Context: an optimization exercise on an open-source flow, tuned for small area. The choices shown serve that exercise and are no tape-out recipe.
At most, simulation tests tie the RTL to the original design; equivalence was not proved.
The series may have gaps, and a smaller design here may also do less where the tests do not look.
Function not checked in run 11: the RTL went through the layout flow alone.
The clock cells of runs 8 to 13 come from the design's own scripts or RTL, not from TritonCTS.
The clock input has no modelled driver; a real chip could not lean on it and would need a root buffer or a full tree.
Power is estimated from default activity; no workload was simulated.

==> design.v <==
module elevator(
	input [63:0] requested_floor,	
	input [63:0] destination_floor_elevator1,
	input [63:0] destination_floor_elevator2,
	input [63:0] current_floor_elevator1,
	input [63:0] current_floor_elevator2,
	input clk,
	input reset_elevator1,
	input in_emergency_elevator1,
	input reset_elevator2,
	input in_emergency_elevator2,
	output reg [1:0] direction_elevator1,
	output reg [1:0] direction_elevator2,
	output reg request_taken,
	output reg elevator1_status,
	output reg elevator2_status,
	output reg arrived_elevator1,
	output reg arrived_elevator2,
	output reg emergency_signal_elevator1,
	output reg emergency_signal_elevator2,
	output reg [63:0] current_floor_output_elevator1,
	output reg [63:0] current_floor_output_elevator2,
	output reg [63:0] final_floor_elevator1,
	output reg [63:0] final_floor_elevator2
	);
always @ (posedge clk) begin
	if(elevator1_status == 1'b0 && request_taken == 1'b0 && final_floor_elevator2 != requested_floor && current_floor_output_elevator1 == destination_floor_elevator1) begin
		final_floor_elevator1 = requested_floor; 
		request_taken = 1'b1;
	end
	else if (elevator2_status == 1'b0 && request_taken == 1'b0 && final_floor_elevator1 != requested_floor && current_floor_output_elevator2 == destination_floor_elevator2) begin
		final_floor_elevator2 = requested_floor; 
		request_taken = 1'b1;
	end
	if (reset_elevator1) begin
		direction_elevator1 = 2'b00;
		request_taken = 1'b0;
		arrived_elevator1 = 1'b0;
		elevator1_status = 1'b0;
		emergency_signal_elevator1 = 1'b0;
		current_floor_output_elevator1 = current_floor_elevator1;
		final_floor_elevator1 = destination_floor_elevator1;
	end
	if (in_emergency_elevator1 == 1'b1) begin
		emergency_signal_elevator1 = 1'b1;
		arrived_elevator1 = 1'b1;
		direction_elevator1 = 2'b00;
	end
	else if (in_emergency_elevator1 == 1'b0) begin
		emergency_signal_elevator1 = 1'b0;
	end
	if ((final_floor_elevator1 > current_floor_output_elevator1) && !in_emergency_elevator1) begin
		emergency_signal_elevator1 = 1'b0;
		direction_elevator1 = 2'b01;
		current_floor_output_elevator1 = current_floor_output_elevator1 << 1;
		arrived_elevator1 = 1'b0;
		elevator1_status = 1'b1;
	end
	else if ((final_floor_elevator1 < current_floor_output_elevator1) && !in_emergency_elevator1) begin
		emergency_signal_elevator1 = 1'b0;
		direction_elevator1 = 2'b10;
		current_floor_output_elevator1 = current_floor_output_elevator1 >> 1;
		arrived_elevator1 = 1'b0;
		elevator1_status = 1'b1;
	end
	else if (final_floor_elevator1 == current_floor_output_elevator1) begin
		direction_elevator1 = 2'b00;
		arrived_elevator1 = 1'b1;
		elevator1_status = 1'b0;
		request_taken = 1'b0;
	end
	if (reset_elevator2) begin
		direction_elevator2 = 2'b00;
		request_taken = 1'b0;
		arrived_elevator2 = 1'b0;
		elevator2_status = 1'b0;
		emergency_signal_elevator2 = 1'b0;
		current_floor_output_elevator2 = current_floor_elevator2;
		final_floor_elevator2 = destination_floor_elevator2;
	end
	if (in_emergency_elevator2 == 1'b1) begin
		emergency_signal_elevator2 = 1'b1;
		arrived_elevator2 = 1'b1;
		direction_elevator2 = 2'b00;
	end
	else if (in_emergency_elevator2 == 1'b0) begin
		emergency_signal_elevator2 = 1'b0;
	end
	if ((final_floor_elevator2 > current_floor_output_elevator2) && !in_emergency_elevator2) begin
		emergency_signal_elevator2 = 1'b0;
		direction_elevator2 = 2'b01;
		current_floor_output_elevator2 = current_floor_output_elevator2 << 1;
		arrived_elevator2 = 1'b0;
		elevator2_status = 1'b1;
	end
	else if ((final_floor_elevator2 < current_floor_output_elevator2) && !in_emergency_elevator2) begin
		emergency_signal_elevator2 = 1'b0;
		direction_elevator2 = 2'b10;
		current_floor_output_elevator2 = current_floor_output_elevator2 >> 1;
		arrived_elevator2 = 1'b0;
		elevator2_status = 1'b1;
	end
	else if (final_floor_elevator2 == current_floor_output_elevator2) begin
		direction_elevator2 = 2'b00;
		arrived_elevator2 = 1'b1;
		elevator2_status = 1'b0;
		request_taken = 1'b0;
	end
end
endmodule
==> run.sh <==
#!/bin/bash
# synth_recipe.tcl (not shown) runs the flow's synth.tcl, then flattens the netlist and writes it again
# the make line also repeats each setting of config.mk as NAME=value (left out here)
make -C /OpenROAD-flow-scripts/flow DESIGN_CONFIG=/design/flow/config.mk WORK_HOME=/design/flow/orfs CLKGATE_MAP_FILE= SYNTH_SCRIPT=/design/flow/synth_recipe.tcl finish
==> config.mk <==
export PLATFORM = sky130hd
export DESIGN_NAME = elevator
export DESIGN_NICKNAME = elevator
export VERILOG_FILES = /design/flow/design.v
export SDC_FILE = /design/flow/constraint.sdc
export NUM_CORES = 4
export LEC_CHECK = 0
export CAP_MARGIN = 20
export CORE_AREA = 10 10 210 210
export DIE_AREA = 0 0 220 220
export SLEW_MARGIN = 20
==> constraint.sdc <==
create_clock -name core_clock -period 10.0 [get_ports {clk}]
set_input_delay 2.0000 -clock core_clock [delete_from_list [all_inputs] [get_ports {clk}]]
set_output_delay 2.0000 -clock core_clock [all_outputs]
set_load 0.01 [all_outputs]
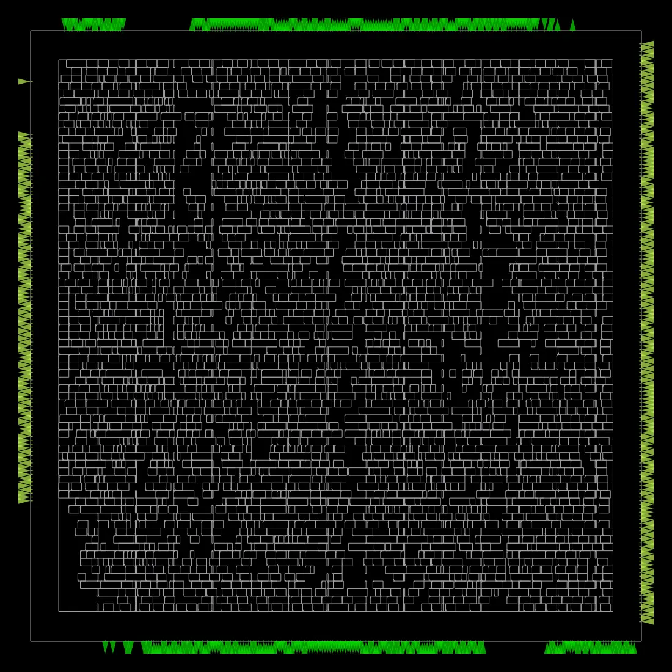
Fig. 1. Cell placement (run 1).
non-filler instance count after layout: 3,154
Fillers: 3,264
core footprint: 39,600 um^2

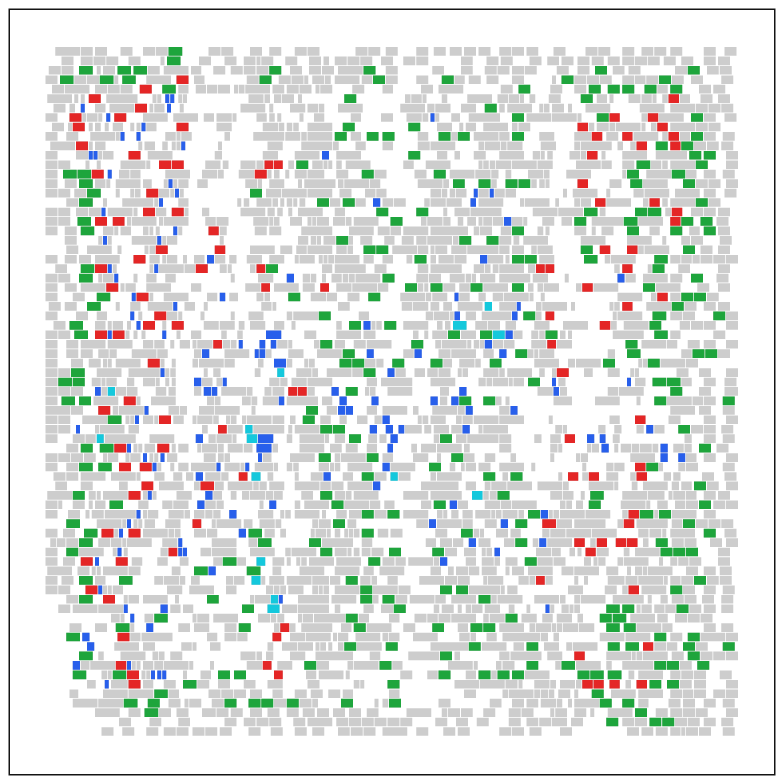
Fig. 2. Gate-type map (run 1).
| family | colour | cells |
|---|---|---|
| multiplexers | green | 301 |
| AND-OR and OR-AND gates | red | 119 |
| AND and OR gates | cyan | 15 |
| NOR gates | blue | 148 |

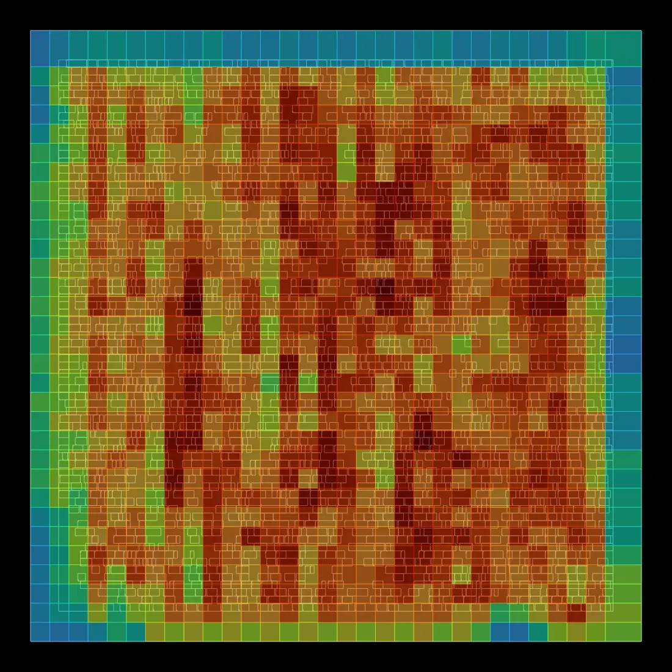
Fig. 3. Routing congestion (run 1).
met1 routing resource usage after global routing: 45.2%
per-cell routed wire length: 30.3 um
GRT met3 Usage: 6.94%

[run 1: cell usage in the layout (no fill, tap or decap), types with 7 or more instances in the layout]
| cell type | n |
|---|---|
| sky130_fd_sc_hd__clkbuf_16 | 37 |
| sky130_fd_sc_hd__xor2_1 | 136 |
| sky130_fd_sc_hd__dfxtp_1 | 267 |
| sky130_fd_sc_hd__o22a_1 | 40 |
| sky130_fd_sc_hd__a22oi_1 | 13 |
| sky130_fd_sc_hd__nor3_1 | 15 |
| sky130_fd_sc_hd__clkbuf_8 | 7 |
| sky130_fd_sc_hd__o21ai_0 | 24 |
| sky130_fd_sc_hd__nand4_1 | 59 |
| sky130_fd_sc_hd__a221oi_1 | 7 |
| sky130_fd_sc_hd__mux2_2 | 41 |
| sky130_fd_sc_hd__a21o_1 | 18 |
| sky130_fd_sc_hd__clkbuf_1 | 7 |
| sky130_fd_sc_hd__diode_2 | 10 |
| sky130_fd_sc_hd__o311a_1 | 47 |
| sky130_fd_sc_hd__nand2b_1 | 16 |
| sky130_fd_sc_hd__nor2_1 | 68 |
| sky130_fd_sc_hd__ha_1 | 128 |
| sky130_fd_sc_hd__nand2_1 | 207 |
| sky130_fd_sc_hd__o21ai_1 | 167 |
| sky130_fd_sc_hd__inv_1 | 87 |
| sky130_fd_sc_hd__xnor2_1 | 86 |
| sky130_fd_sc_hd__mux2_1 | 31 |
| sky130_fd_sc_hd__a32oi_1 | 47 |
| sky130_fd_sc_hd__mux2i_1 | 229 |
| sky130_fd_sc_hd__nor2b_1 | 16 |
| sky130_fd_sc_hd__a21oi_1 | 47 |
| sky130_fd_sc_hd__o22ai_1 | 11 |
| sky130_fd_sc_hd__buf_4 | 14 |
| sky130_fd_sc_hd__clkdlybuf4s50_1 | 588 |
| sky130_fd_sc_hd__nor4_1 | 45 |
| sky130_fd_sc_hd__nand3_1 | 22 |
[run 1: cell usage after synthesis (7+ instances only)]
library cell and count:
sky130_fd_sc_hd__dfxtp_1 267, sky130_fd_sc_hd__mux2i_1 229, sky130_fd_sc_hd__nand2_1 208, sky130_fd_sc_hd__o21ai_1 167, sky130_fd_sc_hd__xor2_1 136, sky130_fd_sc_hd__ha_1 128
sky130_fd_sc_hd__inv_1 87, sky130_fd_sc_hd__xnor2_1 86, sky130_fd_sc_hd__nor2_1 68, sky130_fd_sc_hd__clkbuf_1 67, sky130_fd_sc_hd__nand4_1 59, sky130_fd_sc_hd__a21oi_1 47
sky130_fd_sc_hd__a32oi_1 47, sky130_fd_sc_hd__o311a_1 47, sky130_fd_sc_hd__nor4_1 45, sky130_fd_sc_hd__mux2_2 41, sky130_fd_sc_hd__o22a_1 40, sky130_fd_sc_hd__mux2_1 31
sky130_fd_sc_hd__o21ai_0 24, sky130_fd_sc_hd__nand3_1 22, sky130_fd_sc_hd__buf_2 19, sky130_fd_sc_hd__a21o_1 18, sky130_fd_sc_hd__nand2b_1 17, sky130_fd_sc_hd__nor2b_1 16
sky130_fd_sc_hd__nor3_1 16, sky130_fd_sc_hd__buf_6 15, sky130_fd_sc_hd__a22oi_1 13, sky130_fd_sc_hd__buf_4 12, sky130_fd_sc_hd__o22ai_1 11, sky130_fd_sc_hd__a221oi_1 7
sky130_fd_sc_hd__buf_1 7
[run 1: worst register-to-register path, cell delays in order, from the launching register on]
cell,delay (ns)
sky130_fd_sc_hd__dfxtp_1,0.33
sky130_fd_sc_hd__xor2_1,0.21
sky130_fd_sc_hd__nor4_1,0.73
sky130_fd_sc_hd__nand4_1,0.16
sky130_fd_sc_hd__nor4_1,0.73
sky130_fd_sc_hd__nor4_1,0.30
sky130_fd_sc_hd__nand2b_4,0.52
sky130_fd_sc_hd__buf_4,0.63
sky130_fd_sc_hd__mux2i_1,0.29
sky130_fd_sc_hd__o21ai_1,0.10
sky130_fd_sc_hd__ha_1,0.35
sky130_fd_sc_hd__nand4_1,0.16
sky130_fd_sc_hd__nor3_1,0.50
sky130_fd_sc_hd__a22oi_1,0.17
sky130_fd_sc_hd__o211ai_1,0.22
sky130_fd_sc_hd__a22oi_1,0.24
sky130_fd_sc_hd__nand2_2,0.56
sky130_fd_sc_hd__buf_12,0.30
sky130_fd_sc_hd__mux2_1,0.37
sky130_fd_sc_hd__mux2i_1,0.15
[run 1: logic make-up after synthesis]
group | count (synthesis)
fa+ha+maj | 128
buf+inv | 212
simple gates | 472
xor+xnor | 222
compound gates | 470
mux | 301
flops | 267
==> run notes, run 1 <==
* Combinational share of power at 41.3%
* Share of the synthesized area in the top cell type at 29.0%
* Category of the worst setup path capture point: flip-flop
* Number of tapcells at 525
* DRC errors left at 0
* Dominant class by area: multi-input combinational cells
* Unrepaired setup endpoints after global routing: no
* Setup TNS at 0 ns
* Vias in the first global route at 19,200
* Cell with the largest stage delay on the worst path: sky130_fd_sc_hd__nor4_1
* Buffers, non-clock at between 600 and 700
* Dpl cell area at 24,600 um^2
* Post-synthesis adder-cell area fraction at 8.68%
* Die height at 220 um
* Maximum clock frequency at 111 MHz
* Asr flop ratio synth at 0%
* Final-layout clock-cell area share at 4.71%
* Fraction of the mapped netlist area in compound gates at 17.4%
* Kind of cell with the highest combined delay on the critical path: simple AND/OR/NAND/NOR gates
* Series of cell instances along the critical path: clkdlybuf4s50_1, xor2_1, nor4_1, nand4_1, nor4_1, nor4_1, nand2b_4, buf_4, mux2i_1, o21ai_1, ha_1, nand4_1, nor3_1, a22oi_1, o211ai_1, a22oi_1, nand2_2, buf_12, mux2_1, mux2i_1
* Delay of the slowest cell on the worst path at 0.73 ns
* Endpoint arrival time on the critical path at around 9.4 ns
* Post-placement worst setup slack at 0.921 ns
* Utilization after layout at 65.2%
* Top post-synthesis cells by area: sky130_fd_sc_hd__dfxtp_1 29%, sky130_fd_sc_hd__mux2i_1 12%, sky130_fd_sc_hd__ha_1 8.7%
* Net count after synthesis at approximately 2,500
* Clock latency on the worst-skew pair at 0.53 ns
* Clock sink count at roughly 270
* Routability cong. at 0.994
* Peak-usage layer in the global routing report: met2
* Final count of negative-setup-slack endpoints at 0
* HPWL after DPL at about 80 mm
* Number of nets with antenna violations after detailed routing at 0
* Worst EP required at 10.45 ns
* Worst hold path stage count at 2
* Status: finished clean
* Mean number of vias per cell at 6.15
* Power drawn by the clock network at 1.36 mW
* CP Launch Point: requested_floor[24]
* Worst Path Buf+Inv at 3
* Post-synthesis mux area share at 16.8%
* Worst reg2reg path endpoint: current_floor_output_elevator2[41]
* Worst ir drop on vdd at about 0.11 mV
* Setup clock skew after layout at 0.0108 ns
* Layout Nets at 3,049
* Count of multi-input gates at 1,593
* Fraction of area in registers at 20.7%
* Full die area at 48,400 um^2
* Simple-Gate Fraction of Synth Area at 12.3%
* Fraction of power spent switching nets at 37.9%
* Post-synthesis cell type count at 69
* Total of max-cap violations at 0
* Source of the worst hold timing path: elevator2_status
* H-tree level count at 2
* Hold/Removal Path Class: reg -> reg
* Transition time of the tightest slew-check pin at around 1.1 ns
* Root buffer selected by CTS: sky130_fd_sc_hd__clkbuf_16
* Main power group: combinational logic
* Number of enable-type register cells in the synthesized netlist at 0
* Proportion of cell area occupied by multi-input gates at 47.1%
==> inputs of run 2 (changes only) <==
==> design.v (replaced) <==
module elevator(
	input [63:0] requested_floor,
	input [63:0] destination_floor_elevator1,
	input [63:0] destination_floor_elevator2,
	input [63:0] current_floor_elevator1,
	input [63:0] current_floor_elevator2,
	input clk,
	input reset_elevator1,
	input in_emergency_elevator1,
	input reset_elevator2,
	input in_emergency_elevator2,
	output reg [1:0] direction_elevator1,
	output reg [1:0] direction_elevator2,
	output reg request_taken,
	output reg elevator1_status,
	output reg elevator2_status,
	output reg arrived_elevator1,
	output reg arrived_elevator2,
	output reg emergency_signal_elevator1,
	output reg emergency_signal_elevator2,
	output [63:0] current_floor_output_elevator1,
	output [63:0] current_floor_output_elevator2,
	output [63:0] final_floor_elevator1,
	output [63:0] final_floor_elevator2
	);
function [5:0] enc;
	input [63:0] x;
	integer i;
	begin
		enc = 6'd0;
		for (i = 0; i < 64; i = i + 1)
			if (x[i]) enc = enc | i[5:0];
	end
endfunction
reg [5:0] cur1, cur2, fin1, fin2;
assign current_floor_output_elevator1 = 64'd1 << cur1;
assign current_floor_output_elevator2 = 64'd1 << cur2;
assign final_floor_elevator1 = 64'd1 << fin1;
assign final_floor_elevator2 = 64'd1 << fin2;
wire [5:0] req = enc(requested_floor);
wire [5:0] dst1 = enc(destination_floor_elevator1);
wire [5:0] dst2 = enc(destination_floor_elevator2);
wire [5:0] ld1 = enc(current_floor_elevator1);
wire [5:0] ld2 = enc(current_floor_elevator2);
wire take1 = !elevator1_status && !request_taken && fin2 != req && cur1 == dst1;
wire take2 = !take1 && !elevator2_status && !request_taken && fin1 != req && cur2 == dst2;
wire [5:0] f1 = reset_elevator1 ? dst1 : take1 ? req : fin1;
wire [5:0] c1 = reset_elevator1 ? ld1 : cur1;
wire [5:0] f2 = reset_elevator2 ? dst2 : take2 ? req : fin2;
wire [5:0] c2 = reset_elevator2 ? ld2 : cur2;
wire up1 = !in_emergency_elevator1 && f1 > c1;
wire dn1 = !in_emergency_elevator1 && f1 < c1;
wire eq1 = f1 == c1;
wire up2 = !in_emergency_elevator2 && f2 > c2;
wire dn2 = !in_emergency_elevator2 && f2 < c2;
wire eq2 = f2 == c2;
always @(posedge clk) begin
	fin1 <= f1;
	fin2 <= f2;
	cur1 <= up1 ? c1 + 6'd1 : dn1 ? c1 - 6'd1 : c1;
	cur2 <= up2 ? c2 + 6'd1 : dn2 ? c2 - 6'd1 : c2;
	direction_elevator1 <= {dn1, up1};
	direction_elevator2 <= {dn2, up2};
	arrived_elevator1 <= in_emergency_elevator1 | eq1;
	arrived_elevator2 <= in_emergency_elevator2 | eq2;
	emergency_signal_elevator1 <= in_emergency_elevator1;
	emergency_signal_elevator2 <= in_emergency_elevator2;
	elevator1_status <= !eq1 && (!in_emergency_elevator1 || (!reset_elevator1 && elevator1_status));
	elevator2_status <= !eq2 && (!in_emergency_elevator2 || (!reset_elevator2 && elevator2_status));
	request_taken <= (request_taken | take1 | take2) & !reset_elevator1 & !reset_elevator2 & !eq1 & !eq2;
end
endmodule
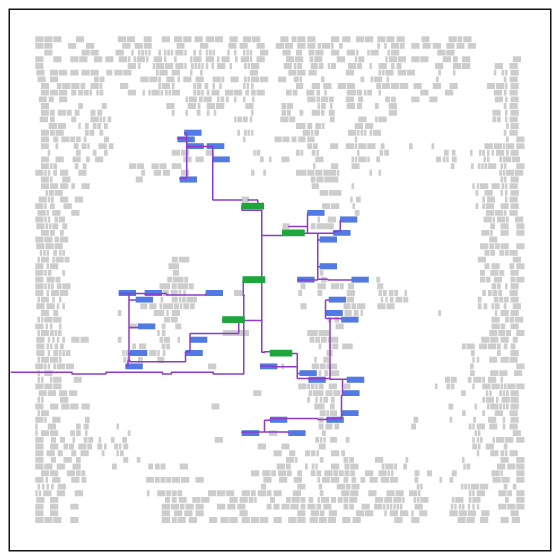
Fig. 4. Routed clock nets over the placement (run 2).
[clock wires] purple | length: 691 um
[cells driving clock nets] green | count: 5
[flip-flops] blue | count: 35
routed clock nets: 6

==> run notes, run 2 <==
* Category of the worst setup path capture point: flip-flop
* Top post-synthesis cells by area: sky130_fd_sc_hd__nor2_1 21%, sky130_fd_sc_hd__nor4_1 13%, sky130_fd_sc_hd__dfxtp_1 13%
* Number of enable-type register cells in the synthesized netlist at 0 (unchanged)
* DRC errors left at 0 (unchanged)
* Combinational share of power at 62.4% (+21 points)
* Vias in the first global route at 9,699 (-50%)
* Worst EP required at 10.17 ns (-0.28 ns)
* Layout Nets at 1,804 (-41%)
* Non-filler instance count after layout at 1,990 (-37%)
* Most common cell after layout, fill and taps aside: sky130_fd_sc_hd__clkdlybuf4s50_1
* I/O pin count at 592
* Commonest cells in the synthesized netlist: 304 x sky130_fd_sc_hd__nor2_1, 114 x sky130_fd_sc_hd__nor4_1, 71 x sky130_fd_sc_hd__nand2_1, 54 x sky130_fd_sc_hd__nor3_1, 43 x sky130_fd_sc_hd__clkbuf_1
* Full die area at 48,400 um^2 (unchanged)
* Clock latency on the worst-skew pair at 0.29 ns (-0.24 ns)
* Post-synthesis cell type count at 55 (-20%)
* Highest-count cells in the layout ignoring fill and taps: 586 x sky130_fd_sc_hd__clkdlybuf4s50_1, 304 x sky130_fd_sc_hd__nor2_1, 114 x sky130_fd_sc_hd__nor4_1
* Fraction of power spent switching nets at 46.8% (+8.9 points)
* Worst ir drop on vdd at 0.0815 mV (-25%)
* Transition time of the tightest slew-check pin at 1.02 ns (-0.0980 ns)
* Net count after synthesis at 1,256 (-50%)
* Fillers at 4,291 (+31%)
* Setup clock skew after layout at 0.0123 ns (+0.00155 ns)
* Mean number of vias per cell at 4.63 (-25%)
* Final count of negative-setup-slack endpoints at 0 (unchanged)
* Worst reg2reg path endpoint: cur2[5]
* Asr flop ratio synth at 0% (unchanged)
* Mean cell area of the mapped netlist at between 5 and 6 um^2
* Source of the worst hold timing path: elevator2_status
* Status: finished clean
* Hold/Removal Path Class: reg -> reg
* Routability cong. at 0.937 (-5.8%)
* Core footprint at 39,600 um^2 (unchanged)
* Area growth from synthesis to layout at 122%
* Root buffer selected by CTS: sky130_fd_sc_hd__clkbuf_16
* Maximum clock frequency at 132 MHz (+18%)
* Die height at 220 um (unchanged)
* Number of nets with antenna violations after detailed routing at 0 (unchanged)
* H-tree level count at 2 (unchanged)
* Total of max-cap violations at 0 (unchanged)
* Share of the synthesized area in the top cell type at 21.4% (-7.6 points)
* Unrepaired setup endpoints after global routing: no
* Endpoint arrival time on the critical path at 7.77 ns (-1.67 ns)
* Setup TNS at 0 ns (unchanged)
* Utilization after layout at 29.9% (-35 points)
* Most frequently used cell type in the post-synthesis netlist: sky130_fd_sc_hd__nor2_1
* Clock sink count at 35 (-87%)
* Worst hold path stage count at 2 (unchanged)
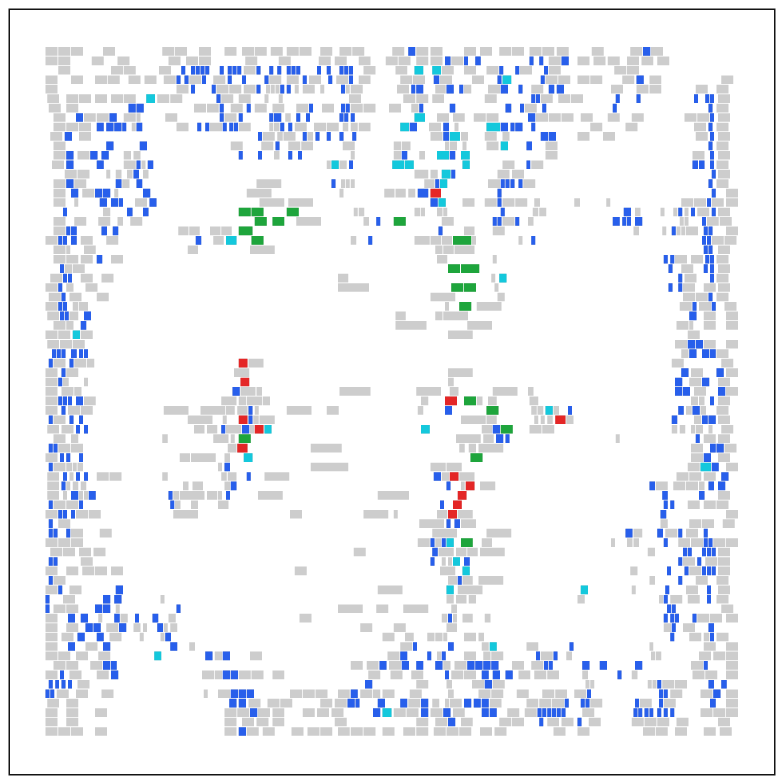
Fig. 5. Gate-type map (run 2).
| family | colour | cells |
|---|---|---|
| multiplexers | green | 20 |
| AND and OR gates | cyan | 34 |
| NOR gates | blue | 491 |
| AND-OR and OR-AND gates | red | 13 |

[run 2: logic make-up (layout without fill, tap and decap cells)]
group	count (synthesis)	after routing	synth area share, %
simple gates	696	696	62.9
xor+xnor	27	27	4.57
other cells	0	1	0
compound gates	59	59	7.26
flops	35	35	13.1
mux	20	20	3.96
fa+ha+maj	16	16	3.75
buf+inv	62	611	4.40
[run 2: how the worst max path moves through the flow]
stage,startpoint,to,slack [ns],cells past startpoint
2_1_floorplan,requested_floor[38],cur2[5],3.68,20
3_3_place_gp,requested_floor[23],cur2[5],2.13,20
5_1_grt,requested_floor[25],cur2[5],1.96,20
6_report,requested_floor[23],cur2[5],2.40,20
3_5_place_dp,requested_floor[58],cur2[5],2.12,20
4_1_cts,requested_floor[58],cur2[5],2.40,20
[run 2: through the flow]
stage | power [mW] | instance area (um^2) | setup WS [ns]
after floorplan | 0.625 | 5340 | 3.68
after global routing | 1.32 | 11900 | 1.96
final | 1.23 | 11900 | 2.40
after CTS | 1.25 | 11900 | 2.40
after global placement | 1.05 | 11700 | 2.13
after detailed placement | 1.05 | 11700 | 2.12
[run 2: routing by layer]
metal	vias up	wire (um)	GRT usage, %
li1	4392	-	-
met4	0	1070	4.45
met2	494	22300	30.5
met3	49	4080	4.95
met1	4277	16500	17.9
met5	-	0	0
[run 2: power groups by stage]
stage / clock (mW) / sequential (mW) / combinational [mW]
floorplan: 0 / 0.205 / 0.419
global placement: 0 / 0.282 / 0.767
detailed placement: 0 / 0.282 / 0.767
CTS: 0.193 / 0.280 / 0.773
finish: 0.185 / 0.275 / 0.766
global route: 0.198 / 0.289 / 0.835
[run 2: layout make-up]
class | instances | area share (%)
repair buffers | 587 | 49.5
multi-input cells | 818 | 37.1
inverters | 16 | 0.506
diodes | 1 | 0.0211
clock buffers | 5 | 1.05
clock inverters | 3 | 0.401
well taps | 525 | 5.53
flip-flops and latches | 35 | 5.90
[run 2: worst max-delay path, stage by stage]
cell	delay [ns]
sky130_fd_sc_hd__clkdlybuf4s50_1	0.46
sky130_fd_sc_hd__or4_1	0.56
sky130_fd_sc_hd__nor3_1	0.60
sky130_fd_sc_hd__nand3_1	0.37
sky130_fd_sc_hd__xnor2_1	0.25
sky130_fd_sc_hd__nand4_1	0.13
sky130_fd_sc_hd__o211ai_2	0.52
sky130_fd_sc_hd__nand3b_4	0.23
sky130_fd_sc_hd__mux2i_1	0.18
sky130_fd_sc_hd__o21ai_0	0.28
sky130_fd_sc_hd__ha_1	0.30
sky130_fd_sc_hd__nor2b_1	0.13
sky130_fd_sc_hd__o21a_1	0.16
sky130_fd_sc_hd__o21a_1	0.16
sky130_fd_sc_hd__o21a_1	0.16
sky130_fd_sc_hd__o21a_1	0.17
sky130_fd_sc_hd__nor3_1	0.54
sky130_fd_sc_hd__and3_1	0.27
sky130_fd_sc_hd__a32oi_1	0.11
sky130_fd_sc_hd__xor2_1	0.18
==> inputs of run 3 (changes only) <==
==> flow/run.sh (new file) <==
#!/bin/bash
# Standard ORFS layout, with the smallest buffer cell for the port buffers.
set -euo pipefail
export BUFFER_PORTS_ARGS="-buffer_cell sky130_fd_sc_hd__buf_1"
bash standard.sh finish > standard_flow.log 2>&1
==> standard.sh (new file) <==
#!/bin/bash
# synth_recipe.tcl (not shown) runs the flow's synth.tcl, then flattens the netlist and writes it again
# the make line also repeats each setting of config.mk as NAME=value (left out here)
make -C /OpenROAD-flow-scripts/flow DESIGN_CONFIG=/design/flow/config.mk WORK_HOME=/design/flow/orfs CLKGATE_MAP_FILE= SYNTH_SCRIPT=/design/flow/synth_recipe.tcl "${@:-finish}"
removed: run.sh
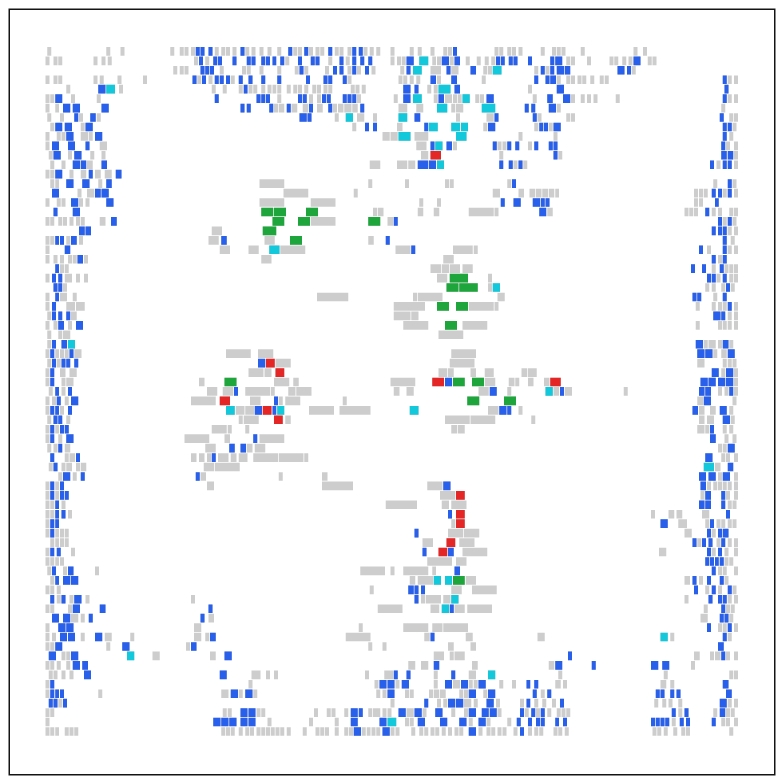
Fig. 6. Gate-type map (run 3).
| family | colour | cells |
|---|---|---|
| multiplexers | green | 20 |
| NOR gates | blue | 491 |
| AND-OR and OR-AND gates | red | 13 |
| AND and OR gates | cyan | 34 |

==> run notes, run 3 <==
* Unrepaired setup endpoints after global routing: no
* Setup TNS at 0 ns (unchanged)
* Worst reg2reg path endpoint: cur2[5]
* Vias in the first global route at 9,238 (-4.8%)
* Dpl cell area at 8040 um^2 (-31%)
* Worst EP required at 10.16 ns (about the same)
* Mean number of vias per cell at 4.58 (-1.0%)
* Pwr dens at 128 nW/um^2
* DRC errors left at 0 (unchanged)
* H-tree level count at 2 (unchanged)
* Post-route design area at 8180 um^2 (-31%)
* Non-filler instance count after layout at 1,989 (-0.050%)
* Fillers at 4,669 (+8.8%)
* Most common cell after layout, fill and taps aside: sky130_fd_sc_hd__buf_1
* ANT cells at 0 (-1)
* Core footprint at 39,600 um^2 (unchanged)
* Post-synthesis cell type count at 55 (unchanged)
* Worst ir drop on vdd at 0.0882 mV (+8.1%)
* Maximum clock frequency at 137 MHz (+4.2%)
* I/O pin count at 592 (unchanged)
* PnR worst setup slack at 2.71 ns (+0.307 ns)
* Setup clock skew after layout at 0.00556 ns (-0.00675 ns)
* Full die area at 48,400 um^2 (unchanged)
* Number of enable-type register cells in the synthesized netlist at 0 (unchanged)
* Layout Nets at 1,805 (+0.055%)
* Most frequently used cell type in the post-synthesis netlist: sky130_fd_sc_hd__nor2_1
* Share of the synthesized area in the top cell type at 21.4% (unchanged)
* Area growth from synthesis to layout at 53.2%
* Top post-synthesis cells by area: sky130_fd_sc_hd__nor2_1 21%, sky130_fd_sc_hd__nor4_1 13%, sky130_fd_sc_hd__dfxtp_1 13%
* Pwr Total at 1.04 mW (-15%)
* Root buffer selected by CTS: sky130_fd_sc_hd__clkbuf_16
* Clock latency on the worst-skew pair at 0.28 ns (about the same)
* Commonest cells in the synthesized netlist: 304 x sky130_fd_sc_hd__nor2_1, 114 x sky130_fd_sc_hd__nor4_1, 71 x sky130_fd_sc_hd__nand2_1, 54 x sky130_fd_sc_hd__nor3_1, 43 x sky130_fd_sc_hd__clkbuf_1
* Net count after synthesis at 1,256 (unchanged)
* Mean cell area of the mapped netlist at 5.84 um^2 (unchanged)
* Category of the worst setup path capture point: flip-flop
* Number of nets with antenna violations after detailed routing at 0 (unchanged)
* Post-placement worst setup slack at 2.45 ns (+0.333 ns)
* Clock sink count at 35 (unchanged)
* Final count of negative-setup-slack endpoints at 0 (unchanged)
* Endpoint arrival time on the critical path at 7.45 ns (-0.32 ns)
* Asr flop ratio synth at 0% (unchanged)
* Die height at 220 um (unchanged)
* Source of the worst hold timing path: elevator2_status
* Highest-count cells in the layout ignoring fill and taps: 586 x sky130_fd_sc_hd__buf_1, 304 x sky130_fd_sc_hd__nor2_1, 114 x sky130_fd_sc_hd__nor4_1
* Transition time of the tightest slew-check pin at 0.941 ns (-0.0791 ns)
* Status: finished clean
* Hold/Removal Path Class: reg -> reg
* Worst hold path stage count at 2 (unchanged)
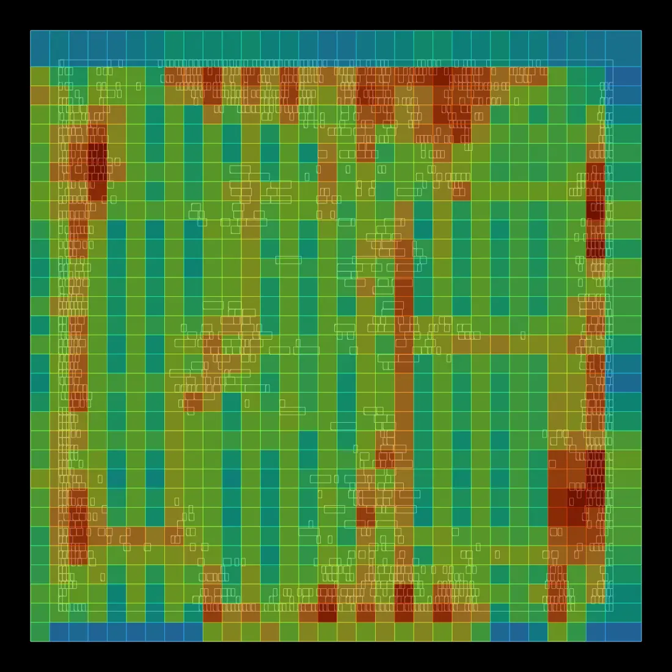
Fig. 7. Routing congestion (run 3).
peak-usage layer in the global routing report: met2
total global-route track usage: 15.2%
utilization after layout: 20.6%
fraction of met2 tracks used by global routing: 28.7%
met1 routing resource usage after global routing: 16.7%

-- run 3: changes by cell type in the layout (fill, tap and decap cells not counted), sizes merged --
| cell | before | now |
|---|---|---|
| buf | 1 | 588 |
| clkdlybuf4s50 | 586 | 0 |
| bufinv | 1 | 0 |
| clkbuf | 5 | 6 |
| diode | 1 | 0 |
| inv | 17 | 16 |
-- run 3: power breakdown --
group	switching (mW)	leakage, nW	internal (mW)
clock network	0.0625	0.0727	0.0974
registers	0.0995	0.290	0.179
logic	0.405	2.05	0.200
total	0.567	2.42	0.477
-- run 3: final cells by class --
cell class              count  area share [%]
multi-input cells         818            53.8
well taps                 525            8.03
flip-flops and latches     35            8.57
repair buffers            588            27.1
clock buffers               6            1.70
clock inverters             1          0.0612
inverters                  16           0.734
-- run 3: logic make-up after synthesis --
| group | count (synthesis) | synth area share, % |
|---|---|---|
| xor gates and xnor gates | 27 | 4.57 |
| AOI/OAI and AO/OA | 59 | 7.26 |
| buffers and inverters | 62 | 4.40 |
| DFF | 35 | 13.1 |
| muxes | 20 | 3.96 |
| adders and majority gates | 16 | 3.75 |
| and+or+nand+nor | 696 | 62.9 |
-- run 3: how the worst max path moves through the flow --
stage,startpoint,to,slack [ns],depth (start not counted)
finish,requested_floor[25],cur2[5],2.71,20
global route,requested_floor[23],cur2[5],2.29,20
floorplan,requested_floor[38],cur2[5],3.68,20
CTS,destination_floor_elevator2[60],cur2[5],2.73,20
detailed placement,destination_floor_elevator2[60],cur2[5],2.45,20
global placement,destination_floor_elevator2[60],cur2[5],2.44,20
-- run 3: critical path, cell delays in order --
cell and delay (ns):
sky130_fd_sc_hd__buf_1 0.15, sky130_fd_sc_hd__nor4_1 0.75, sky130_fd_sc_hd__nand4b_1 0.31, sky130_fd_sc_hd__or3_1 0.45
sky130_fd_sc_hd__xnor2_1 0.16, sky130_fd_sc_hd__nand4_1 0.14, sky130_fd_sc_hd__o211ai_2 0.51, sky130_fd_sc_hd__nand3b_4 0.23
sky130_fd_sc_hd__mux2i_1 0.17, sky130_fd_sc_hd__o21ai_0 0.32, sky130_fd_sc_hd__ha_1 0.31, sky130_fd_sc_hd__nor2b_1 0.13
sky130_fd_sc_hd__o21a_1 0.16, sky130_fd_sc_hd__o21a_1 0.16, sky130_fd_sc_hd__o21a_1 0.16, sky130_fd_sc_hd__o21a_1 0.17
sky130_fd_sc_hd__nor3_1 0.59, sky130_fd_sc_hd__and3_1 0.27, sky130_fd_sc_hd__a32oi_1 0.12, sky130_fd_sc_hd__xor2_1 0.18
-- run 3: per-layer routing --
layer	vias up	track usage [%]	wire length, um
met3	46	3.72	3880
met5	-	0	0
met4	0	3.10	813
li1	4395	-	-
met1	4113	16.7	15100
met2	561	28.7	21000
==> inputs of run 4 (changes only) <==
--- a/design.v
+++ b/design.v
@@ -14,8 +14,8 @@
 	output reg request_taken,
 	output reg elevator1_status,
 	output reg elevator2_status,
-	output reg arrived_elevator1,
-	output reg arrived_elevator2,
+	output arrived_elevator1,
+	output arrived_elevator2,
 	output reg emergency_signal_elevator1,
 	output reg emergency_signal_elevator2,
 	output [63:0] current_floor_output_elevator1,
@@ -25,18 +25,52 @@
 	);
 function [5:0] enc;
 	input [63:0] x;
+	reg [7:0] row, col;
 	integer i;
 	begin
-		enc = 6'd0;
+		for (i = 0; i < 8; i = i + 1) begin
+			row[i] = |x[8*i +: 8];
+			col[i] = x[i] | x[8+i] | x[16+i] | x[24+i] | x[32+i] | x[40+i] | x[48+i] | x[56+i];
+		end
+		enc[0] = col[1] | col[3] | col[5] | col[7];
+		enc[1] = col[2] | col[3] | col[6] | col[7];
+		enc[2] = col[4] | col[5] | col[6] | col[7];
+		enc[3] = row[1] | row[3] | row[5] | row[7];
+		enc[4] = row[2] | row[3] | row[6] | row[7];
+		enc[5] = row[4] | row[5] | row[6] | row[7];
+	end
+endfunction
+function [63:0] dec;
+	input [5:0] k;
+	reg [7:0] row, col;
+	integer i;
+	begin
+		row = 8'd1 << k[5:3];
+		col = 8'd1 << k[2:0];
 		for (i = 0; i < 64; i = i + 1)
-			if (x[i]) enc = enc | i[5:0];
+			dec[i] = row[i / 8] & col[i % 8];
+	end
+endfunction
+function [5:0] step;
+	input [5:0] c;
+	input up, dn;
+	reg u, d;
+	integer i;
+	begin
+		u = up;
+		d = dn;
+		for (i = 0; i < 6; i = i + 1) begin
+			step[i] = c[i] ^ (u | d);
+			u = u & c[i];
+			d = d & !c[i];
+		end
 	end
 endfunction
 reg [5:0] cur1, cur2, fin1, fin2;
-assign current_floor_output_elevator1 = 64'd1 << cur1;
-assign current_floor_output_elevator2 = 64'd1 << cur2;
-assign final_floor_elevator1 = 64'd1 << fin1;
-assign final_floor_elevator2 = 64'd1 << fin2;
+assign current_floor_output_elevator1 = dec(cur1);
+assign current_floor_output_elevator2 = dec(cur2);
+assign final_floor_elevator1 = dec(fin1);
+assign final_floor_elevator2 = dec(fin2);
 wire [5:0] req = enc(requested_floor);
 wire [5:0] dst1 = enc(destination_floor_elevator1);
 wire [5:0] dst2 = enc(destination_floor_elevator2);
@@ -54,15 +88,15 @@
 wire up2 = !in_emergency_elevator2 && f2 > c2;
 wire dn2 = !in_emergency_elevator2 && f2 < c2;
 wire eq2 = f2 == c2;
+assign arrived_elevator1 = !(direction_elevator1[0] | direction_elevator1[1]);
+assign arrived_elevator2 = !(direction_elevator2[0] | direction_elevator2[1]);
 always @(posedge clk) begin
 	fin1 <= f1;
 	fin2 <= f2;
-	cur1 <= up1 ? c1 + 6'd1 : dn1 ? c1 - 6'd1 : c1;
-	cur2 <= up2 ? c2 + 6'd1 : dn2 ? c2 - 6'd1 : c2;
+	cur1 <= step(c1, up1, dn1);
+	cur2 <= step(c2, up2, dn2);
 	direction_elevator1 <= {dn1, up1};
 	direction_elevator2 <= {dn2, up2};
-	arrived_elevator1 <= in_emergency_elevator1 | eq1;
-	arrived_elevator2 <= in_emergency_elevator2 | eq2;
 	emergency_signal_elevator1 <= in_emergency_elevator1;
 	emergency_signal_elevator2 <= in_emergency_elevator2;
 	elevator1_status <= !eq1 && (!in_emergency_elevator1 || (!reset_elevator1 && elevator1_status));
==> flow/run.sh (replaced) <==
#!/bin/bash
# The standard ORFS layout, with an area-oriented synthesis (flow/synth.tcl) and the
# smallest buffer cell for the port buffers. Full tool output: standard_flow.log and
# orfs/logs/.
set -euo pipefail
export MY_WORK=$(pwd)
export MY_ABC_SCRIPT=$MY_WORK/flow/area.script
export BUFFER_PORTS_ARGS="-buffer_cell sky130_fd_sc_hd__buf_1"
bash standard.sh SYNTH_SCRIPT=$MY_WORK/flow/synth.tcl finish > standard_flow.log 2>&1
==> flow/area.script (new file) <==
strash
&get -n
&fraig -x
&put
scorr
dc2
strash
dch -f
amap -F 20 -A 40 -C 5000
==> flow/synth.tcl (new file) <==
# The standard synthesis (synth_recipe.tcl in the work folder), with two changes that
# leave the registers alone: ABC maps with the area-oriented script in flow/area.script, and
# Yosys does not extract half/full adders (ABC maps that logic instead).
proc abc {args} {
  set i [lsearch -exact $args -script]
  if {$i >= 0} { lset args [expr {$i + 1}] $::env(MY_ABC_SCRIPT) }
  yosys abc {*}$args
}
proc extract_fa {args} {}
source $::env(MY_WORK)/synth_recipe.tcl
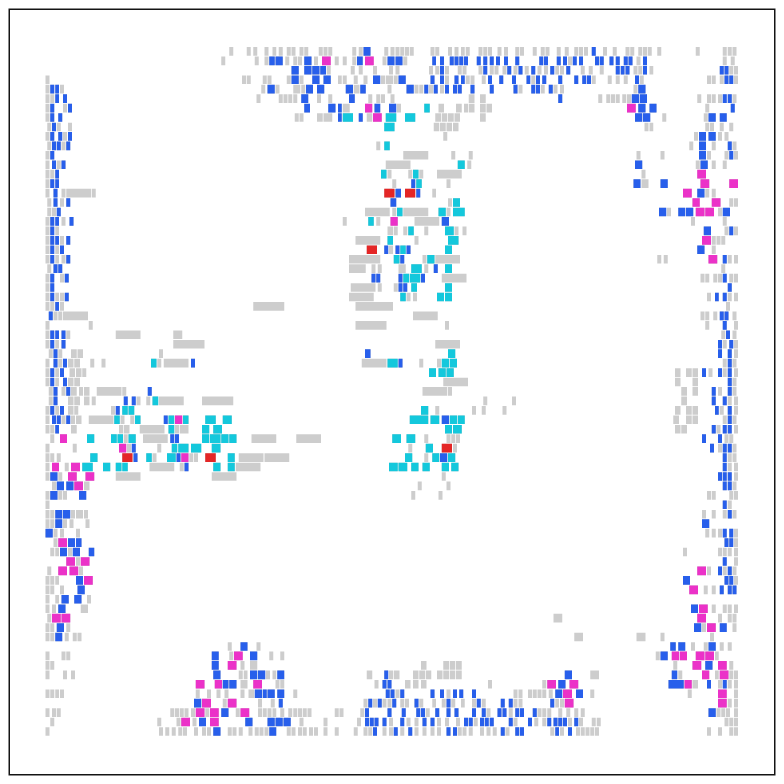
Fig. 8. Gate-type map (run 4).
| family | colour | cells | where |
|---|---|---|---|
| AND and OR gates | magenta | 65 | widely spread |
| AND-OR and OR-AND gates | red | 6 | centre |
| NOR gates | blue | 409 | widely spread |
| inverting AOI/OAI gates | cyan | 93 | centre |

==> run notes, run 4 <==
* Highest-count cells in the layout ignoring fill and taps: 586 x sky130_fd_sc_hd__buf_1, 291 x sky130_fd_sc_hd__nor2_1, 102 x sky130_fd_sc_hd__nor4_1
* Maximum clock frequency at 123 MHz (-11%)
* Unrepaired setup endpoints after global routing: no
* Internal power component at 0.456 mW (-4.3%)
* Share of the synthesized area in the top cell type at 24.7% (+3.3 points)
* Combinational share of power at 57.4% (-0.6 points)
* Setup clock skew after layout at 0.00678 ns (+0.00122 ns)
* Met3 wire len at 3.94 mm (+1.6%)
* Worst ir drop on vdd at 0.0846 mV (-4.1%)
* Mean cell area of the mapped netlist at 5.57 um^2 (-4.6%)
* Full die area at 48,400 um^2 (unchanged)
* Commonest cells in the synthesized netlist: 291 x sky130_fd_sc_hd__nor2_1, 103 x sky130_fd_sc_hd__nor4_1, 72 x sky130_fd_sc_hd__nand3_1, 55 x sky130_fd_sc_hd__clkinv_1, 52 x sky130_fd_sc_hd__or4_1
* Sequential power share at 24.3% (-2.4 points)
* Cell with the largest stage delay on the worst path: sky130_fd_sc_hd__nor4_1
* Kind of cell with the highest combined delay on the critical path: simple AND/OR/NAND/NOR gates
* Category of the worst setup path capture point: flip-flop
* Count of cell instances traversed by the critical path at 25 (+25%)
* Status: finished clean
* Most common cell after layout, fill and taps aside: sky130_fd_sc_hd__buf_1
* H-tree level count at 2 (unchanged)
* Setup TNS at 0 ns (unchanged)
* Highest metal used: met4
* Asr flop ratio synth at 0% (unchanged)
* ANT cells at 0 (unchanged)
* Post-route design area at 7500 um^2 (-8.3%)
* DRC errors left at 0 (unchanged)
* Dpl cell area at 7320 um^2 (-9.0%)
* WL met2 at 18.9 mm (-10%)
* Vias in the first global route at 9,022 (-2.3%)
* Endpoint arrival time on the critical path at 8.36 ns (+0.91 ns)
* Hold/Removal Path Class: reg -> reg
* Delay of the slowest cell on the worst path at 0.67 ns (-0.08 ns)
* Final count of negative-setup-slack endpoints at 0 (unchanged)
* I/O pin count at 592 (unchanged)
* Net count after synthesis at 1,120 (-11%)
* Most frequently used cell type in the post-synthesis netlist: sky130_fd_sc_hd__nor2_1
* Worst EP required at 10.21 ns (+0.05 ns)
* Mean number of vias per cell at 4.59 (about the same)
* Clock sink count at 33 (-5.7%)
* Layout Nets at 1,717 (-4.9%)
* Core footprint at 39,600 um^2 (unchanged)
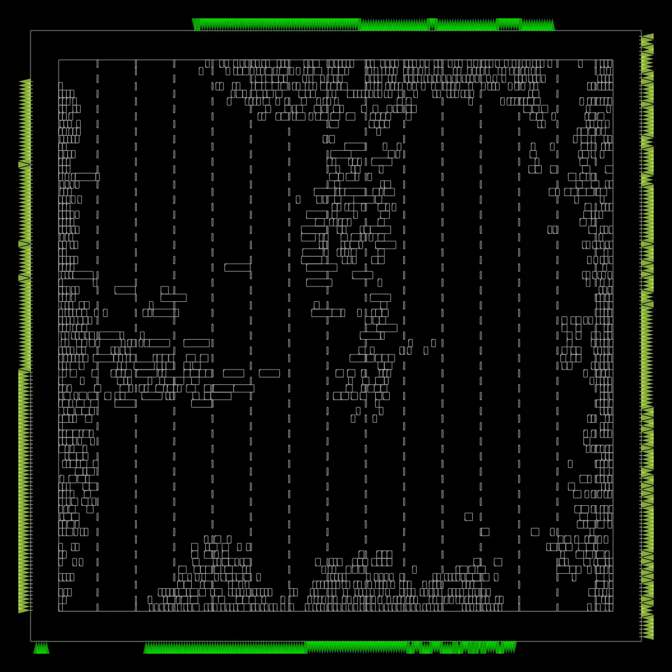
Fig. 9. Cell placement (run 4).
non-filler instance count after layout: 1,918
fraction of area in registers: 8.81%
Fillers: 4,680
number of cell rows: 73

==> run 4: cell types whose count changed after synthesis, moves of 30 or more <==
cell,before,now
sky130_fd_sc_hd__clkbuf_1,43,0
sky130_fd_sc_hd__clkinv_1,0,55
sky130_fd_sc_hd__nand3_1,42,72
sky130_fd_sc_hd__nor3_1,54,15
sky130_fd_sc_hd__o22ai_1,2,37
sky130_fd_sc_hd__or4_1,11,52
==> run 4: per-stage QoR <==
stage	hold WS, ns	utilization [%]
after CTS	0.489	18.9
after global placement	0.475	18.5
final	0.488	18.9
after floorplan	0.492	-
after detailed placement	0.480	18.5
after global routing	0.533	18.9
==> run 4: final timing paths <==
kind,startpoint,to,slack (ns)
setup / recovery,destination_floor_elevator2[19],cur2[5],1.85
hold / removal,elevator1_status,elevator1_status,0.49
setup reg to reg,cur2[0],cur2[5],5.24
hold reg to reg,elevator1_status,elevator1_status,0.49
==> run 4: final cells by class <==
class	instances	area, um^2
clock buffer	6	139
clock inverter	2	37.5
fill	4680	32100
inverter	55	206
multi-input combinational	707	3570
sequential	33	661
tap	525	657
timing repair buffer	590	2230
==> run 4: cell families after synthesis <==
kind of cell / count (synthesis) / share of synthesized area [%]
AO/OA/AOI/OAI: 99 / 14.7
buffers and inverters: 55 / 4.67
AND/OR/NAND/NOR: 608 / 65.7
flip-flops: 33 / 14.9
==> run 4: power by group through the flow <==
stage                     registers [mW]  clock network (mW)  logic (mW)
after floorplan                    0.217                   0       0.328
after global placement             0.247                   0       0.572
after detailed placement           0.246                   0       0.570
after CTS                          0.244               0.192       0.573
after global routing               0.252               0.197       0.642
final                              0.244               0.184       0.577
==> run 4: worst min-delay path: cells and delay by family, from the launching register on <==
family           cells  cell delay [ns]
AO/OA/AOI/OAI        1             0.06
flip-flops           1             0.33
AND/OR/NAND/NOR      1             0.06
==> run 4: routing by layer <==
metal	global-route usage, %	vias up
met4	3.61	0
met1	15.5	3891
li1	-	4184
met3	3.63	78
met2	25.9	642
met5	0	-
==> inputs of run 5 (changes only) <==
--- a/flow/run.sh
+++ b/flow/run.sh
@@ -6,4 +6,5 @@
 export MY_WORK=$(pwd)
 export MY_ABC_SCRIPT=$MY_WORK/flow/area.script
 export BUFFER_PORTS_ARGS="-buffer_cell sky130_fd_sc_hd__buf_1"
+export CTS_ARGS="-sink_clustering_enable -repair_clock_nets -dont_use_dummy_load -root_buf sky130_fd_sc_hd__clkbuf_4 -buf_list sky130_fd_sc_hd__clkbuf_4 -sink_clustering_size 20"
 bash standard.sh SYNTH_SCRIPT=$MY_WORK/flow/synth.tcl finish > standard_flow.log 2>&1
--- a/config.mk
+++ b/config.mk
@@ -8,4 +8,5 @@
 export CAP_MARGIN = 20
 export CORE_AREA = 10 10 210 210
 export DIE_AREA = 0 0 220 220
+export GPL_TIMING_DRIVEN = 0
 export SLEW_MARGIN = 20
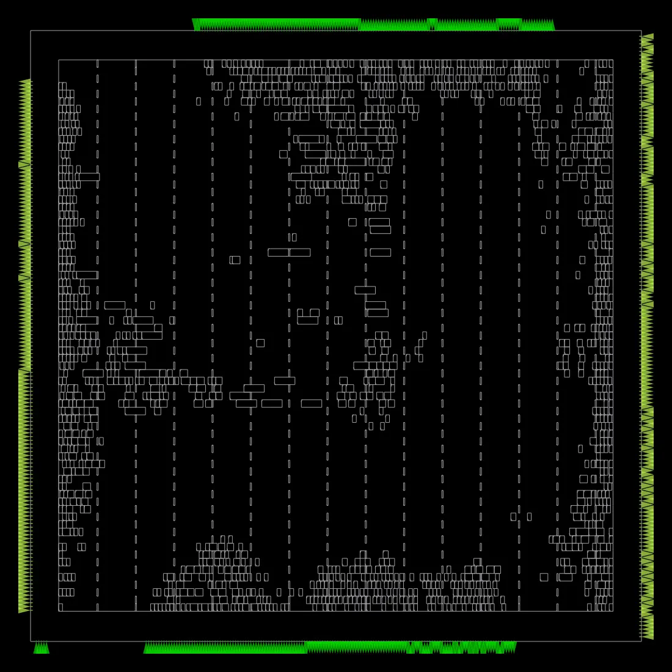
Fig. 10. Cell placement (run 5).
utilization after layout: 18.5%
number of tapcells: 525
number of sequential cells: 33

==> run notes, run 5 <==
* Worst reg2reg path endpoint: cur2[5]
* Worst slew margin relative to its limit at 35.2%
* Worst ir drop on vdd at 0.116 mV (+37%)
* Mean number of vias per cell at 4.65 (+1.3%)
* Post-synthesis adder-cell area fraction at 0% (unchanged)
* I/O pin count at 592 (unchanged)
* Unrepaired setup endpoints after global routing: no
* Largest family of logic cells by synthesized area: simple AND/OR/NAND/NOR gates
* Commonest cells in the synthesized netlist: 291 x sky130_fd_sc_hd__nor2_1, 103 x sky130_fd_sc_hd__nor4_1, 72 x sky130_fd_sc_hd__nand3_1, 55 x sky130_fd_sc_hd__clkinv_1, 52 x sky130_fd_sc_hd__or4_1
* Net count after synthesis at 1,120 (unchanged)
* Routed vias at 8,895
* Vias in the first global route at 8,900 (-1.4%)
* Count of buffers from port buffering at 586
* Layout Nets at 1,715 (-0.12%)
* Source of the worst hold timing path: elevator1_status
* Share of the synthesized area in the top cell type at 24.7% (unchanged)
* Category of the worst setup path capture point: flip-flop
* Clock sink count at 33 (unchanged)
* Share of synthesized area occupied by flip-flops and latches at 14.9%
* Mean cell area of the mapped netlist at 5.57 um^2 (unchanged)
* Simple-Gate Fraction of Synth Area at 65.7% (unchanged)
* Number of nets with antenna violations after detailed routing at 0
* Highest-count cells in the layout ignoring fill and taps: 586 x sky130_fd_sc_hd__buf_1, 291 x sky130_fd_sc_hd__nor2_1, 101 x sky130_fd_sc_hd__nor4_1
* Endpoint with the worst hold slack: elevator1_status
* Crit Reg-Reg Startpoint: cur2[0]
* Non-filler instance count after layout at 1,914 (-0.21%)
* Initial core utilization at 11.2%
* Full die area at 48,400 um^2 (unchanged)
* Final count of negative-setup-slack endpoints at 0 (unchanged)
* DRC errors left at 0 (unchanged)
* Asr flop ratio synth at 0% (unchanged)
* Number of cell rows at 73 (unchanged)
* Fraction of the mapped netlist area in compound gates at 14.7% (unchanged)
* Setup clock skew after layout at 0.0200 ns (+0.0132 ns)
* H-tree level count at 2 (unchanged)
* Maximum clock frequency at 120 MHz (-1.8%)
* Status: finished clean
* Hold/Removal Path Class: reg -> reg
* Most frequently used cell type in the post-synthesis netlist: sky130_fd_sc_hd__nor2_1
* Setup TNS at 0 ns (unchanged)
* Most common cell after layout, fill and taps aside: sky130_fd_sc_hd__buf_1
* Startpoint types: input pin
* Post-synthesis mux area share at 0% (unchanged)
* Xor-xnor portion of the synthesized cell area at 0% (unchanged)
* Endpoint arrival time on the critical path at 8.60 ns (+0.24 ns)
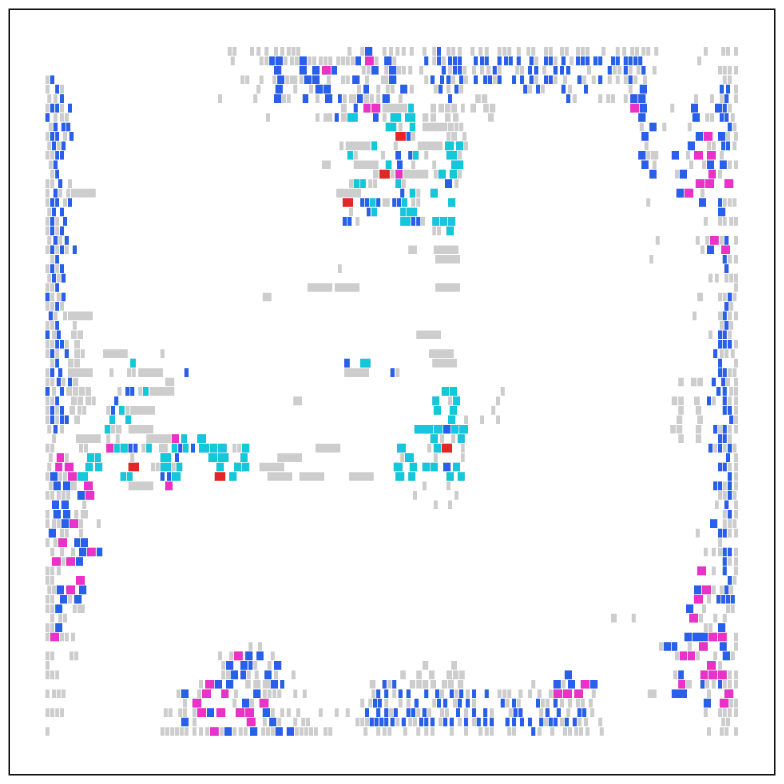
Fig. 11. Gate-type map (run 5).
| family | colour | cells |
|---|---|---|
| NOR gates | blue | 409 |
| inverting AOI/OAI gates | cyan | 93 |
| AND-OR and OR-AND gates | red | 6 |
| AND and OR gates | magenta | 65 |

-- run 5: changes by cell type in the layout (fill, tap and decap cells not counted), sizes merged --
cell / delta
clkbuf: -1
buf: -2
bufinv: -1
clkinvlp: -1
diode: +1
-- run 5: cell type report --
class	instances	area [um^2]
sequential	33	661
tap	525	657
fill	4705	32300
timing repair buffer	588	2210
multi-input combinational	707	3580
clock buffer	5	37.5
inverter	55	206
antenna	1	2.50
-- run 5: cell families after synthesis --
kind of cell           after synthesis
AO/OA/AOI/OAI                       99
buffers and inverters               55
flip-flops                          33
AND/OR/NAND/NOR                    608
-- run 5: stage by stage --
stage / hold slack, ns / area [um^2] / worst slack, ns
after floorplan: 0.492 / 4420 / 3.22
after global placement: 0.477 / 7280 / 1.19
after detailed placement: 0.477 / 7310 / 1.28
after CTS: 0.495 / 7340 / 1.66
after global routing: 0.535 / 7350 / 1.09
final: 0.491 / 7350 / 1.70
-- run 5: worst max-delay path: stages --
cell	delay, ns
sky130_fd_sc_hd__buf_1	0.11
sky130_fd_sc_hd__or4_1	0.52
sky130_fd_sc_hd__or3_1	0.31
sky130_fd_sc_hd__or4_1	0.51
sky130_fd_sc_hd__nor4_1	0.59
sky130_fd_sc_hd__clkinv_1	0.21
sky130_fd_sc_hd__a222oi_1	0.28
sky130_fd_sc_hd__o2111ai_1	0.28
sky130_fd_sc_hd__a31o_1	0.32
sky130_fd_sc_hd__nor4_1	0.58
sky130_fd_sc_hd__nand2_1	0.32
sky130_fd_sc_hd__clkinv_1	0.19
sky130_fd_sc_hd__o22ai_1	0.13
sky130_fd_sc_hd__o22ai_1	0.33
sky130_fd_sc_hd__nor2_1	0.09
sky130_fd_sc_hd__a2111oi_0	0.49
sky130_fd_sc_hd__o21ai_0	0.17
sky130_fd_sc_hd__o311ai_0	0.17
sky130_fd_sc_hd__nand2_1	0.17
sky130_fd_sc_hd__nor2_1	0.16
sky130_fd_sc_hd__nand2_1	0.11
sky130_fd_sc_hd__nor3_1	0.25
sky130_fd_sc_hd__o22a_1	0.17
sky130_fd_sc_hd__nor2_1	0.04
sky130_fd_sc_hd__a21oi_1	0.11
-- run 5: power by group --
part,internal (mW),switching (mW)
Sequential,0.169,0.0755
Combinational,0.163,0.417
Clock,0.0235,0.0516
-- run 5: how the worst max path moves through the flow --
stage	slack [ns]	from	cells past startpoint	end
after global routing	1.09	destination_floor_elevator2[19]	25	cur2[5]
final	1.70	destination_floor_elevator2[19]	25	cur2[5]
after CTS	1.66	destination_floor_elevator2[19]	25	cur2[5]
after detailed placement	1.28	destination_floor_elevator2[19]	25	cur2[5]
after global placement	1.19	requested_floor[13]	25	cur2[5]
after floorplan	3.22	requested_floor[13]	24	cur2[5]
-- run 5: per-layer routing --
metal / share of wire (%) / up-vias / track usage (%)
met1: 37 / 4015 / 15.3
li1: - / 4183 / -
met2: 49 / 631 / 24.9
met3: 10 / 66 / 3.72
met4: 3.4 / 0 / 5.04
met5: 0 / - / 0
==> inputs of run 6 (changes only) <==
==> flow/run.sh (replaced) <==
#!/bin/bash
# The standard ORFS layout, with an area-oriented synthesis (flow/synth.tcl) and the
# smallest buffer cell for the port buffers. Full tool output: standard_flow.log and
# orfs/logs/.
set -euo pipefail
export MY_WORK=$(pwd)
export MY_ABC_SCRIPT=$MY_WORK/flow/area.script
export BUFFER_PORTS_ARGS="-buffer_cell sky130_fd_sc_hd__buf_1"
export CTS_ARGS="-sink_clustering_enable -repair_clock_nets -dont_use_dummy_load -root_buf sky130_fd_sc_hd__clkbuf_8 -buf_list sky130_fd_sc_hd__clkbuf_8 -sink_clustering_size 40 -sink_clustering_max_diameter 400"
bash standard.sh SYNTH_SCRIPT=$MY_WORK/flow/synth.tcl finish > standard_flow.log 2>&1
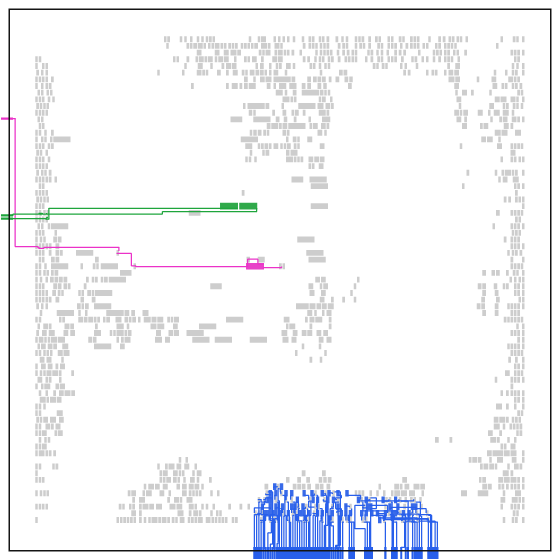
Fig. 12. Wires at chosen ports, followed through buffers (run 6).
| port | colour | bits | direction | edge | end cells | buffers | wire |
|---|---|---|---|---|---|---|---|
| final_floor_elevator1 | blue | 64 | output | bottom | 64 | 64 | 1,390 um |
| request_taken | magenta | 1 | output | left | 1 | 1 | 177 um |
| direction_elevator2 | green | 2 | output | left | 2 | 2 | 203 um |

==> run notes, run 6 <==
* Crit Reg-Reg Startpoint: cur2[0]
* Asr flop ratio synth at 0% (unchanged)
* Fraction of power spent switching nets at 59.2% (-1.3 points)
* Mean cell area of the mapped netlist at 5.57 um^2 (unchanged)
* Highest-count cells in the layout ignoring fill and taps: 586 x sky130_fd_sc_hd__buf_1, 291 x sky130_fd_sc_hd__nor2_1, 101 x sky130_fd_sc_hd__nor4_1
* Total area of multi-input combinational cells at 3580 um^2 (unchanged)
* Full die area at 48,400 um^2 (unchanged)
* Unrepaired setup endpoints after global routing: no
* Initial core utilization at 11.2% (unchanged)
* Status: finished clean
* Category of the worst setup path capture point: flip-flop
* Number of cell rows at 73 (unchanged)
* Number of nets with antenna violations after detailed routing at 0 (unchanged)
* Commonest cells in the synthesized netlist: 291 x sky130_fd_sc_hd__nor2_1, 103 x sky130_fd_sc_hd__nor4_1, 72 x sky130_fd_sc_hd__nand3_1, 55 x sky130_fd_sc_hd__clkinv_1, 52 x sky130_fd_sc_hd__or4_1
* I/O pin count at 592 (unchanged)
* Setup clock skew after layout at 0.0128 ns (-0.00721 ns)
* Share of synthesized area occupied by flip-flops and latches at 14.9% (unchanged)
* Maximum clock frequency at 119 MHz (-1.3%)
* Final-layout worst hold slack at 0.485 ns (-0.00573 ns)
* Clock sink count at 33 (unchanged)
* Vias in the first global route at 8,899 (-0.011%)
* Most frequently used cell type in the post-synthesis netlist: sky130_fd_sc_hd__nor2_1
* Psw at 0.546 mW (+0.42%)
* Combinational share of power at 62.9% (-1.6 points)
* Dpl cell area at 7310 um^2 (unchanged)
* Sequential power share at 26.5% (-0.7 points)
* Setup TNS at 0 ns (unchanged)
* DRC errors left at 0 (unchanged)
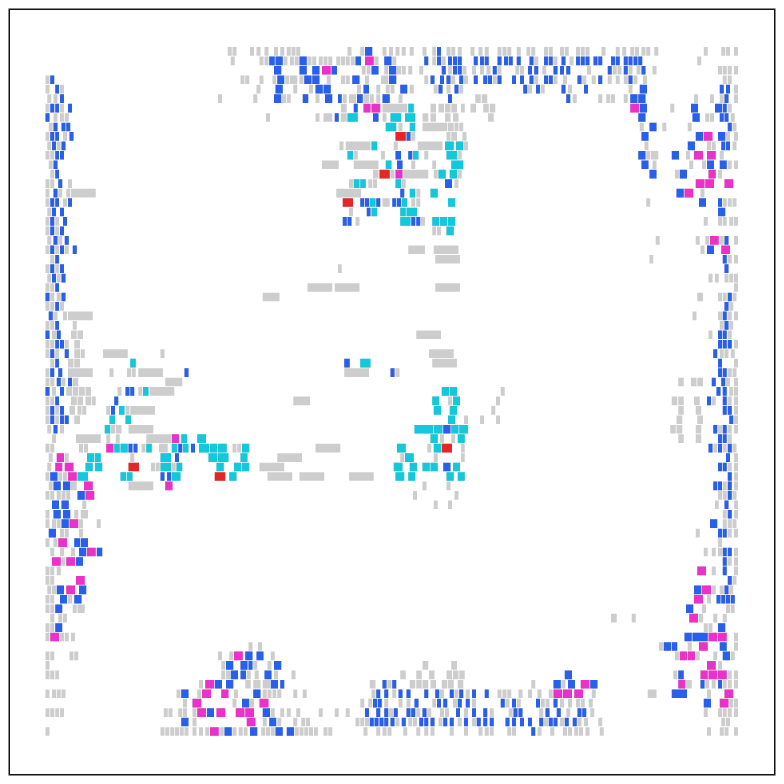
Fig. 13. Gate-type map (run 6).
| family | colour | cells |
|---|---|---|
| AND-OR and OR-AND gates | red | 6 |
| NOR gates | blue | 409 |
| inverting AOI/OAI gates | cyan | 93 |
| AND and OR gates | magenta | 65 |

-- run 6: power by group through the flow --
stage                     logic, mW  clock network [mW]  registers (mW)
after floorplan               0.328                   0           0.217
after global routing          0.640               0.110           0.250
after global placement        0.574                   0           0.247
after detailed placement      0.573                   0           0.246
after CTS                     0.576               0.106           0.243
final                         0.580              0.0983           0.244
-- run 6: layout make-up --
cell class                 count  share of cell area (%)
tap                          525                    8.90
clock buffer                   5                   0.932
sequential                    33                    8.95
multi-input combinational    707                    48.4
inverter                      55                    2.80
timing repair buffer         588                    30.0
-- run 6: cells by family (layout without fill, tap and decap cells) --
kind of cell,Yosys count,in the layout,share of synthesized area [%]
AND/OR/NAND/NOR,608,608,65.7
flip-flops,33,33,14.9
buffers and inverters,55,648,4.67
AO/OA/AOI/OAI,99,99,14.7
-- run 6: worst paths after layout --
path                 endpoint  slack (ns)
max                   cur2[5]        1.59
min          elevator1_status        0.49
max reg2reg           cur2[5]        4.99
min reg2reg  elevator1_status        0.49
-- run 6: routing by layer --
metal / global-route usage, % / up-vias / wire length (um)
met5: 0 / - / 0
met4: 5.04 / 0 / 1250
met3: 3.67 / 66 / 4150
met2: 24.9 / 655 / 18600
met1: 15.3 / 3960 / 13800
li1: - / 4176 / -
-- run 6: per-stage QoR --
stage	cells	worst slack (ns)	util, %
floorplan	795	3.22	-
detailed placement	1908	1.28	18.4
global route	1913	1.01	18.6
global placement	1906	1.19	18.4
finish	1913	1.59	18.6
CTS	1913	1.57	18.6
-- run 6: critical path: stages --
cell and delay (ns):
sky130_fd_sc_hd__buf_1 0.11, sky130_fd_sc_hd__or4_1 0.53, sky130_fd_sc_hd__or3_1 0.31, sky130_fd_sc_hd__or4_1 0.51, sky130_fd_sc_hd__nor4_1 0.64, sky130_fd_sc_hd__clkinv_1 0.22
sky130_fd_sc_hd__a222oi_1 0.28, sky130_fd_sc_hd__o2111ai_1 0.27, sky130_fd_sc_hd__a31o_1 0.32, sky130_fd_sc_hd__nor4_1 0.58, sky130_fd_sc_hd__nand2_1 0.32, sky130_fd_sc_hd__clkinv_1 0.19
sky130_fd_sc_hd__o22ai_1 0.13, sky130_fd_sc_hd__o22ai_1 0.32, sky130_fd_sc_hd__nor2_1 0.09, sky130_fd_sc_hd__a2111oi_0 0.48, sky130_fd_sc_hd__o21ai_0 0.17, sky130_fd_sc_hd__o311ai_0 0.17
sky130_fd_sc_hd__nand2_1 0.17, sky130_fd_sc_hd__nor2_1 0.16, sky130_fd_sc_hd__nand2_1 0.10, sky130_fd_sc_hd__nor3_1 0.25, sky130_fd_sc_hd__o22a_1 0.17, sky130_fd_sc_hd__nor2_1 0.04
sky130_fd_sc_hd__a21oi_1 0.11
==> inputs of run 7 (changes only) <==
==> flow/run.sh (replaced) <==
#!/bin/bash
# The standard ORFS layout, with an area-oriented synthesis (flow/synth.tcl), the
# smallest buffer cell for the port buffers and a one-buffer clock tree (flow/cts.tcl).
# Full tool output: standard_flow.log and orfs/logs/.
set -euo pipefail
export MY_WORK=$(pwd)
export MY_ABC_SCRIPT=$MY_WORK/flow/area.script
export BUFFER_PORTS_ARGS="-buffer_cell sky130_fd_sc_hd__buf_1"
export PRE_CTS_TCL=$MY_WORK/flow/cts.tcl
export MY_CLOCK_PORT=clk
export MY_CLOCK_BUF=sky130_fd_sc_hd__clkbuf_16
bash standard.sh SYNTH_SCRIPT=$MY_WORK/flow/synth.tcl finish > standard_flow.log 2>&1
==> flow/cts.tcl (new file) <==
# Sourced before ORFS's CTS step (PRE_CTS_TCL). The design has a few dozen flip-flops, so the
# clock tree is a single clock buffer: this replaces clock_tree_synthesis with a step that
# puts one buffer between the clock port and every clock pin, placed at the pins' centroid
# (detailed placement then legalises it).
proc clock_tree_synthesis {args} {
  set block [ord::get_db_block]
  set clk [$block findNet $::env(MY_CLOCK_PORT)]
  set master [[ord::get_db] findMaster $::env(MY_CLOCK_BUF)]
  set buf [odb::dbInst_create $block $master clkbuf_root]
  set net [odb::dbNet_create $block clknet_root]
  $net setSigType CLOCK
  set sx 0
  set sy 0
  set n 0
  foreach it [$clk getITerms] {
    set inst [$it getInst]
    set loc [$inst getLocation]
    incr sx [lindex $loc 0]
    incr sy [lindex $loc 1]
    incr n
    $it disconnect
    $it connect $net
  }
  [$buf findITerm A] connect $clk
  [$buf findITerm X] connect $net
  $buf setLocation [expr {$sx / $n}] [expr {$sy / $n}]
  $buf setPlacementStatus PLACED
  puts "Clock buffer $::env(MY_CLOCK_BUF) drives $n clock pins"
}
--- a/config.mk
+++ b/config.mk
@@ -6,7 +6,7 @@
 export NUM_CORES = 4
 export LEC_CHECK = 0
 export CAP_MARGIN = 20
-export CORE_AREA = 10 10 210 210
-export DIE_AREA = 0 0 220 220
+export CORE_AREA = 5 5 125 125
+export DIE_AREA = 0 0 130 130
 export GPL_TIMING_DRIVEN = 0
 export SLEW_MARGIN = 20
==> run notes, run 7 <==
* Post-synth top area cell: sky130_fd_sc_hd__nor2_1
* Most frequently used cell type in the post-synthesis netlist: sky130_fd_sc_hd__nor2_1
* Synth Register Bits at 33
* Post-synthesis cell type count at 30
* Cell Area, Synth at between 4000 and 5000 um^2
* Top post-synthesis cells by area: sky130_fd_sc_hd__nor2_1 25%, sky130_fd_sc_hd__dfxtp_1 15%, sky130_fd_sc_hd__nor4_1 15%
* Commonest cells in the synthesized netlist: 291 x sky130_fd_sc_hd__nor2_1, 103 x sky130_fd_sc_hd__nor4_1, 72 x sky130_fd_sc_hd__nand3_1, 55 x sky130_fd_sc_hd__clkinv_1, 52 x sky130_fd_sc_hd__or4_1
* Yosys Warn Count at 1
* Die height at 130 um
* Number of cell rows at 43 (-41%)
* Mean cell area of the mapped netlist at 5.57 um^2 (unchanged)
* Share of the synthesized area in the top cell type at 24.7%
* Most instantiated flip-flop cell in the synthesis netlist: sky130_fd_sc_hd__dfxtp_1
* Synthesized instance count at 795
* Horizontal die dimension at 130 um
* Initial core utilization at 31.6% (+20 points)
* Run Error: [ERROR PPL-0024] Number of IO pins (592) exceeds maximum number of available positions (462). Increase the die perimeter from 520.00um to 805.12um.
* Status: aborted with a tool error
* Stage reached: I/O pin placement
* Number of enable-type register cells in the synthesized netlist at 0
* Share of synthesized area occupied by flip-flops and latches at 14.9% (unchanged)
* Asr flop ratio synth at 0% (unchanged)
* Net count after synthesis at 1,120
[run 7: cell counts after synthesis]
No cell type changed its count.
[run 7: kinds of logic after synthesis]
group / Yosys count / synth area share (%)
buffers and inverters: 55 / 4.67
AOI/OAI and AO/OA: 99 / 14.7
and+or+nand+nor: 608 / 65.7
DFF: 33 / 14.9
==> inputs of run 8 (changes only) <==
==> flow/run.sh (replaced) <==
#!/bin/bash
# The standard ORFS layout, with an area-oriented synthesis (flow/synth.tcl), the
# smallest buffer cell for the port buffers and a one-level clock tree of three buffers (flow/cts.tcl).
# Full tool output: standard_flow.log and orfs/logs/.
set -euo pipefail
export MY_WORK=$(pwd)
export MY_ABC_SCRIPT=$MY_WORK/flow/area.script
export BUFFER_PORTS_ARGS="-buffer_cell sky130_fd_sc_hd__buf_1"
export PRE_CTS_TCL=$MY_WORK/flow/cts.tcl
export MY_CLOCK_PORT=clk
export MY_CLOCK_BUF=sky130_fd_sc_hd__clkbuf_8
export MY_CLOCK_GROUPS=3
bash standard.sh SYNTH_SCRIPT=$MY_WORK/flow/synth.tcl finish > standard_flow.log 2>&1
==> flow/cts.tcl (replaced) <==
# Sourced before ORFS's CTS step (PRE_CTS_TCL). The design has a few dozen flip-flops, so the
# clock tree is one level of clock buffers: this replaces clock_tree_synthesis with a step that
# splits the clock pins into MY_CLOCK_GROUPS groups by position (k-means), and gives each group
# its own buffer, placed at the group's centroid and fed by the clock port (detailed placement
# then legalises the buffers).
proc clock_tree_synthesis {args} {
  set block [ord::get_db_block]
  set clk [$block findNet $::env(MY_CLOCK_PORT)]
  set master [[ord::get_db] findMaster $::env(MY_CLOCK_BUF)]
  set k $::env(MY_CLOCK_GROUPS)
  set pins {}
  set xs {}
  set ys {}
  foreach it [$clk getITerms] {
    set loc [[$it getInst] getLocation]
    lappend pins $it
    lappend xs [lindex $loc 0]
    lappend ys [lindex $loc 1]
  }
  set n [llength $pins]
  # initial centres: pins spread through the list sorted by x
  set order [lsort -integer -indices $xs]
  set cx {}
  set cy {}
  for {set j 0} {$j < $k} {incr j} {
    set i [lindex $order [expr {($j * $n + $n / 2) / $k}]]
    lappend cx [lindex $xs $i]
    lappend cy [lindex $ys $i]
  }
  for {set iter 0} {$iter < 50} {incr iter} {
    set grp {}
    for {set i 0} {$i < $n} {incr i} {
      set best 0
      set bd -1
      for {set j 0} {$j < $k} {incr j} {
        set d [expr {abs([lindex $xs $i] - [lindex $cx $j]) + abs([lindex $ys $i] - [lindex $cy $j])}]
        if {$bd < 0 || $d < $bd} { set bd $d; set best $j }
      }
      lappend grp $best
    }
    for {set j 0} {$j < $k} {incr j} {
      set sx 0; set sy 0; set m 0
      for {set i 0} {$i < $n} {incr i} {
        if {[lindex $grp $i] == $j} { incr sx [lindex $xs $i]; incr sy [lindex $ys $i]; incr m }
      }
      if {$m > 0} { lset cx $j [expr {$sx / $m}]; lset cy $j [expr {$sy / $m}] }
    }
  }
  for {set j 0} {$j < $k} {incr j} {
    set buf [odb::dbInst_create $block $master clkbuf_leaf_$j]
    set net [odb::dbNet_create $block clknet_leaf_$j]
    $net setSigType CLOCK
    set m 0
    for {set i 0} {$i < $n} {incr i} {
      if {[lindex $grp $i] == $j} {
        set it [lindex $pins $i]
        $it disconnect
        $it connect $net
        incr m
      }
    }
    [$buf findITerm A] connect $clk
    [$buf findITerm X] connect $net
    $buf setLocation [lindex $cx $j] [lindex $cy $j]
    $buf setPlacementStatus PLACED
    puts "Clock buffer $j ($::env(MY_CLOCK_BUF)) drives $m clock pins"
  }
}
--- a/config.mk
+++ b/config.mk
@@ -6,7 +6,7 @@
 export NUM_CORES = 4
 export LEC_CHECK = 0
 export CAP_MARGIN = 20
-export CORE_AREA = 5 5 125 125
-export DIE_AREA = 0 0 130 130
+export CORE_AREA = 10 10 210 210
+export DIE_AREA = 0 0 220 220
 export GPL_TIMING_DRIVEN = 0
 export SLEW_MARGIN = 20
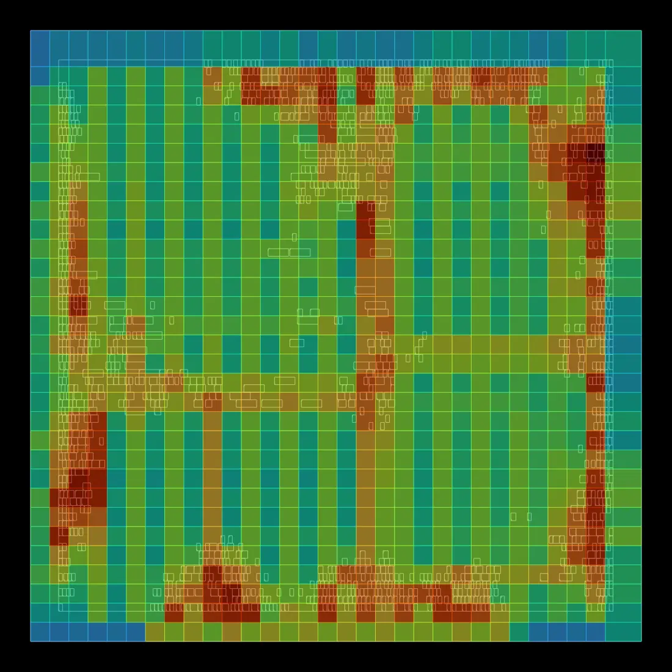
Fig. 14. Routing congestion (run 8).
total global-route track usage: 13.6%
met1 routing resource usage after global routing: 15.1%
utilization after layout: 18.6%
fraction of met2 tracks used by global routing: 25.0%

==> run notes, run 8 <==
* Worst ir drop on vdd at 0.116 mV
* Net count after synthesis at 1,120 (unchanged)
* Routed wire length at 37.6 mm
* Pwr dens at 121 nW/um^2
* Area growth from synthesis to layout at 66.2%
* Vias in the first global route at between 8,000 and 9,000
* Initial core utilization at 11.2% (-20 points)
* Status: finished clean
* Synth Register Bits at 33 (unchanged)
* Final count of negative-setup-slack endpoints at 0
* I/O pin count at 592
* Synthesized instance count at 795 (unchanged)
* Highest-count cells in the layout ignoring fill and taps: 586 x sky130_fd_sc_hd__buf_1, 291 x sky130_fd_sc_hd__nor2_1, 101 x sky130_fd_sc_hd__nor4_1
* Share of synthesized area occupied by flip-flops and latches at 14.9% (unchanged)
* Share of the synthesized area in the top cell type at 24.7% (unchanged)
* Worst reg2reg path endpoint: cur2[5]
* Leakage at 1.80 nW
* Asr flop ratio synth at 0% (unchanged)
* Ratio of cells with drive above 1 in the final layout at 0.577%
* Crit Reg-Reg Startpoint: cur2[0]
* Endpoint arrival time on the critical path at 8.57 ns
* Post-synthesis cell type count at 30 (unchanged)
* Largest net degree at the start of global routing at 15
* Worst EP required at 10.07 ns
* Full die area at 48,400 um^2
* Delay of the slowest cell on the worst path at roughly 0.59 ns
* Yosys Warn Count at 1 (unchanged)
* Cell Area, Synth at 4420 um^2 (unchanged)
* Most frequently used cell type in the post-synthesis netlist: sky130_fd_sc_hd__nor2_1
* Horizontal die dimension at 220 um (+69%)
* Top post-synthesis cells by area: sky130_fd_sc_hd__nor2_1 25%, sky130_fd_sc_hd__dfxtp_1 15%, sky130_fd_sc_hd__nor4_1 15%
* Most instantiated flip-flop cell in the synthesis netlist: sky130_fd_sc_hd__dfxtp_1
* Post-synth top area cell: sky130_fd_sc_hd__nor2_1
* Startpoint types: input pin
* Number of enable-type register cells in the synthesized netlist at 0 (unchanged)
* Reg2reg setup slack at approximately 5.0 ns
* ANT cells at 0
* Die height at 220 um (+69%)
* Mean cell area of the mapped netlist at 5.57 um^2 (unchanged)
* Clock transition at the register clock pins on the worst setup and hold paths after CTS at 0.09 ns
* Number of cell rows at 73 (+70%)
* Commonest cells in the synthesized netlist: 291 x sky130_fd_sc_hd__nor2_1, 103 x sky130_fd_sc_hd__nor4_1, 72 x sky130_fd_sc_hd__nand3_1, 55 x sky130_fd_sc_hd__clkinv_1, 52 x sky130_fd_sc_hd__or4_1
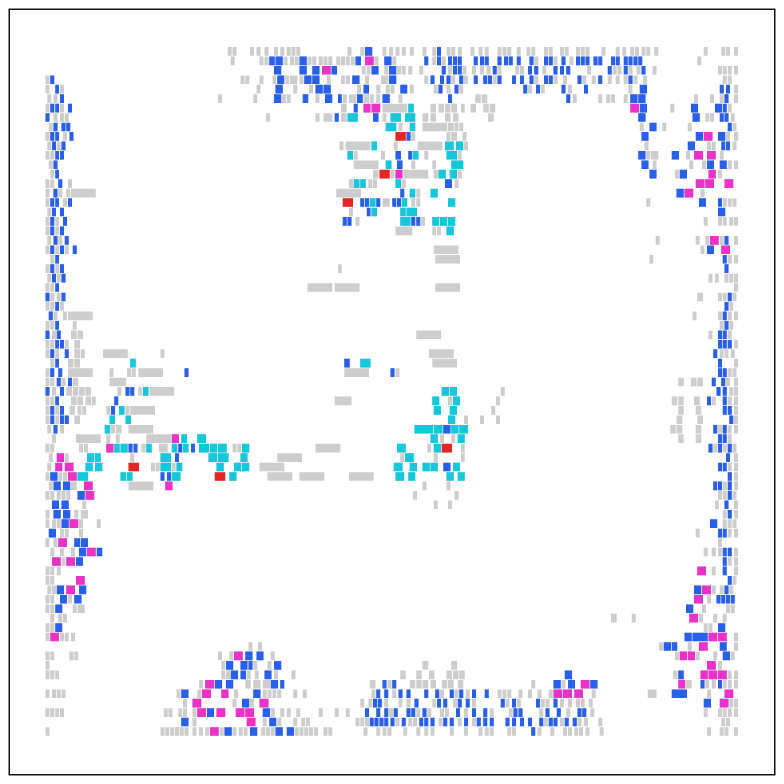
Fig. 15. Gate-type map (run 8).
| family | colour | cells |
|---|---|---|
| AND-OR and OR-AND gates | red | 6 |
| inverting AOI/OAI gates | cyan | 93 |
| AND and OR gates | magenta | 65 |
| NOR gates | blue | 409 |

run 8: worst max path at each step:
stage | cells after the start | slack [ns] | startpoint | endpoint
3_3_place_gp | 25 | 1.19 | requested_floor[13] | cur2[5]
2_1_floorplan | 24 | 3.22 | requested_floor[13] | cur2[5]
3_5_place_dp | 25 | 1.28 | destination_floor_elevator2[19] | cur2[5]
6_report | 25 | 1.51 | destination_floor_elevator2[19] | cur2[5]
5_1_grt | 25 | 0.84 | destination_floor_elevator2[19] | cur2[5]
4_1_cts | 25 | 1.25 | destination_floor_elevator2[19] | cur2[5]
run 8: per-layer routing:
| metal | wire length [um] | up-vias | global-route usage, % |
|---|---|---|---|
| met3 | 3860 | 65 | 3.14 |
| met4 | 1270 | 0 | 4.54 |
| met1 | 13900 | 3924 | 15.1 |
| li1 | - | 4174 | - |
| met2 | 18600 | 615 | 25.0 |
| met5 | 0 | - | 0 |
run 8: final cells by class:
type | instances | area (um^2) | share of cell area, %
Tap cell | 525 | 657 | 8.93
Multi-Input combinational cell | 707 | 3580 | 48.6
Timing Repair Buffer | 588 | 2210 | 30.1
Sequential cell | 33 | 661 | 8.98
Buffer | 3 | 41.3 | 0.562
Inverter | 55 | 206 | 2.81
run 8: cell families (layout without fill, tap and decap cells):
logic type,Yosys count,in the layout,share of synthesized area [%]
AOI/OAI and AO/OA,99,99,14.7
and+or+nand+nor,608,608,65.7
DFF,33,33,14.9
buffers and inverters,55,646,4.67
run 8: power by group:
| group | internal (mW) | switching [mW] | total [mW] | leakage (nW) |
|---|---|---|---|---|
| Combinational | 0.163 | 0.416 | 0.579 | 1.51 |
| Sequential | 0.169 | 0.0755 | 0.244 | 0.275 |
| Clock | 0.0276 | 0.0396 | 0.0672 | 0.0216 |
run 8: critical path, delay by kind of cell:
kind / cells / cell delay (ns)
compound gates: 10 / 2.44
simple gates: 12 / 3.63
buf+inv: 3 / 0.51
run 8: stage by stage:
| step | util [%] | cell area [um^2] | cells | total power, mW |
|---|---|---|---|---|
| floorplan | - | 4420 | 795 | 0.545 |
| global placement | 18.4 | 7280 | 1906 | 0.820 |
| detailed placement | 18.4 | 7310 | 1908 | 0.818 |
| CTS | 18.5 | 7350 | 1911 | 0.870 |
| global route | 18.6 | 7350 | 1911 | 0.965 |
| finish | 18.6 | 7350 | 1911 | 0.890 |
==> inputs of run 9 (changes only) <==
--- a/config.mk
+++ b/config.mk
@@ -5,8 +5,8 @@
 export SDC_FILE = /design/flow/constraint.sdc
 export NUM_CORES = 4
 export LEC_CHECK = 0
-export CAP_MARGIN = 20
+export CAP_MARGIN = 0
 export CORE_AREA = 10 10 210 210
 export DIE_AREA = 0 0 220 220
 export GPL_TIMING_DRIVEN = 0
-export SLEW_MARGIN = 20
+export SLEW_MARGIN = 0
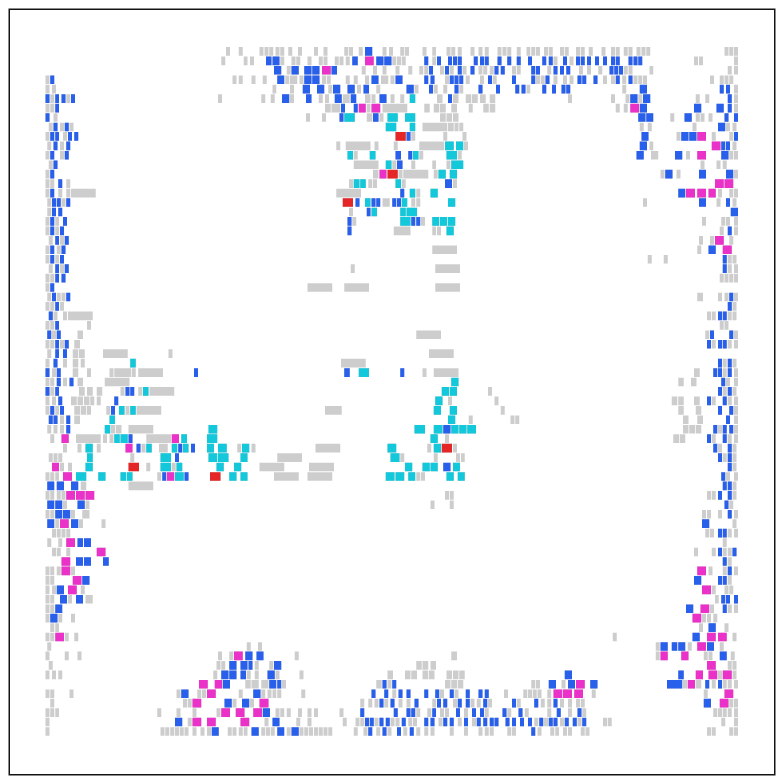
Fig. 16. Gate-type map (run 9).
| family | colour | cells |
|---|---|---|
| inverting AOI/OAI gates | cyan | 93 |
| AND and OR gates | magenta | 65 |
| AND-OR and OR-AND gates | red | 6 |
| NOR gates | blue | 409 |

==> run notes, run 9 <==
* Combinational share of power at 64.9% (about the same)
* Yosys Warn Count at 1 (unchanged)
* Post-synthesis cell type count at 30 (unchanged)
* Number of cell rows at 73 (unchanged)
* Mean cell area of the mapped netlist at 5.57 um^2 (unchanged)
* Synthesized instance count at 795 (unchanged)
* Cell Area, Synth at 4420 um^2 (unchanged)
* Most instantiated flip-flop cell in the synthesis netlist: sky130_fd_sc_hd__dfxtp_1
* Largest net degree at the start of global routing at 15 (unchanged)
* Reg2reg setup slack at 4.83 ns (-0.17 ns)
* Pwr Total at 0.888 mW (-0.18%)
* Worst ir drop on vdd at 0.120 mV (+3.3%)
* Storage element area at 661 um^2 (unchanged)
* Net count after synthesis at 1,120 (unchanged)
* Ratio of cells with drive above 1 in the final layout at 0.289% (-0.29 points)
* Startpoint types: input pin
* Full die area at 48,400 um^2 (unchanged)
* Commonest cells in the synthesized netlist: 291 x sky130_fd_sc_hd__nor2_1, 103 x sky130_fd_sc_hd__nor4_1, 72 x sky130_fd_sc_hd__nand3_1, 55 x sky130_fd_sc_hd__clkinv_1, 52 x sky130_fd_sc_hd__or4_1
* Area growth from synthesis to layout at 65.6%
* Status: finished clean
* Routed wire length at 37.6 mm (about the same)
* Highest-count cells in the layout ignoring fill and taps: 586 x sky130_fd_sc_hd__buf_1, 291 x sky130_fd_sc_hd__nor2_1, 102 x sky130_fd_sc_hd__nor4_1
* Most frequently used cell type in the post-synthesis netlist: sky130_fd_sc_hd__nor2_1
* Post-synth top area cell: sky130_fd_sc_hd__nor2_1
* Clk pwr share at 7.6% (about the same)
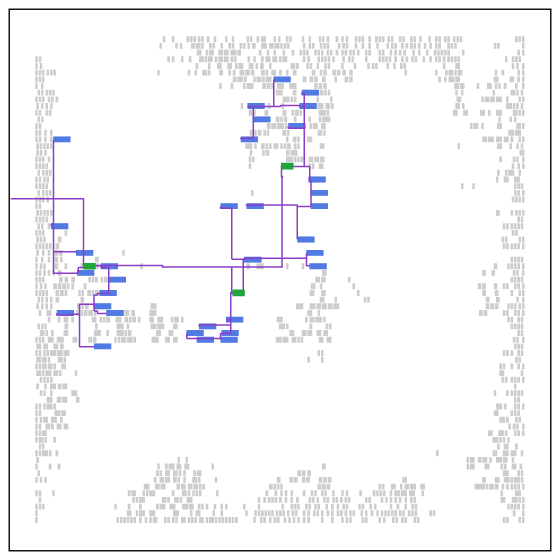
Fig. 17. Routed clock nets over the placement (run 9).
[clock wires] purple | length: 645 um
[flip-flops] blue | count: 33
[cells driving clock nets] green | count: 3
routed clock nets: 4

[run 9: cell type report]
| class | count | area share (%) |
|---|---|---|
| Timing Repair Buffer | 586 | 30.0 |
| Inverter | 55 | 2.82 |
| Buffer | 3 | 0.563 |
| Sequential cell | 33 | 9.01 |
| Tap cell | 525 | 8.96 |
| Multi-Input combinational cell | 707 | 48.6 |
[run 9: through the flow]
step	hold slack (ns)	instance area (um^2)	cells	setup WS [ns]
global placement	0.477	7280	1906	1.19
detailed placement	0.490	7290	1906	1.29
CTS	0.491	7330	1909	1.26
floorplan	0.492	4420	795	3.22
global route	0.536	7330	1909	0.896
finish	0.500	7330	1909	1.53
[run 9: path summary, 6_finish.rpt]
| kind | startpoint | end |
|---|---|---|
| worst max register to register | cur1[2] | cur2[5] |
| worst min register to register | elevator1_status | elevator1_status |
| worst min-delay path | elevator1_status | elevator1_status |
| worst max-delay path | requested_floor[45] | cur2[5] |
[run 9: logic make-up after synthesis]
| logic type | count (synthesis) | share of synthesized area, % |
|---|---|---|
| buf+inv | 55 | 4.67 |
| simple gates | 608 | 65.7 |
| flops | 33 | 14.9 |
| compound gates | 99 | 14.7 |
[run 9: critical path: stages]
cell and delay, ns:
sky130_fd_sc_hd__buf_1 0.09, sky130_fd_sc_hd__or4_1 0.56, sky130_fd_sc_hd__or3_1 0.41, sky130_fd_sc_hd__nor4_1 0.86, sky130_fd_sc_hd__clkinv_1 0.39, sky130_fd_sc_hd__a22oi_1 0.30, sky130_fd_sc_hd__nor4_1 0.09, sky130_fd_sc_hd__a311oi_1 0.92
sky130_fd_sc_hd__nor2_1 0.09, sky130_fd_sc_hd__nand2_1 0.23, sky130_fd_sc_hd__clkinv_1 0.20, sky130_fd_sc_hd__o22ai_1 0.29, sky130_fd_sc_hd__o22ai_1 0.17, sky130_fd_sc_hd__nand2_1 0.12, sky130_fd_sc_hd__o21ai_0 0.07, sky130_fd_sc_hd__a2111oi_0 0.42
sky130_fd_sc_hd__o21ai_0 0.17, sky130_fd_sc_hd__o311ai_0 0.17, sky130_fd_sc_hd__nand2_1 0.16, sky130_fd_sc_hd__nor2_1 0.17, sky130_fd_sc_hd__nand2_1 0.11, sky130_fd_sc_hd__nor3_1 0.24, sky130_fd_sc_hd__o22a_1 0.17, sky130_fd_sc_hd__nor2_1 0.04
sky130_fd_sc_hd__a21oi_1 0.11
[run 9: power groups by stage]
stage,Combinational (mW),Clock [mW],Sequential [mW]
global placement,0.574,0,0.247
detailed placement,0.572,0,0.246
floorplan,0.328,0,0.217
finish,0.577,0.0674,0.244
CTS,0.575,0.0470,0.247
global route,0.637,0.0762,0.251
[run 9: routing by layer]
layer	track usage, %	up-vias	part of all wire, %
li1	-	4169	-
met1	15.5	3932	37
met2	25.3	631	50
met3	2.81	67	10
met4	3.88	0	3.1
met5	0	-	0
==> inputs of run 10 (changes only) <==
==> flow/area.script (replaced) <==
strash
&get -n
&fraig -x
&put
scorr
dc2
strash
dch -f
amap -F 20 -A 40 -C 5000 -x
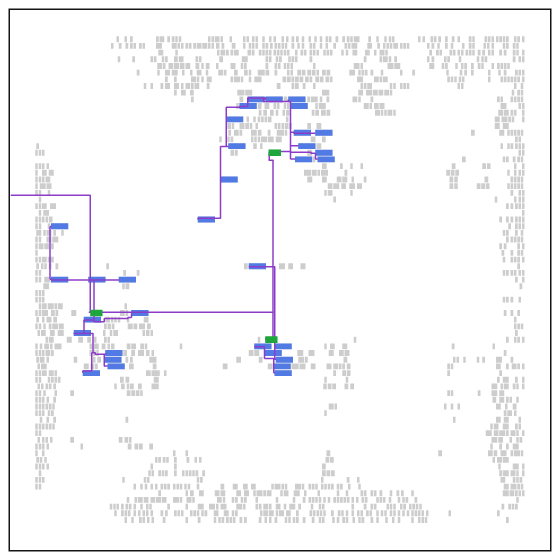
Fig. 18. Routed clock nets over the placement (run 10).
[clock wires] purple | length: 591 um
[cells driving clock nets] green | count: 3
[flip-flops] blue | count: 33
routed clock nets: 4

==> run notes, run 10 <==
* Setup TNS at 0 ns
* Post-synthesis mux area share at 0% (unchanged)
* Mean cell area of the mapped netlist at 5.54 um^2 (-0.40%)
* Synthesized instance count at 795 (unchanged)
* Maximum clock frequency at around 120 MHz
* Fraction of the mapped netlist area in compound gates at 14.0% (-0.68 points)
* Pwr Total at 0.864 mW (-2.7%)
* Post-synthesis cell type count at 28 (-6.7%)
* Delay of the slowest cell on the worst path at 0.99 ns (+0.07 ns)
* Number of cell rows at 73 (unchanged)
* Count of buffers from port buffering at 586
* Worst ir drop on vdd at 0.0573 mV (-52%)
* Net count after synthesis at 1,120 (unchanged)
* Largest net degree at the start of global routing at 16 (+1)
* Commonest cells in the synthesized netlist: 300 x sky130_fd_sc_hd__nor2_1, 103 x sky130_fd_sc_hd__nor4_1, 73 x sky130_fd_sc_hd__nand3_1, 52 x sky130_fd_sc_hd__or4_1, 49 x sky130_fd_sc_hd__nand2_1
* Most instantiated flip-flop cell in the synthesis netlist: sky130_fd_sc_hd__dfxtp_1
* Cell Area, Synth at 4410 um^2 (-0.40%)
* Post-synth top area cell: sky130_fd_sc_hd__nor2_1
* Largest family of logic cells by synthesized area: simple AND/OR/NAND/NOR gates
* Yosys Warn Count at 1 (unchanged)
* Area growth from synthesis to layout at 65.9%
* DRC errors left at 0
* Routed wire length at 39.0 mm (+3.6%)
* Highest-count cells in the layout ignoring fill and taps: 586 x sky130_fd_sc_hd__buf_1, 300 x sky130_fd_sc_hd__nor2_1, 103 x sky130_fd_sc_hd__nor4_1
* Status: finished clean
* Worst Path Buf+Inv at 5 (+2)
* Crit path top cell by count: sky130_fd_sc_hd__nor2_1
* Startpoint types: input pin
* Most frequently used cell type in the post-synthesis netlist: sky130_fd_sc_hd__nor2_1
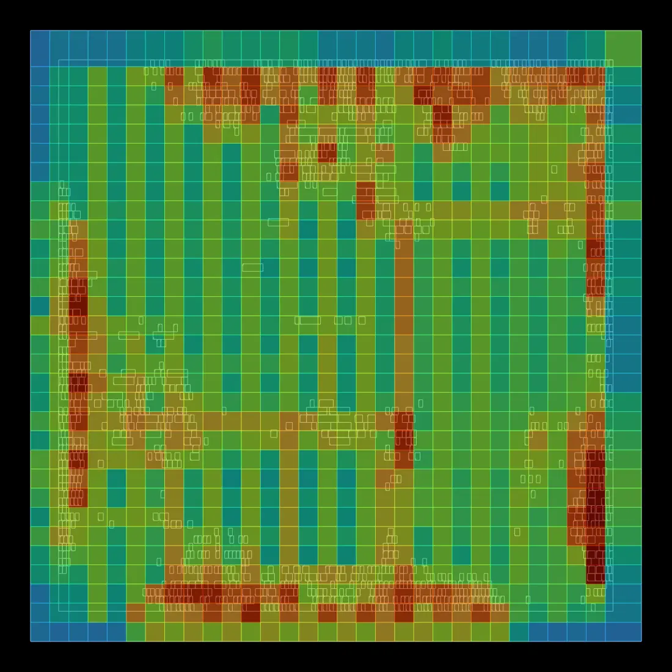
Fig. 19. Routing congestion (run 10).
GRT met3 Usage: 2.76%
total global-route track usage: 14.2%
fraction of met2 tracks used by global routing: 24.6%
utilization after layout: 18.4%

-- run 10: cell count changes in the layout (fill, tap and decap cells not counted), sizes merged, moves of 2 or more --
cell / previous run / this run
a31oi: 1 / 6
nand2: 51 / 49
o311ai: 2 / 0
nor2: 291 / 300
o22a: 4 / 0
a21oi: 11 / 17
o21ai: 18 / 13
clkinv: 55 / 48
o22ai: 37 / 32
o21a: 0 / 2
a31o: 2 / 0
or2: 1 / 3
a221oi: 2 / 6
-- run 10: kinds of logic (layout without fill, tap and decap cells) --
logic type             count (synthesis)  after routing
AO/OA/AOI/OAI                         96             96
flip-flops                            33             33
AND/OR/NAND/NOR                      618            618
buffers and inverters                 48            638
-- run 10: per-stage QoR --
stage               util (%)  worst slack [ns]  cells  hold WS (ns)  area, um^2
floorplan                  -              3.18    795         0.492        4410
global placement        18.3              1.16   1906         0.468        7260
detailed placement      18.3              1.21   1907         0.474        7270
CTS                     18.4              1.15   1910         0.476        7310
global route            18.4             0.874   1910         0.512        7310
finish                  18.4              1.40   1910         0.482        7310
-- run 10: worst paths after layout --
path / startpoint / to / slack [ns] / cells after the start
setup / recovery: requested_floor[13] / cur1[5] / 1.40 / 26
hold reg to reg: elevator1_status / elevator1_status / 0.48 / 2
hold / removal: elevator1_status / elevator1_status / 0.48 / 2
setup reg to reg: cur1[5] / cur1[5] / 4.98 / 23
-- run 10: routing by layer --
metal | wire (um) | vias to the layer above | global-route usage [%]
li1 | - | 4177 | -
met2 | 18800 | 597 | 24.6
met4 | 933 | 2 | 3.20
met5 | 13 | - | 0
met1 | 15300 | 4046 | 17.8
met3 | 3900 | 58 | 2.76
-- run 10: tightest hold or removal path: cells and delay by family (launching register included) --
kind | cells | cell delay, ns
compound gates | 1 | 0.06
flops | 1 | 0.33
simple gates | 1 | 0.05
-- run 10: area by class of cell --
| type | count | area [um^2] |
|---|---|---|
| well taps | 525 | 657 |
| repair buffers | 587 | 2200 |
| inverters | 48 | 180 |
| plain buffers | 3 | 41.3 |
| multi-input cells | 714 | 3570 |
| fillers | 4708 | 32300 |
| flip-flops and latches | 33 | 661 |
-- run 10: power by group --
part	internal [mW]	total [mW]	switching, mW
Combinational	0.158	0.561	0.402
Clock	0.0275	0.0634	0.0360
Sequential	0.167	0.240	0.0724
Total	0.353	0.864	0.511
==> inputs of run 11 (changes only) <==
--- a/design.v
+++ b/design.v
@@ -88,15 +88,21 @@
 wire up2 = !in_emergency_elevator2 && f2 > c2;
 wire dn2 = !in_emergency_elevator2 && f2 < c2;
 wire eq2 = f2 == c2;
-assign arrived_elevator1 = !(direction_elevator1[0] | direction_elevator1[1]);
-assign arrived_elevator2 = !(direction_elevator2[0] | direction_elevator2[1]);
+wire moving1 = elevator1_status & !emergency_signal_elevator1;
+wire moving2 = elevator2_status & !emergency_signal_elevator2;
+always @* begin
+	direction_elevator1[1] = moving1 & !direction_elevator1[0];
+	direction_elevator2[1] = moving2 & !direction_elevator2[0];
+end
+assign arrived_elevator1 = !moving1;
+assign arrived_elevator2 = !moving2;
 always @(posedge clk) begin
 	fin1 <= f1;
 	fin2 <= f2;
 	cur1 <= step(c1, up1, dn1);
 	cur2 <= step(c2, up2, dn2);
-	direction_elevator1 <= {dn1, up1};
-	direction_elevator2 <= {dn2, up2};
+	direction_elevator1[0] <= up1;
+	direction_elevator2[0] <= up2;
 	emergency_signal_elevator1 <= in_emergency_elevator1;
 	emergency_signal_elevator2 <= in_emergency_elevator2;
 	elevator1_status <= !eq1 && (!in_emergency_elevator1 || (!reset_elevator1 && elevator1_status));
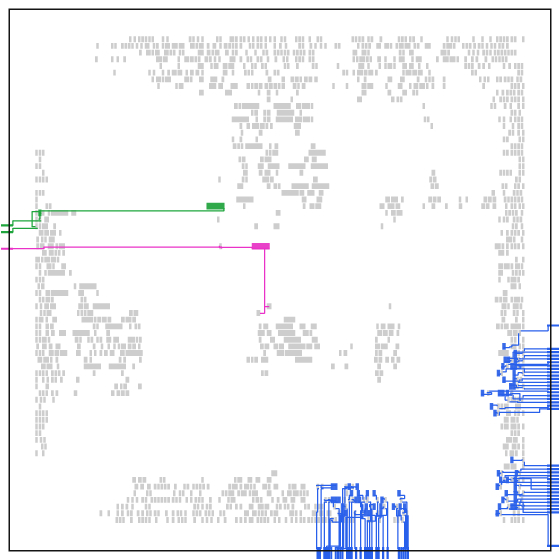
Fig. 20. Wires at chosen ports, followed through buffers (run 11).
I/O pin count: 592
count of buffers from port buffering: 586

==> run notes, run 11 <==
* Status: finished clean
* Reg2reg setup slack at 4.24 ns (-0.74 ns)
* Leakage at 1.78 nW
* Reg2Reg Depth at 23 (unchanged)
* CP Launch Point: requested_floor[13]
* Setup TNS at 0 ns (unchanged)
* Share of synthesized area occupied by flip-flops and latches at approximately 14%
* Area growth from synthesis to layout at 65.9% (about the same)
* Worst ir drop on vdd at 0.0549 mV (-4.2%)
* Highest-count cells in the layout ignoring fill and taps: 586 x sky130_fd_sc_hd__buf_1, 299 x sky130_fd_sc_hd__nor2_1, 92 x sky130_fd_sc_hd__nor4_1
* Transition time of the tightest slew-check pin at approximately 1.2 ns
* Total of max-cap violations at 0
* Psw at 0.397 mW (-22%)
* Fraction of met2 tracks used by global routing at 24.4% (-0.22 points)
* Internal power component at 0.299 mW (-15%)
* Crit Reg-Reg Startpoint: fin2[0]
* Worst Path Buf+Inv at 3 (-2)
* Synthesized instance count at 798 (+0.38%)
* Post-synthesis cell type count at 32 (+14%)
* Routed vias at 8,679
* Routed wire length at 38.8 mm (-0.42%)
* Number of cell rows at 73 (unchanged)
* Core footprint at 39,600 um^2
* Clk pwr share at 8.9% (+1.6 points)
* Post-synth top area cell: sky130_fd_sc_hd__nor2_1
* Termination of the worst setup path: cur2[5]
* Final count of negative-setup-slack endpoints at 0
* Commonest cells in the synthesized netlist: 299 x sky130_fd_sc_hd__nor2_1, 94 x sky130_fd_sc_hd__nor4_1, 75 x sky130_fd_sc_hd__nand3_1, 58 x sky130_fd_sc_hd__or4_1, 53 x sky130_fd_sc_hd__clkinv_1
* Total global-route track usage at 14.0% (-0.21 points)
* Number of nets with antenna violations after detailed routing at 0
* Met1 routing resource usage after global routing at 17.4% (-0.44 points)
* Ratio of cells with drive above 1 in the final layout at 0.360%
* Delay of the slowest cell on the worst path at 0.77 ns (-0.22 ns)
* Per-cell routed wire length at 20.3 um
* Most frequently used cell type in the post-synthesis netlist: sky130_fd_sc_hd__nor2_1
* Sequential power share at 28.8% (+1.0 points)
* Maximum clock frequency at 113 MHz (-2.9%)
* Peak-usage layer in the global routing report: met2
* DRC errors left at 0 (unchanged)
* HPWL after DPL at between 30 and 40 mm
* Total global routing overflow at 0
* Worst slew margin relative to its limit at 19.4%
* Post-Place Cells at 1,909 (+0.10%)
* Non-filler instance count after layout at 1,913 (+0.16%)
* Count of cell instances traversed by the critical path at 27 (+3.8%)
* Combinational share of power at 62.4% (-2.5 points)
* Net count after synthesis at 1,123 (+0.27%)
* Asr flop ratio synth at 0%
* GRT met3 Usage at 3.07% (+0.32 points)
* Final-report max-slew violation count at 0
* Mean cell area of the mapped netlist at 5.53 um^2 (-0.15%)
* Worst reg2reg path endpoint: cur2[5]
* Startpoint types: input pin
* Largest net degree at the start of global routing at 16 (unchanged)
* Fraction of power spent switching nets at 57.1% (-2.0 points)
* Yosys Warn Count at 1 (unchanged)
* Cell Area, Synth at 4420 um^2 (+0.23%)
* Most instantiated flip-flop cell in the synthesis netlist: sky130_fd_sc_hd__dfxtp_1
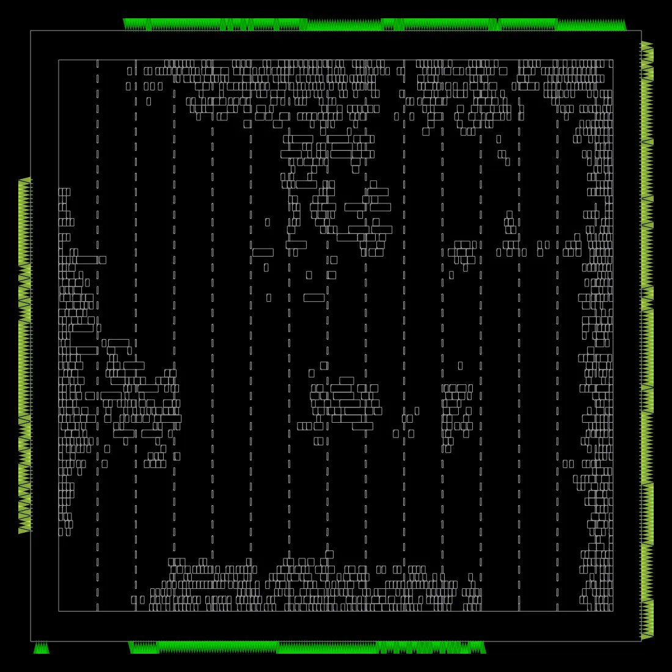
Fig. 21. Cell placement (run 11).
Fillers: 4,685
utilization after layout: 18.5%
number of sequential cells: 31
fraction of area in registers: 8.47%

==> run 11: cell count changes after synthesis, sizes merged, moves of 3 or more <==
| cell | before | now |
|---|---|---|
| nand4 | 9 | 3 |
| or4 | 52 | 58 |
| nor4 | 103 | 94 |
| a221oi | 6 | 3 |
| o221ai | 2 | 6 |
| clkinv | 48 | 53 |
| a31oi | 6 | 2 |
| or3 | 8 | 13 |
| o22ai | 32 | 28 |
==> run 11: area by class of cell <==
cell class | count | area (um^2)
multi-input cells | 714 | 3610
diodes | 1 | 2.50
plain buffers | 3 | 41.3
well taps | 525 | 657
inverters | 53 | 199
fillers | 4685 | 32300
repair buffers | 586 | 2200
flip-flops and latches | 31 | 621
==> run 11: cells by family (layout without fill, tap and decap cells) <==
kind of cell,count (synthesis),count (layout),share of synthesized area [%]
AO/OA/AOI/OAI,98,98,14.8
other,0,1,0
buffers and inverters,53,642,4.50
AND/OR/NAND/NOR,616,616,66.6
flip-flops,31,31,14.1
==> run 11: worst min path at each step <==
| stage | cells past startpoint | end | startpoint |
|---|---|---|---|
| after floorplan | 2 | elevator1_status | elevator1_status |
| after global placement | 2 | elevator1_status | elevator1_status |
| after detailed placement | 2 | elevator1_status | elevator1_status |
| after CTS | 2 | elevator1_status | elevator1_status |
| after global routing | 2 | elevator1_status | elevator1_status |
| final | 2 | elevator1_status | elevator1_status |
==> run 11: power groups by stage <==
stage	clock, mW	sequential, mW	combinational (mW)
2_1_floorplan	0	0.182	0.237
3_3_place_gp	0	0.201	0.431
3_5_place_dp	0	0.201	0.431
4_1_cts	0.0456	0.202	0.433
5_1_grt	0.0667	0.204	0.484
6_report	0.0616	0.200	0.434
==> run 11: through the flow <==
step | worst slack (ns) | util [%] | power, mW | cell area, um^2 | hold slack (ns)
6_report | 1.14 | 18.5 | 0.696 | 7330 | 0.562
5_1_grt | 0.0945 | 18.5 | 0.755 | 7330 | 0.594
4_1_cts | 0.336 | 18.5 | 0.680 | 7310 | 0.566
3_5_place_dp | 0.336 | 18.3 | 0.633 | 7270 | 0.565
3_3_place_gp | 0.491 | 18.3 | 0.633 | 7270 | 0.559
2_1_floorplan | 3.05 | - | 0.420 | 4420 | 0.497
==> run 11: per-layer routing <==
metal | up-vias | wire length, um
li1 | 4172 | -
met1 | 3934 | 15500
met2 | 523 | 18800
met3 | 50 | 3820
met4 | 0 | 648
met5 | - | 0
==> run 11: tightest hold or removal path: stages, from the launching register on <==
cell and delay [ns]:
sky130_fd_sc_hd__dfxtp_1 0.37, sky130_fd_sc_hd__clkinv_1 0.08, sky130_fd_sc_hd__o31ai_1 0.06
==> run 11: what timing repair did <==
action,in CTS,in global routing
hold buffers,0,0
gates resized for setup,0,2
setup endpoints to repair,0,2
==> inputs of run 12 (changes only) <==
--- a/design.v
+++ b/design.v
@@ -88,21 +88,15 @@
 wire up2 = !in_emergency_elevator2 && f2 > c2;
 wire dn2 = !in_emergency_elevator2 && f2 < c2;
 wire eq2 = f2 == c2;
-wire moving1 = elevator1_status & !emergency_signal_elevator1;
-wire moving2 = elevator2_status & !emergency_signal_elevator2;
-always @* begin
-	direction_elevator1[1] = moving1 & !direction_elevator1[0];
-	direction_elevator2[1] = moving2 & !direction_elevator2[0];
-end
-assign arrived_elevator1 = !moving1;
-assign arrived_elevator2 = !moving2;
+assign arrived_elevator1 = !(direction_elevator1[0] | direction_elevator1[1]);
+assign arrived_elevator2 = !(direction_elevator2[0] | direction_elevator2[1]);
 always @(posedge clk) begin
 	fin1 <= f1;
 	fin2 <= f2;
 	cur1 <= step(c1, up1, dn1);
 	cur2 <= step(c2, up2, dn2);
-	direction_elevator1[0] <= up1;
-	direction_elevator2[0] <= up2;
+	direction_elevator1 <= {dn1, up1};
+	direction_elevator2 <= {dn2, up2};
 	emergency_signal_elevator1 <= in_emergency_elevator1;
 	emergency_signal_elevator2 <= in_emergency_elevator2;
 	elevator1_status <= !eq1 && (!in_emergency_elevator1 || (!reset_elevator1 && elevator1_status));
--- a/flow/run.sh
+++ b/flow/run.sh
@@ -8,6 +8,7 @@
 export BUFFER_PORTS_ARGS="-buffer_cell sky130_fd_sc_hd__buf_1"
 export PRE_CTS_TCL=$MY_WORK/flow/cts.tcl
 export MY_CLOCK_PORT=clk
-export MY_CLOCK_BUF=sky130_fd_sc_hd__clkbuf_8
-export MY_CLOCK_GROUPS=3
+export MY_CLOCK_BUF=sky130_fd_sc_hd__clkbuf_16
+export MY_CLOCK_GROUPS=1
+export MY_CLOCK_SHRINK=0.3
 bash standard.sh SYNTH_SCRIPT=$MY_WORK/flow/synth.tcl finish > standard_flow.log 2>&1
--- a/flow/cts.tcl
+++ b/flow/cts.tcl
@@ -18,6 +18,22 @@
     lappend ys [lindex $loc 1]
   }
   set n [llength $pins]
+  # draw the flip-flops towards their common centroid by MY_CLOCK_SHRINK (1 leaves them where
+  # global placement put them); detailed placement legalises them afterwards
+  if {[info exists ::env(MY_CLOCK_SHRINK)]} {
+    set s $::env(MY_CLOCK_SHRINK)
+    set mx 0.0; set my 0.0
+    foreach x $xs { set mx [expr {$mx + $x}] }
+    foreach y $ys { set my [expr {$my + $y}] }
+    set mx [expr {$mx / $n}]; set my [expr {$my / $n}]
+    for {set i 0} {$i < $n} {incr i} {
+      set nx [expr {int($mx + $s * ([lindex $xs $i] - $mx))}]
+      set ny [expr {int($my + $s * ([lindex $ys $i] - $my))}]
+      [[lindex $pins $i] getInst] setLocation $nx $ny
+      lset xs $i $nx
+      lset ys $i $ny
+    }
+  }
   # initial centres: pins spread through the list sorted by x
   set order [lsort -integer -indices $xs]
   set cx {}
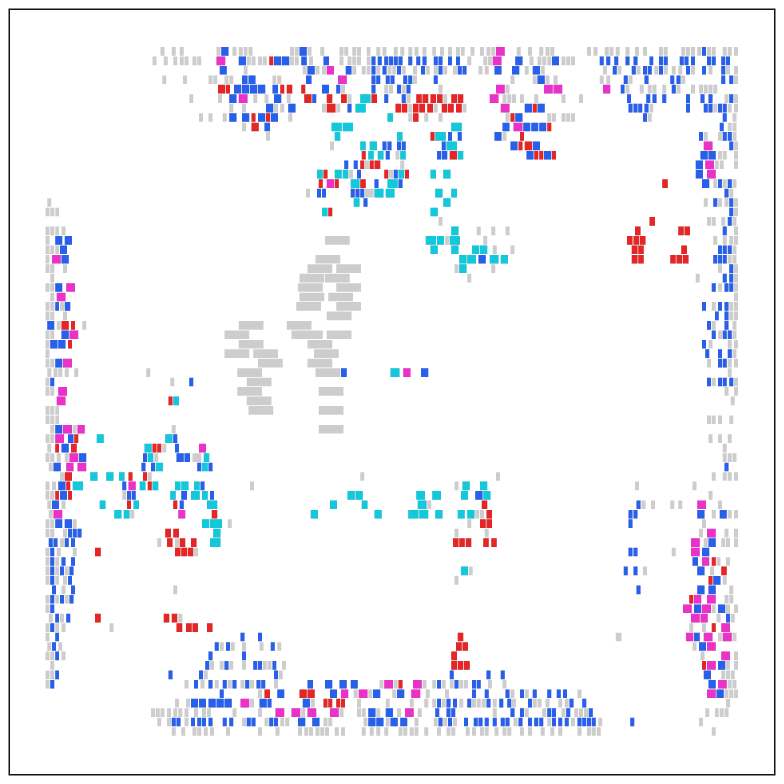
Fig. 22. Gate-type map (run 12).
non-filler instance count after layout: 1,908
proportion of cell area occupied by multi-input gates: 48.9%
most common cell after layout, fill and taps aside: sky130_fd_sc_hd__buf_1

==> run notes, run 12 <==
* WL met2 at 20.3 mm (+8.0%)
* Hold buffer count at cts at 0 (unchanged)
* Core footprint at 39,600 um^2 (unchanged)
* Transition time of the tightest slew-check pin at 1.39 ns (+0.188 ns)
* Leakage at 1.78 nW (+0.30%)
* HPWL after DPL at 34.3 mm (+0.62%)
* I/O pin count at 592 (unchanged)
* Final-report max-slew violation count at 0 (unchanged)
* Post-synthesis cell type count at 28 (-13%)
* Total global routing overflow at 0 (unchanged)
* Met3 wire len at 3.74 mm (-2.1%)
* Worst Path Buf+Inv at 5 (+2)
* Setup TNS at 0 ns (unchanged)
* Commonest cells in the synthesized netlist: 300 x sky130_fd_sc_hd__nor2_1, 103 x sky130_fd_sc_hd__nor4_1, 73 x sky130_fd_sc_hd__nand3_1, 52 x sky130_fd_sc_hd__or4_1, 49 x sky130_fd_sc_hd__nand2_1
* Yosys Warn Count at 1 (unchanged)
* ANT cells at 0 (-1)
* Highest-count cells in the layout ignoring fill and taps: 586 x sky130_fd_sc_hd__buf_1, 300 x sky130_fd_sc_hd__nor2_1, 103 x sky130_fd_sc_hd__nor4_1
* Largest net degree at the start of global routing at 34 (+18)
* Crit Reg-Reg Startpoint: cur1[3]
* Number of cell rows at 73 (unchanged)
* Routed vias at 8,800 (+1.4%)
* Status: finished clean
* Endpoint arrival time on the critical path at 8.76 ns
* Worst ir drop on vdd at 0.0746 mV (+36%)
* Post-route design area at 7290 um^2 (-0.50%)
* CP Launch Point: requested_floor[13]
* Final count of negative-setup-slack endpoints at 0 (unchanged)
* Share of synthesized area occupied by flip-flops and latches at 15.0% (+0.94 points)
* Per-cell routed wire length at 21.5 um (+6.0%)
* Asr flop ratio synth at 0% (unchanged)
* Total of max-cap violations at 0 (unchanged)
* Most frequently used cell type in the post-synthesis netlist: sky130_fd_sc_hd__nor2_1
* PnR worst setup slack at 1.24 ns (+0.0933 ns)
* Highest metal used: met5
* Synthesized instance count at 795 (-0.38%)
* Startpoint types: input pin
* Routed metal-1 wirelength at 16.3 mm (+4.9%)
* Maximum clock frequency at 114 MHz (+1.1%)
* Count of buffers from port buffering at 586 (unchanged)
* Number of nets with antenna violations after detailed routing at 0 (unchanged)
* Ratio of cells with drive above 1 in the final layout at 0.145% (-0.22 points)
* DRC errors left at 0 (unchanged)
* Pwr Total at 0.876 mW (+26%)
* Count of instances resized after the clock tree is built at 0 (unchanged)
* Post-CTS Repair Setup Buffers at 0
* Cell Area, Synth at 4410 um^2 (-0.23%)
* Post-placement worst setup slack at 1.21 ns (+0.873 ns)
* Area growth from synthesis to layout at 65.5%
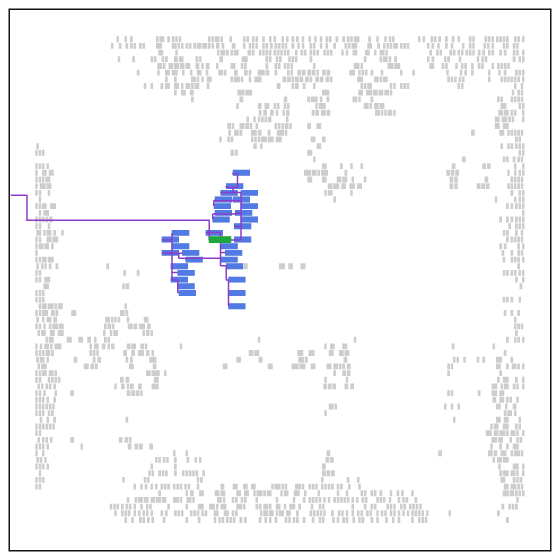
Fig. 23. Routed clock nets over the placement (run 12).
[clock wires] purple | length: 282 um
[cells driving clock nets] green | count: 1
[flip-flops] blue | count: 33
flops lie: centre
routed clock nets: 2

[run 12: cells by family (layout without fill, tap and decap cells)]
group,after synthesis,in the layout,share of synthesized area (%)
AND/OR/NAND/NOR,618,618,66.9
AO/OA/AOI/OAI,96,96,14.0
buffers and inverters,48,636,4.09
flip-flops,33,33,15.0
[run 12: cell type report]
cell class,instances,area (um^2)
multi-input cells,714,3570
flip-flops and latches,33,661
repair buffers,587,2200
plain buffers,1,25.0
inverters,48,180
fillers,4713,32300
well taps,525,657
[run 12: tightest hold or removal path: cells and delay by family (launching register included)]
kind | cells | cell delay [ns]
compound gates | 1 | 0.08
simple gates | 1 | 0.07
flops | 1 | 0.37
[run 12: per-layer routing]
| metal | track usage, % | up-vias |
|---|---|---|
| met2 | 26.9 | 555 |
| li1 | - | 4174 |
| met4 | 2.37 | 2 |
| met5 | 0 | - |
| met3 | 2.54 | 44 |
| met1 | 19.0 | 4025 |
[run 12: final timing paths]
check                                         to  depth (start not counted)
worst max register to register           cur1[5]                         22
worst max-delay path                     cur1[5]                         26
worst min register to register  elevator2_status                          2
worst min-delay path            elevator2_status                          2
[run 12: where the power goes]
part	switching (mW)	internal, mW
combinational	0.419	0.158
sequential	0.0843	0.167
clock	0.0283	0.0185
total	0.531	0.344
[run 12: per-stage QoR]
step	std cells	hold slack, ns	utilization (%)
3_3_place_gp	1906	0.468	18.3
6_report	1908	0.574	18.4
5_1_grt	1908	0.604	18.4
4_1_cts	1908	0.567	18.4
3_5_place_dp	1907	0.474	18.3
2_1_floorplan	795	0.492	-
==> inputs of run 13 (changes only) <==
--- a/flow/run.sh
+++ b/flow/run.sh
@@ -1,6 +1,6 @@
 #!/bin/bash
 # The standard ORFS layout, with an area-oriented synthesis (flow/synth.tcl), the
-# smallest buffer cell for the port buffers and a one-level clock tree of three buffers (flow/cts.tcl).
+# smallest buffer cell for the port buffers and a one-buffer clock tree (flow/cts.tcl).
 # Full tool output: standard_flow.log and orfs/logs/.
 set -euo pipefail
 export MY_WORK=$(pwd)
--- a/flow/cts.tcl
+++ b/flow/cts.tcl
@@ -1,8 +1,8 @@
 # Sourced before ORFS's CTS step (PRE_CTS_TCL). The design has a few dozen flip-flops, so the
 # clock tree is one level of clock buffers: this replaces clock_tree_synthesis with a step that
-# splits the clock pins into MY_CLOCK_GROUPS groups by position (k-means), and gives each group
-# its own buffer, placed at the group's centroid and fed by the clock port (detailed placement
-# then legalises the buffers).
+# (optionally) draws the flip-flops closer together, splits the clock pins into MY_CLOCK_GROUPS
+# groups by position (k-means), and gives each group its own buffer, placed at the group's
+# centroid and fed by the clock port (detailed placement then legalises the cells).
 proc clock_tree_synthesis {args} {
   set block [ord::get_db_block]
   set clk [$block findNet $::env(MY_CLOCK_PORT)]
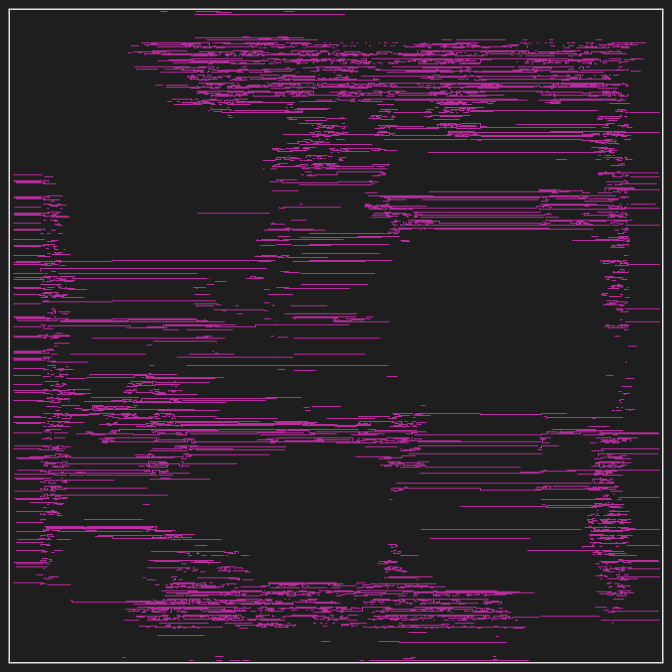
Fig. 24. Signal wires on met1 (run 13).
main direction: horizontal
wire length on this layer: 16,300 um
longest straight run: 76.4 um

==> run notes, run 13 <==
* Internal power component at 0.344 mW (unchanged)
* Per-cell routed wire length at 21.5 um (unchanged)
* Status: finished clean
* Crit Reg-Reg Startpoint: cur1[3]
* Synthesized instance count at 795 (unchanged)
* Sequential power share at 28.7% (about the same)
* Final-report max-slew violation count at 0 (unchanged)
* Largest net degree at the start of global routing at 34 (unchanged)
* Maximum clock frequency at 114 MHz (unchanged)
* Worst hold path stage count at 2 (unchanged)
* Cell Area, Synth at 4410 um^2 (unchanged)
* Final count of negative-setup-slack endpoints at 0 (unchanged)
* Clk pwr share at 5.3% (about the same)
* Total of max-cap violations at 0 (unchanged)
* Yosys Warn Count at 1 (unchanged)
* Endpoint arrival time on the critical path at 8.76 ns (about the same)
* DRC errors left at 0 (unchanged)
* Worst ir drop on vdd at 0.0746 mV (unchanged)
* PnR worst setup slack at 1.24 ns (unchanged)
* Setup TNS at 0 ns (unchanged)
* Psw at 0.531 mW (unchanged)
* Most frequently used cell type in the post-synthesis netlist: sky130_fd_sc_hd__nor2_1
* Commonest cells in the synthesized netlist: 300 x sky130_fd_sc_hd__nor2_1, 103 x sky130_fd_sc_hd__nor4_1, 73 x sky130_fd_sc_hd__nand3_1, 52 x sky130_fd_sc_hd__or4_1, 49 x sky130_fd_sc_hd__nand2_1
* Combinational share of power at 65.9% (about the same)
* Total area of multi-input combinational cells at 3570 um^2 (unchanged)
* Number of nets with antenna violations after detailed routing at 0 (unchanged)
* Post-placement worst setup slack at 1.21 ns (unchanged)
* Most common cell after layout, fill and taps aside: sky130_fd_sc_hd__buf_1
* Hold buffer count at cts at 0 (unchanged)
* I/O pin count at 592 (unchanged)
* HPWL after DPL at 34.3 mm (unchanged)
* Utilization after layout at 18.4% (unchanged)
* Area growth from synthesis to layout at 65.5% (unchanged)
* Worst reg2reg path endpoint: cur1[5]
* Pwr Total at 0.876 mW (unchanged)
* Post-route design area at 7290 um^2 (unchanged)
* ANT cells at 0 (unchanged)
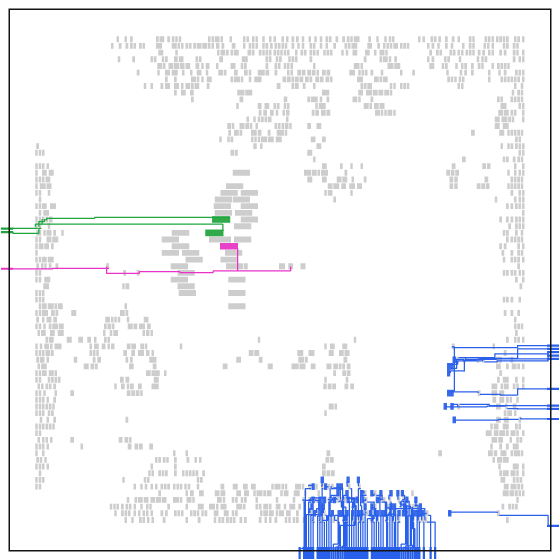
Fig. 25. Wires at chosen ports, followed through buffers (run 13).
| port | colour | bits | direction | edge | end cells | buffers | wire |
|---|---|---|---|---|---|---|---|
| request_taken | magenta | 1 | output | left | 1 | 1 | 130 um |
| final_floor_elevator1 | blue | 64 | output | 54 bottom, 10 right | 64 | 64 | 1,600 um |
| direction_elevator2 | green | 2 | output | left | 2 | 2 | 190 um |

[run 13: cell counts after synthesis]
No cell type changed its count.
[run 13: how the worst max path moves through the flow]
stage / startpoint / endpoint / cells after the start
floorplan: destination_floor_elevator2[19] / cur2[5] / 25
global placement: requested_floor[13] / cur1[5] / 26
detailed placement: requested_floor[13] / cur1[5] / 26
CTS: requested_floor[13] / cur1[5] / 26
global route: requested_floor[13] / cur1[5] / 26
finish: requested_floor[13] / cur1[5] / 26
[run 13: routing by layer]
metal	share of wire [%]	track usage, %
met1	40	19.0
met2	50	26.9
met3	9.1	2.54
met4	1.6	2.37
met5	0.032	0
[run 13: metrics by stage]
step	std cells	hold slack, ns
final	1908	0.574
after global routing	1908	0.604
after CTS	1908	0.567
after detailed placement	1907	0.474
after global placement	1906	0.468
after floorplan	795	0.492
[run 13: kinds of logic after synthesis]
logic type / synth area share (%)
flip-flops: 15.0
AND/OR/NAND/NOR: 66.9
AO/OA/AOI/OAI: 14.0
buffers and inverters: 4.09
[run 13: cell type report]
| type | count | area share (%) |
|---|---|---|
| plain buffers | 1 | 0.343 |
| inverters | 48 | 2.47 |
| multi-input cells | 714 | 48.9 |
| flip-flops and latches | 33 | 9.06 |
| well taps | 525 | 9.01 |
| repair buffers | 587 | 30.2 |
[run 13: critical path, stage by stage]
cell,delay [ns]
sky130_fd_sc_hd__buf_1,0.14
sky130_fd_sc_hd__or4_1,0.53
sky130_fd_sc_hd__or3_1,0.42
sky130_fd_sc_hd__nor4_1,1.06
sky130_fd_sc_hd__clkinv_1,0.57
sky130_fd_sc_hd__o22ai_1,0.30
sky130_fd_sc_hd__nor4_1,0.09
sky130_fd_sc_hd__a31oi_1,0.63
sky130_fd_sc_hd__clkinv_1,0.35
sky130_fd_sc_hd__a22oi_1,0.32
sky130_fd_sc_hd__o22ai_1,0.21
sky130_fd_sc_hd__o21ai_0,0.24
sky130_fd_sc_hd__nor3_1,0.06
sky130_fd_sc_hd__o21ai_0,0.11
sky130_fd_sc_hd__nor2_1,0.10
sky130_fd_sc_hd__and3_1,0.25
sky130_fd_sc_hd__nor2_1,0.15
sky130_fd_sc_hd__clkinv_1,0.12
sky130_fd_sc_hd__nor2_1,0.21
sky130_fd_sc_hd__nand2_1,0.12
sky130_fd_sc_hd__nor2_1,0.13
sky130_fd_sc_hd__nand2_1,0.10
sky130_fd_sc_hd__nor2_1,0.13
sky130_fd_sc_hd__clkinv_1,0.10
sky130_fd_sc_hd__a21oi_1,0.15
sky130_fd_sc_hd__o22ai_1,0.14
[run 13: power groups by stage]
stage          sequential (mW)  combinational (mW)  clock (mW)
2_1_floorplan            0.216               0.316           0
3_3_place_gp             0.241               0.556           0
3_5_place_dp             0.240               0.554           0
4_1_cts                  0.258               0.576      0.0383
5_1_grt                  0.260               0.635      0.0530
6_report                 0.252               0.577      0.0468

-- port drivers added, routing unchanged --
How much do the figures lean on ideal ports? The routed layouts below were timed once more, with nothing changed but the port constraints.
Step 1, drivers: a clkbuf_16 drives clk and a buf_2 each remaining input, both assumed.
Step 2, shift: input delay + t, output delay - t, t = (earliest + latest rising clock arrival at the registers) / 2. This alone moves slack from input paths to output paths.
Slacks: ideal / step 1 / step 2; pairs: ideal / step 1.
| run | shift t [ns] | setup slack, ns | worst setup path after step 2 |
|---|---|---|---|
| run 1 | 0.587 | 1.010 / 0.990 / 0.404 | input to register |
| run 2 | 0.322 | 2.403 / 2.416 / 2.094 | input to register |
| run 3 | 0.320 | 2.710 / 2.725 / 2.405 | input to register |
| run 4 | 0.309 | 1.848 / 1.853 / 1.544 | input to register |
| run 5 | 0.391 | 1.696 / 1.696 / 1.305 | input to register |
| run 6 | 0.326 | 1.588 / 1.585 / 1.259 | input to register |
| run 8 | 0.198 | 1.509 / 1.534 / 1.336 | input to register |
| run 9 | 0.199 | 1.528 / 1.550 / 1.352 | input to register |
| run 10 | 0.200 | 1.396 / 1.430 / 1.230 | input to register |
| run 11 | 0.202 | 1.143 / 1.143 / 0.942 | input to register |
| run 12 | 0.200 | 1.236 / 1.244 / 1.044 | input to register |
| run 13 | 0.200 | 1.236 / 1.244 / 1.044 | input to register |
After both steps every run listed still meets setup and hold. For run 1, which loses most, drivers alone change the setup slack by -0.020 ns; drivers and shift together by -0.606 ns.
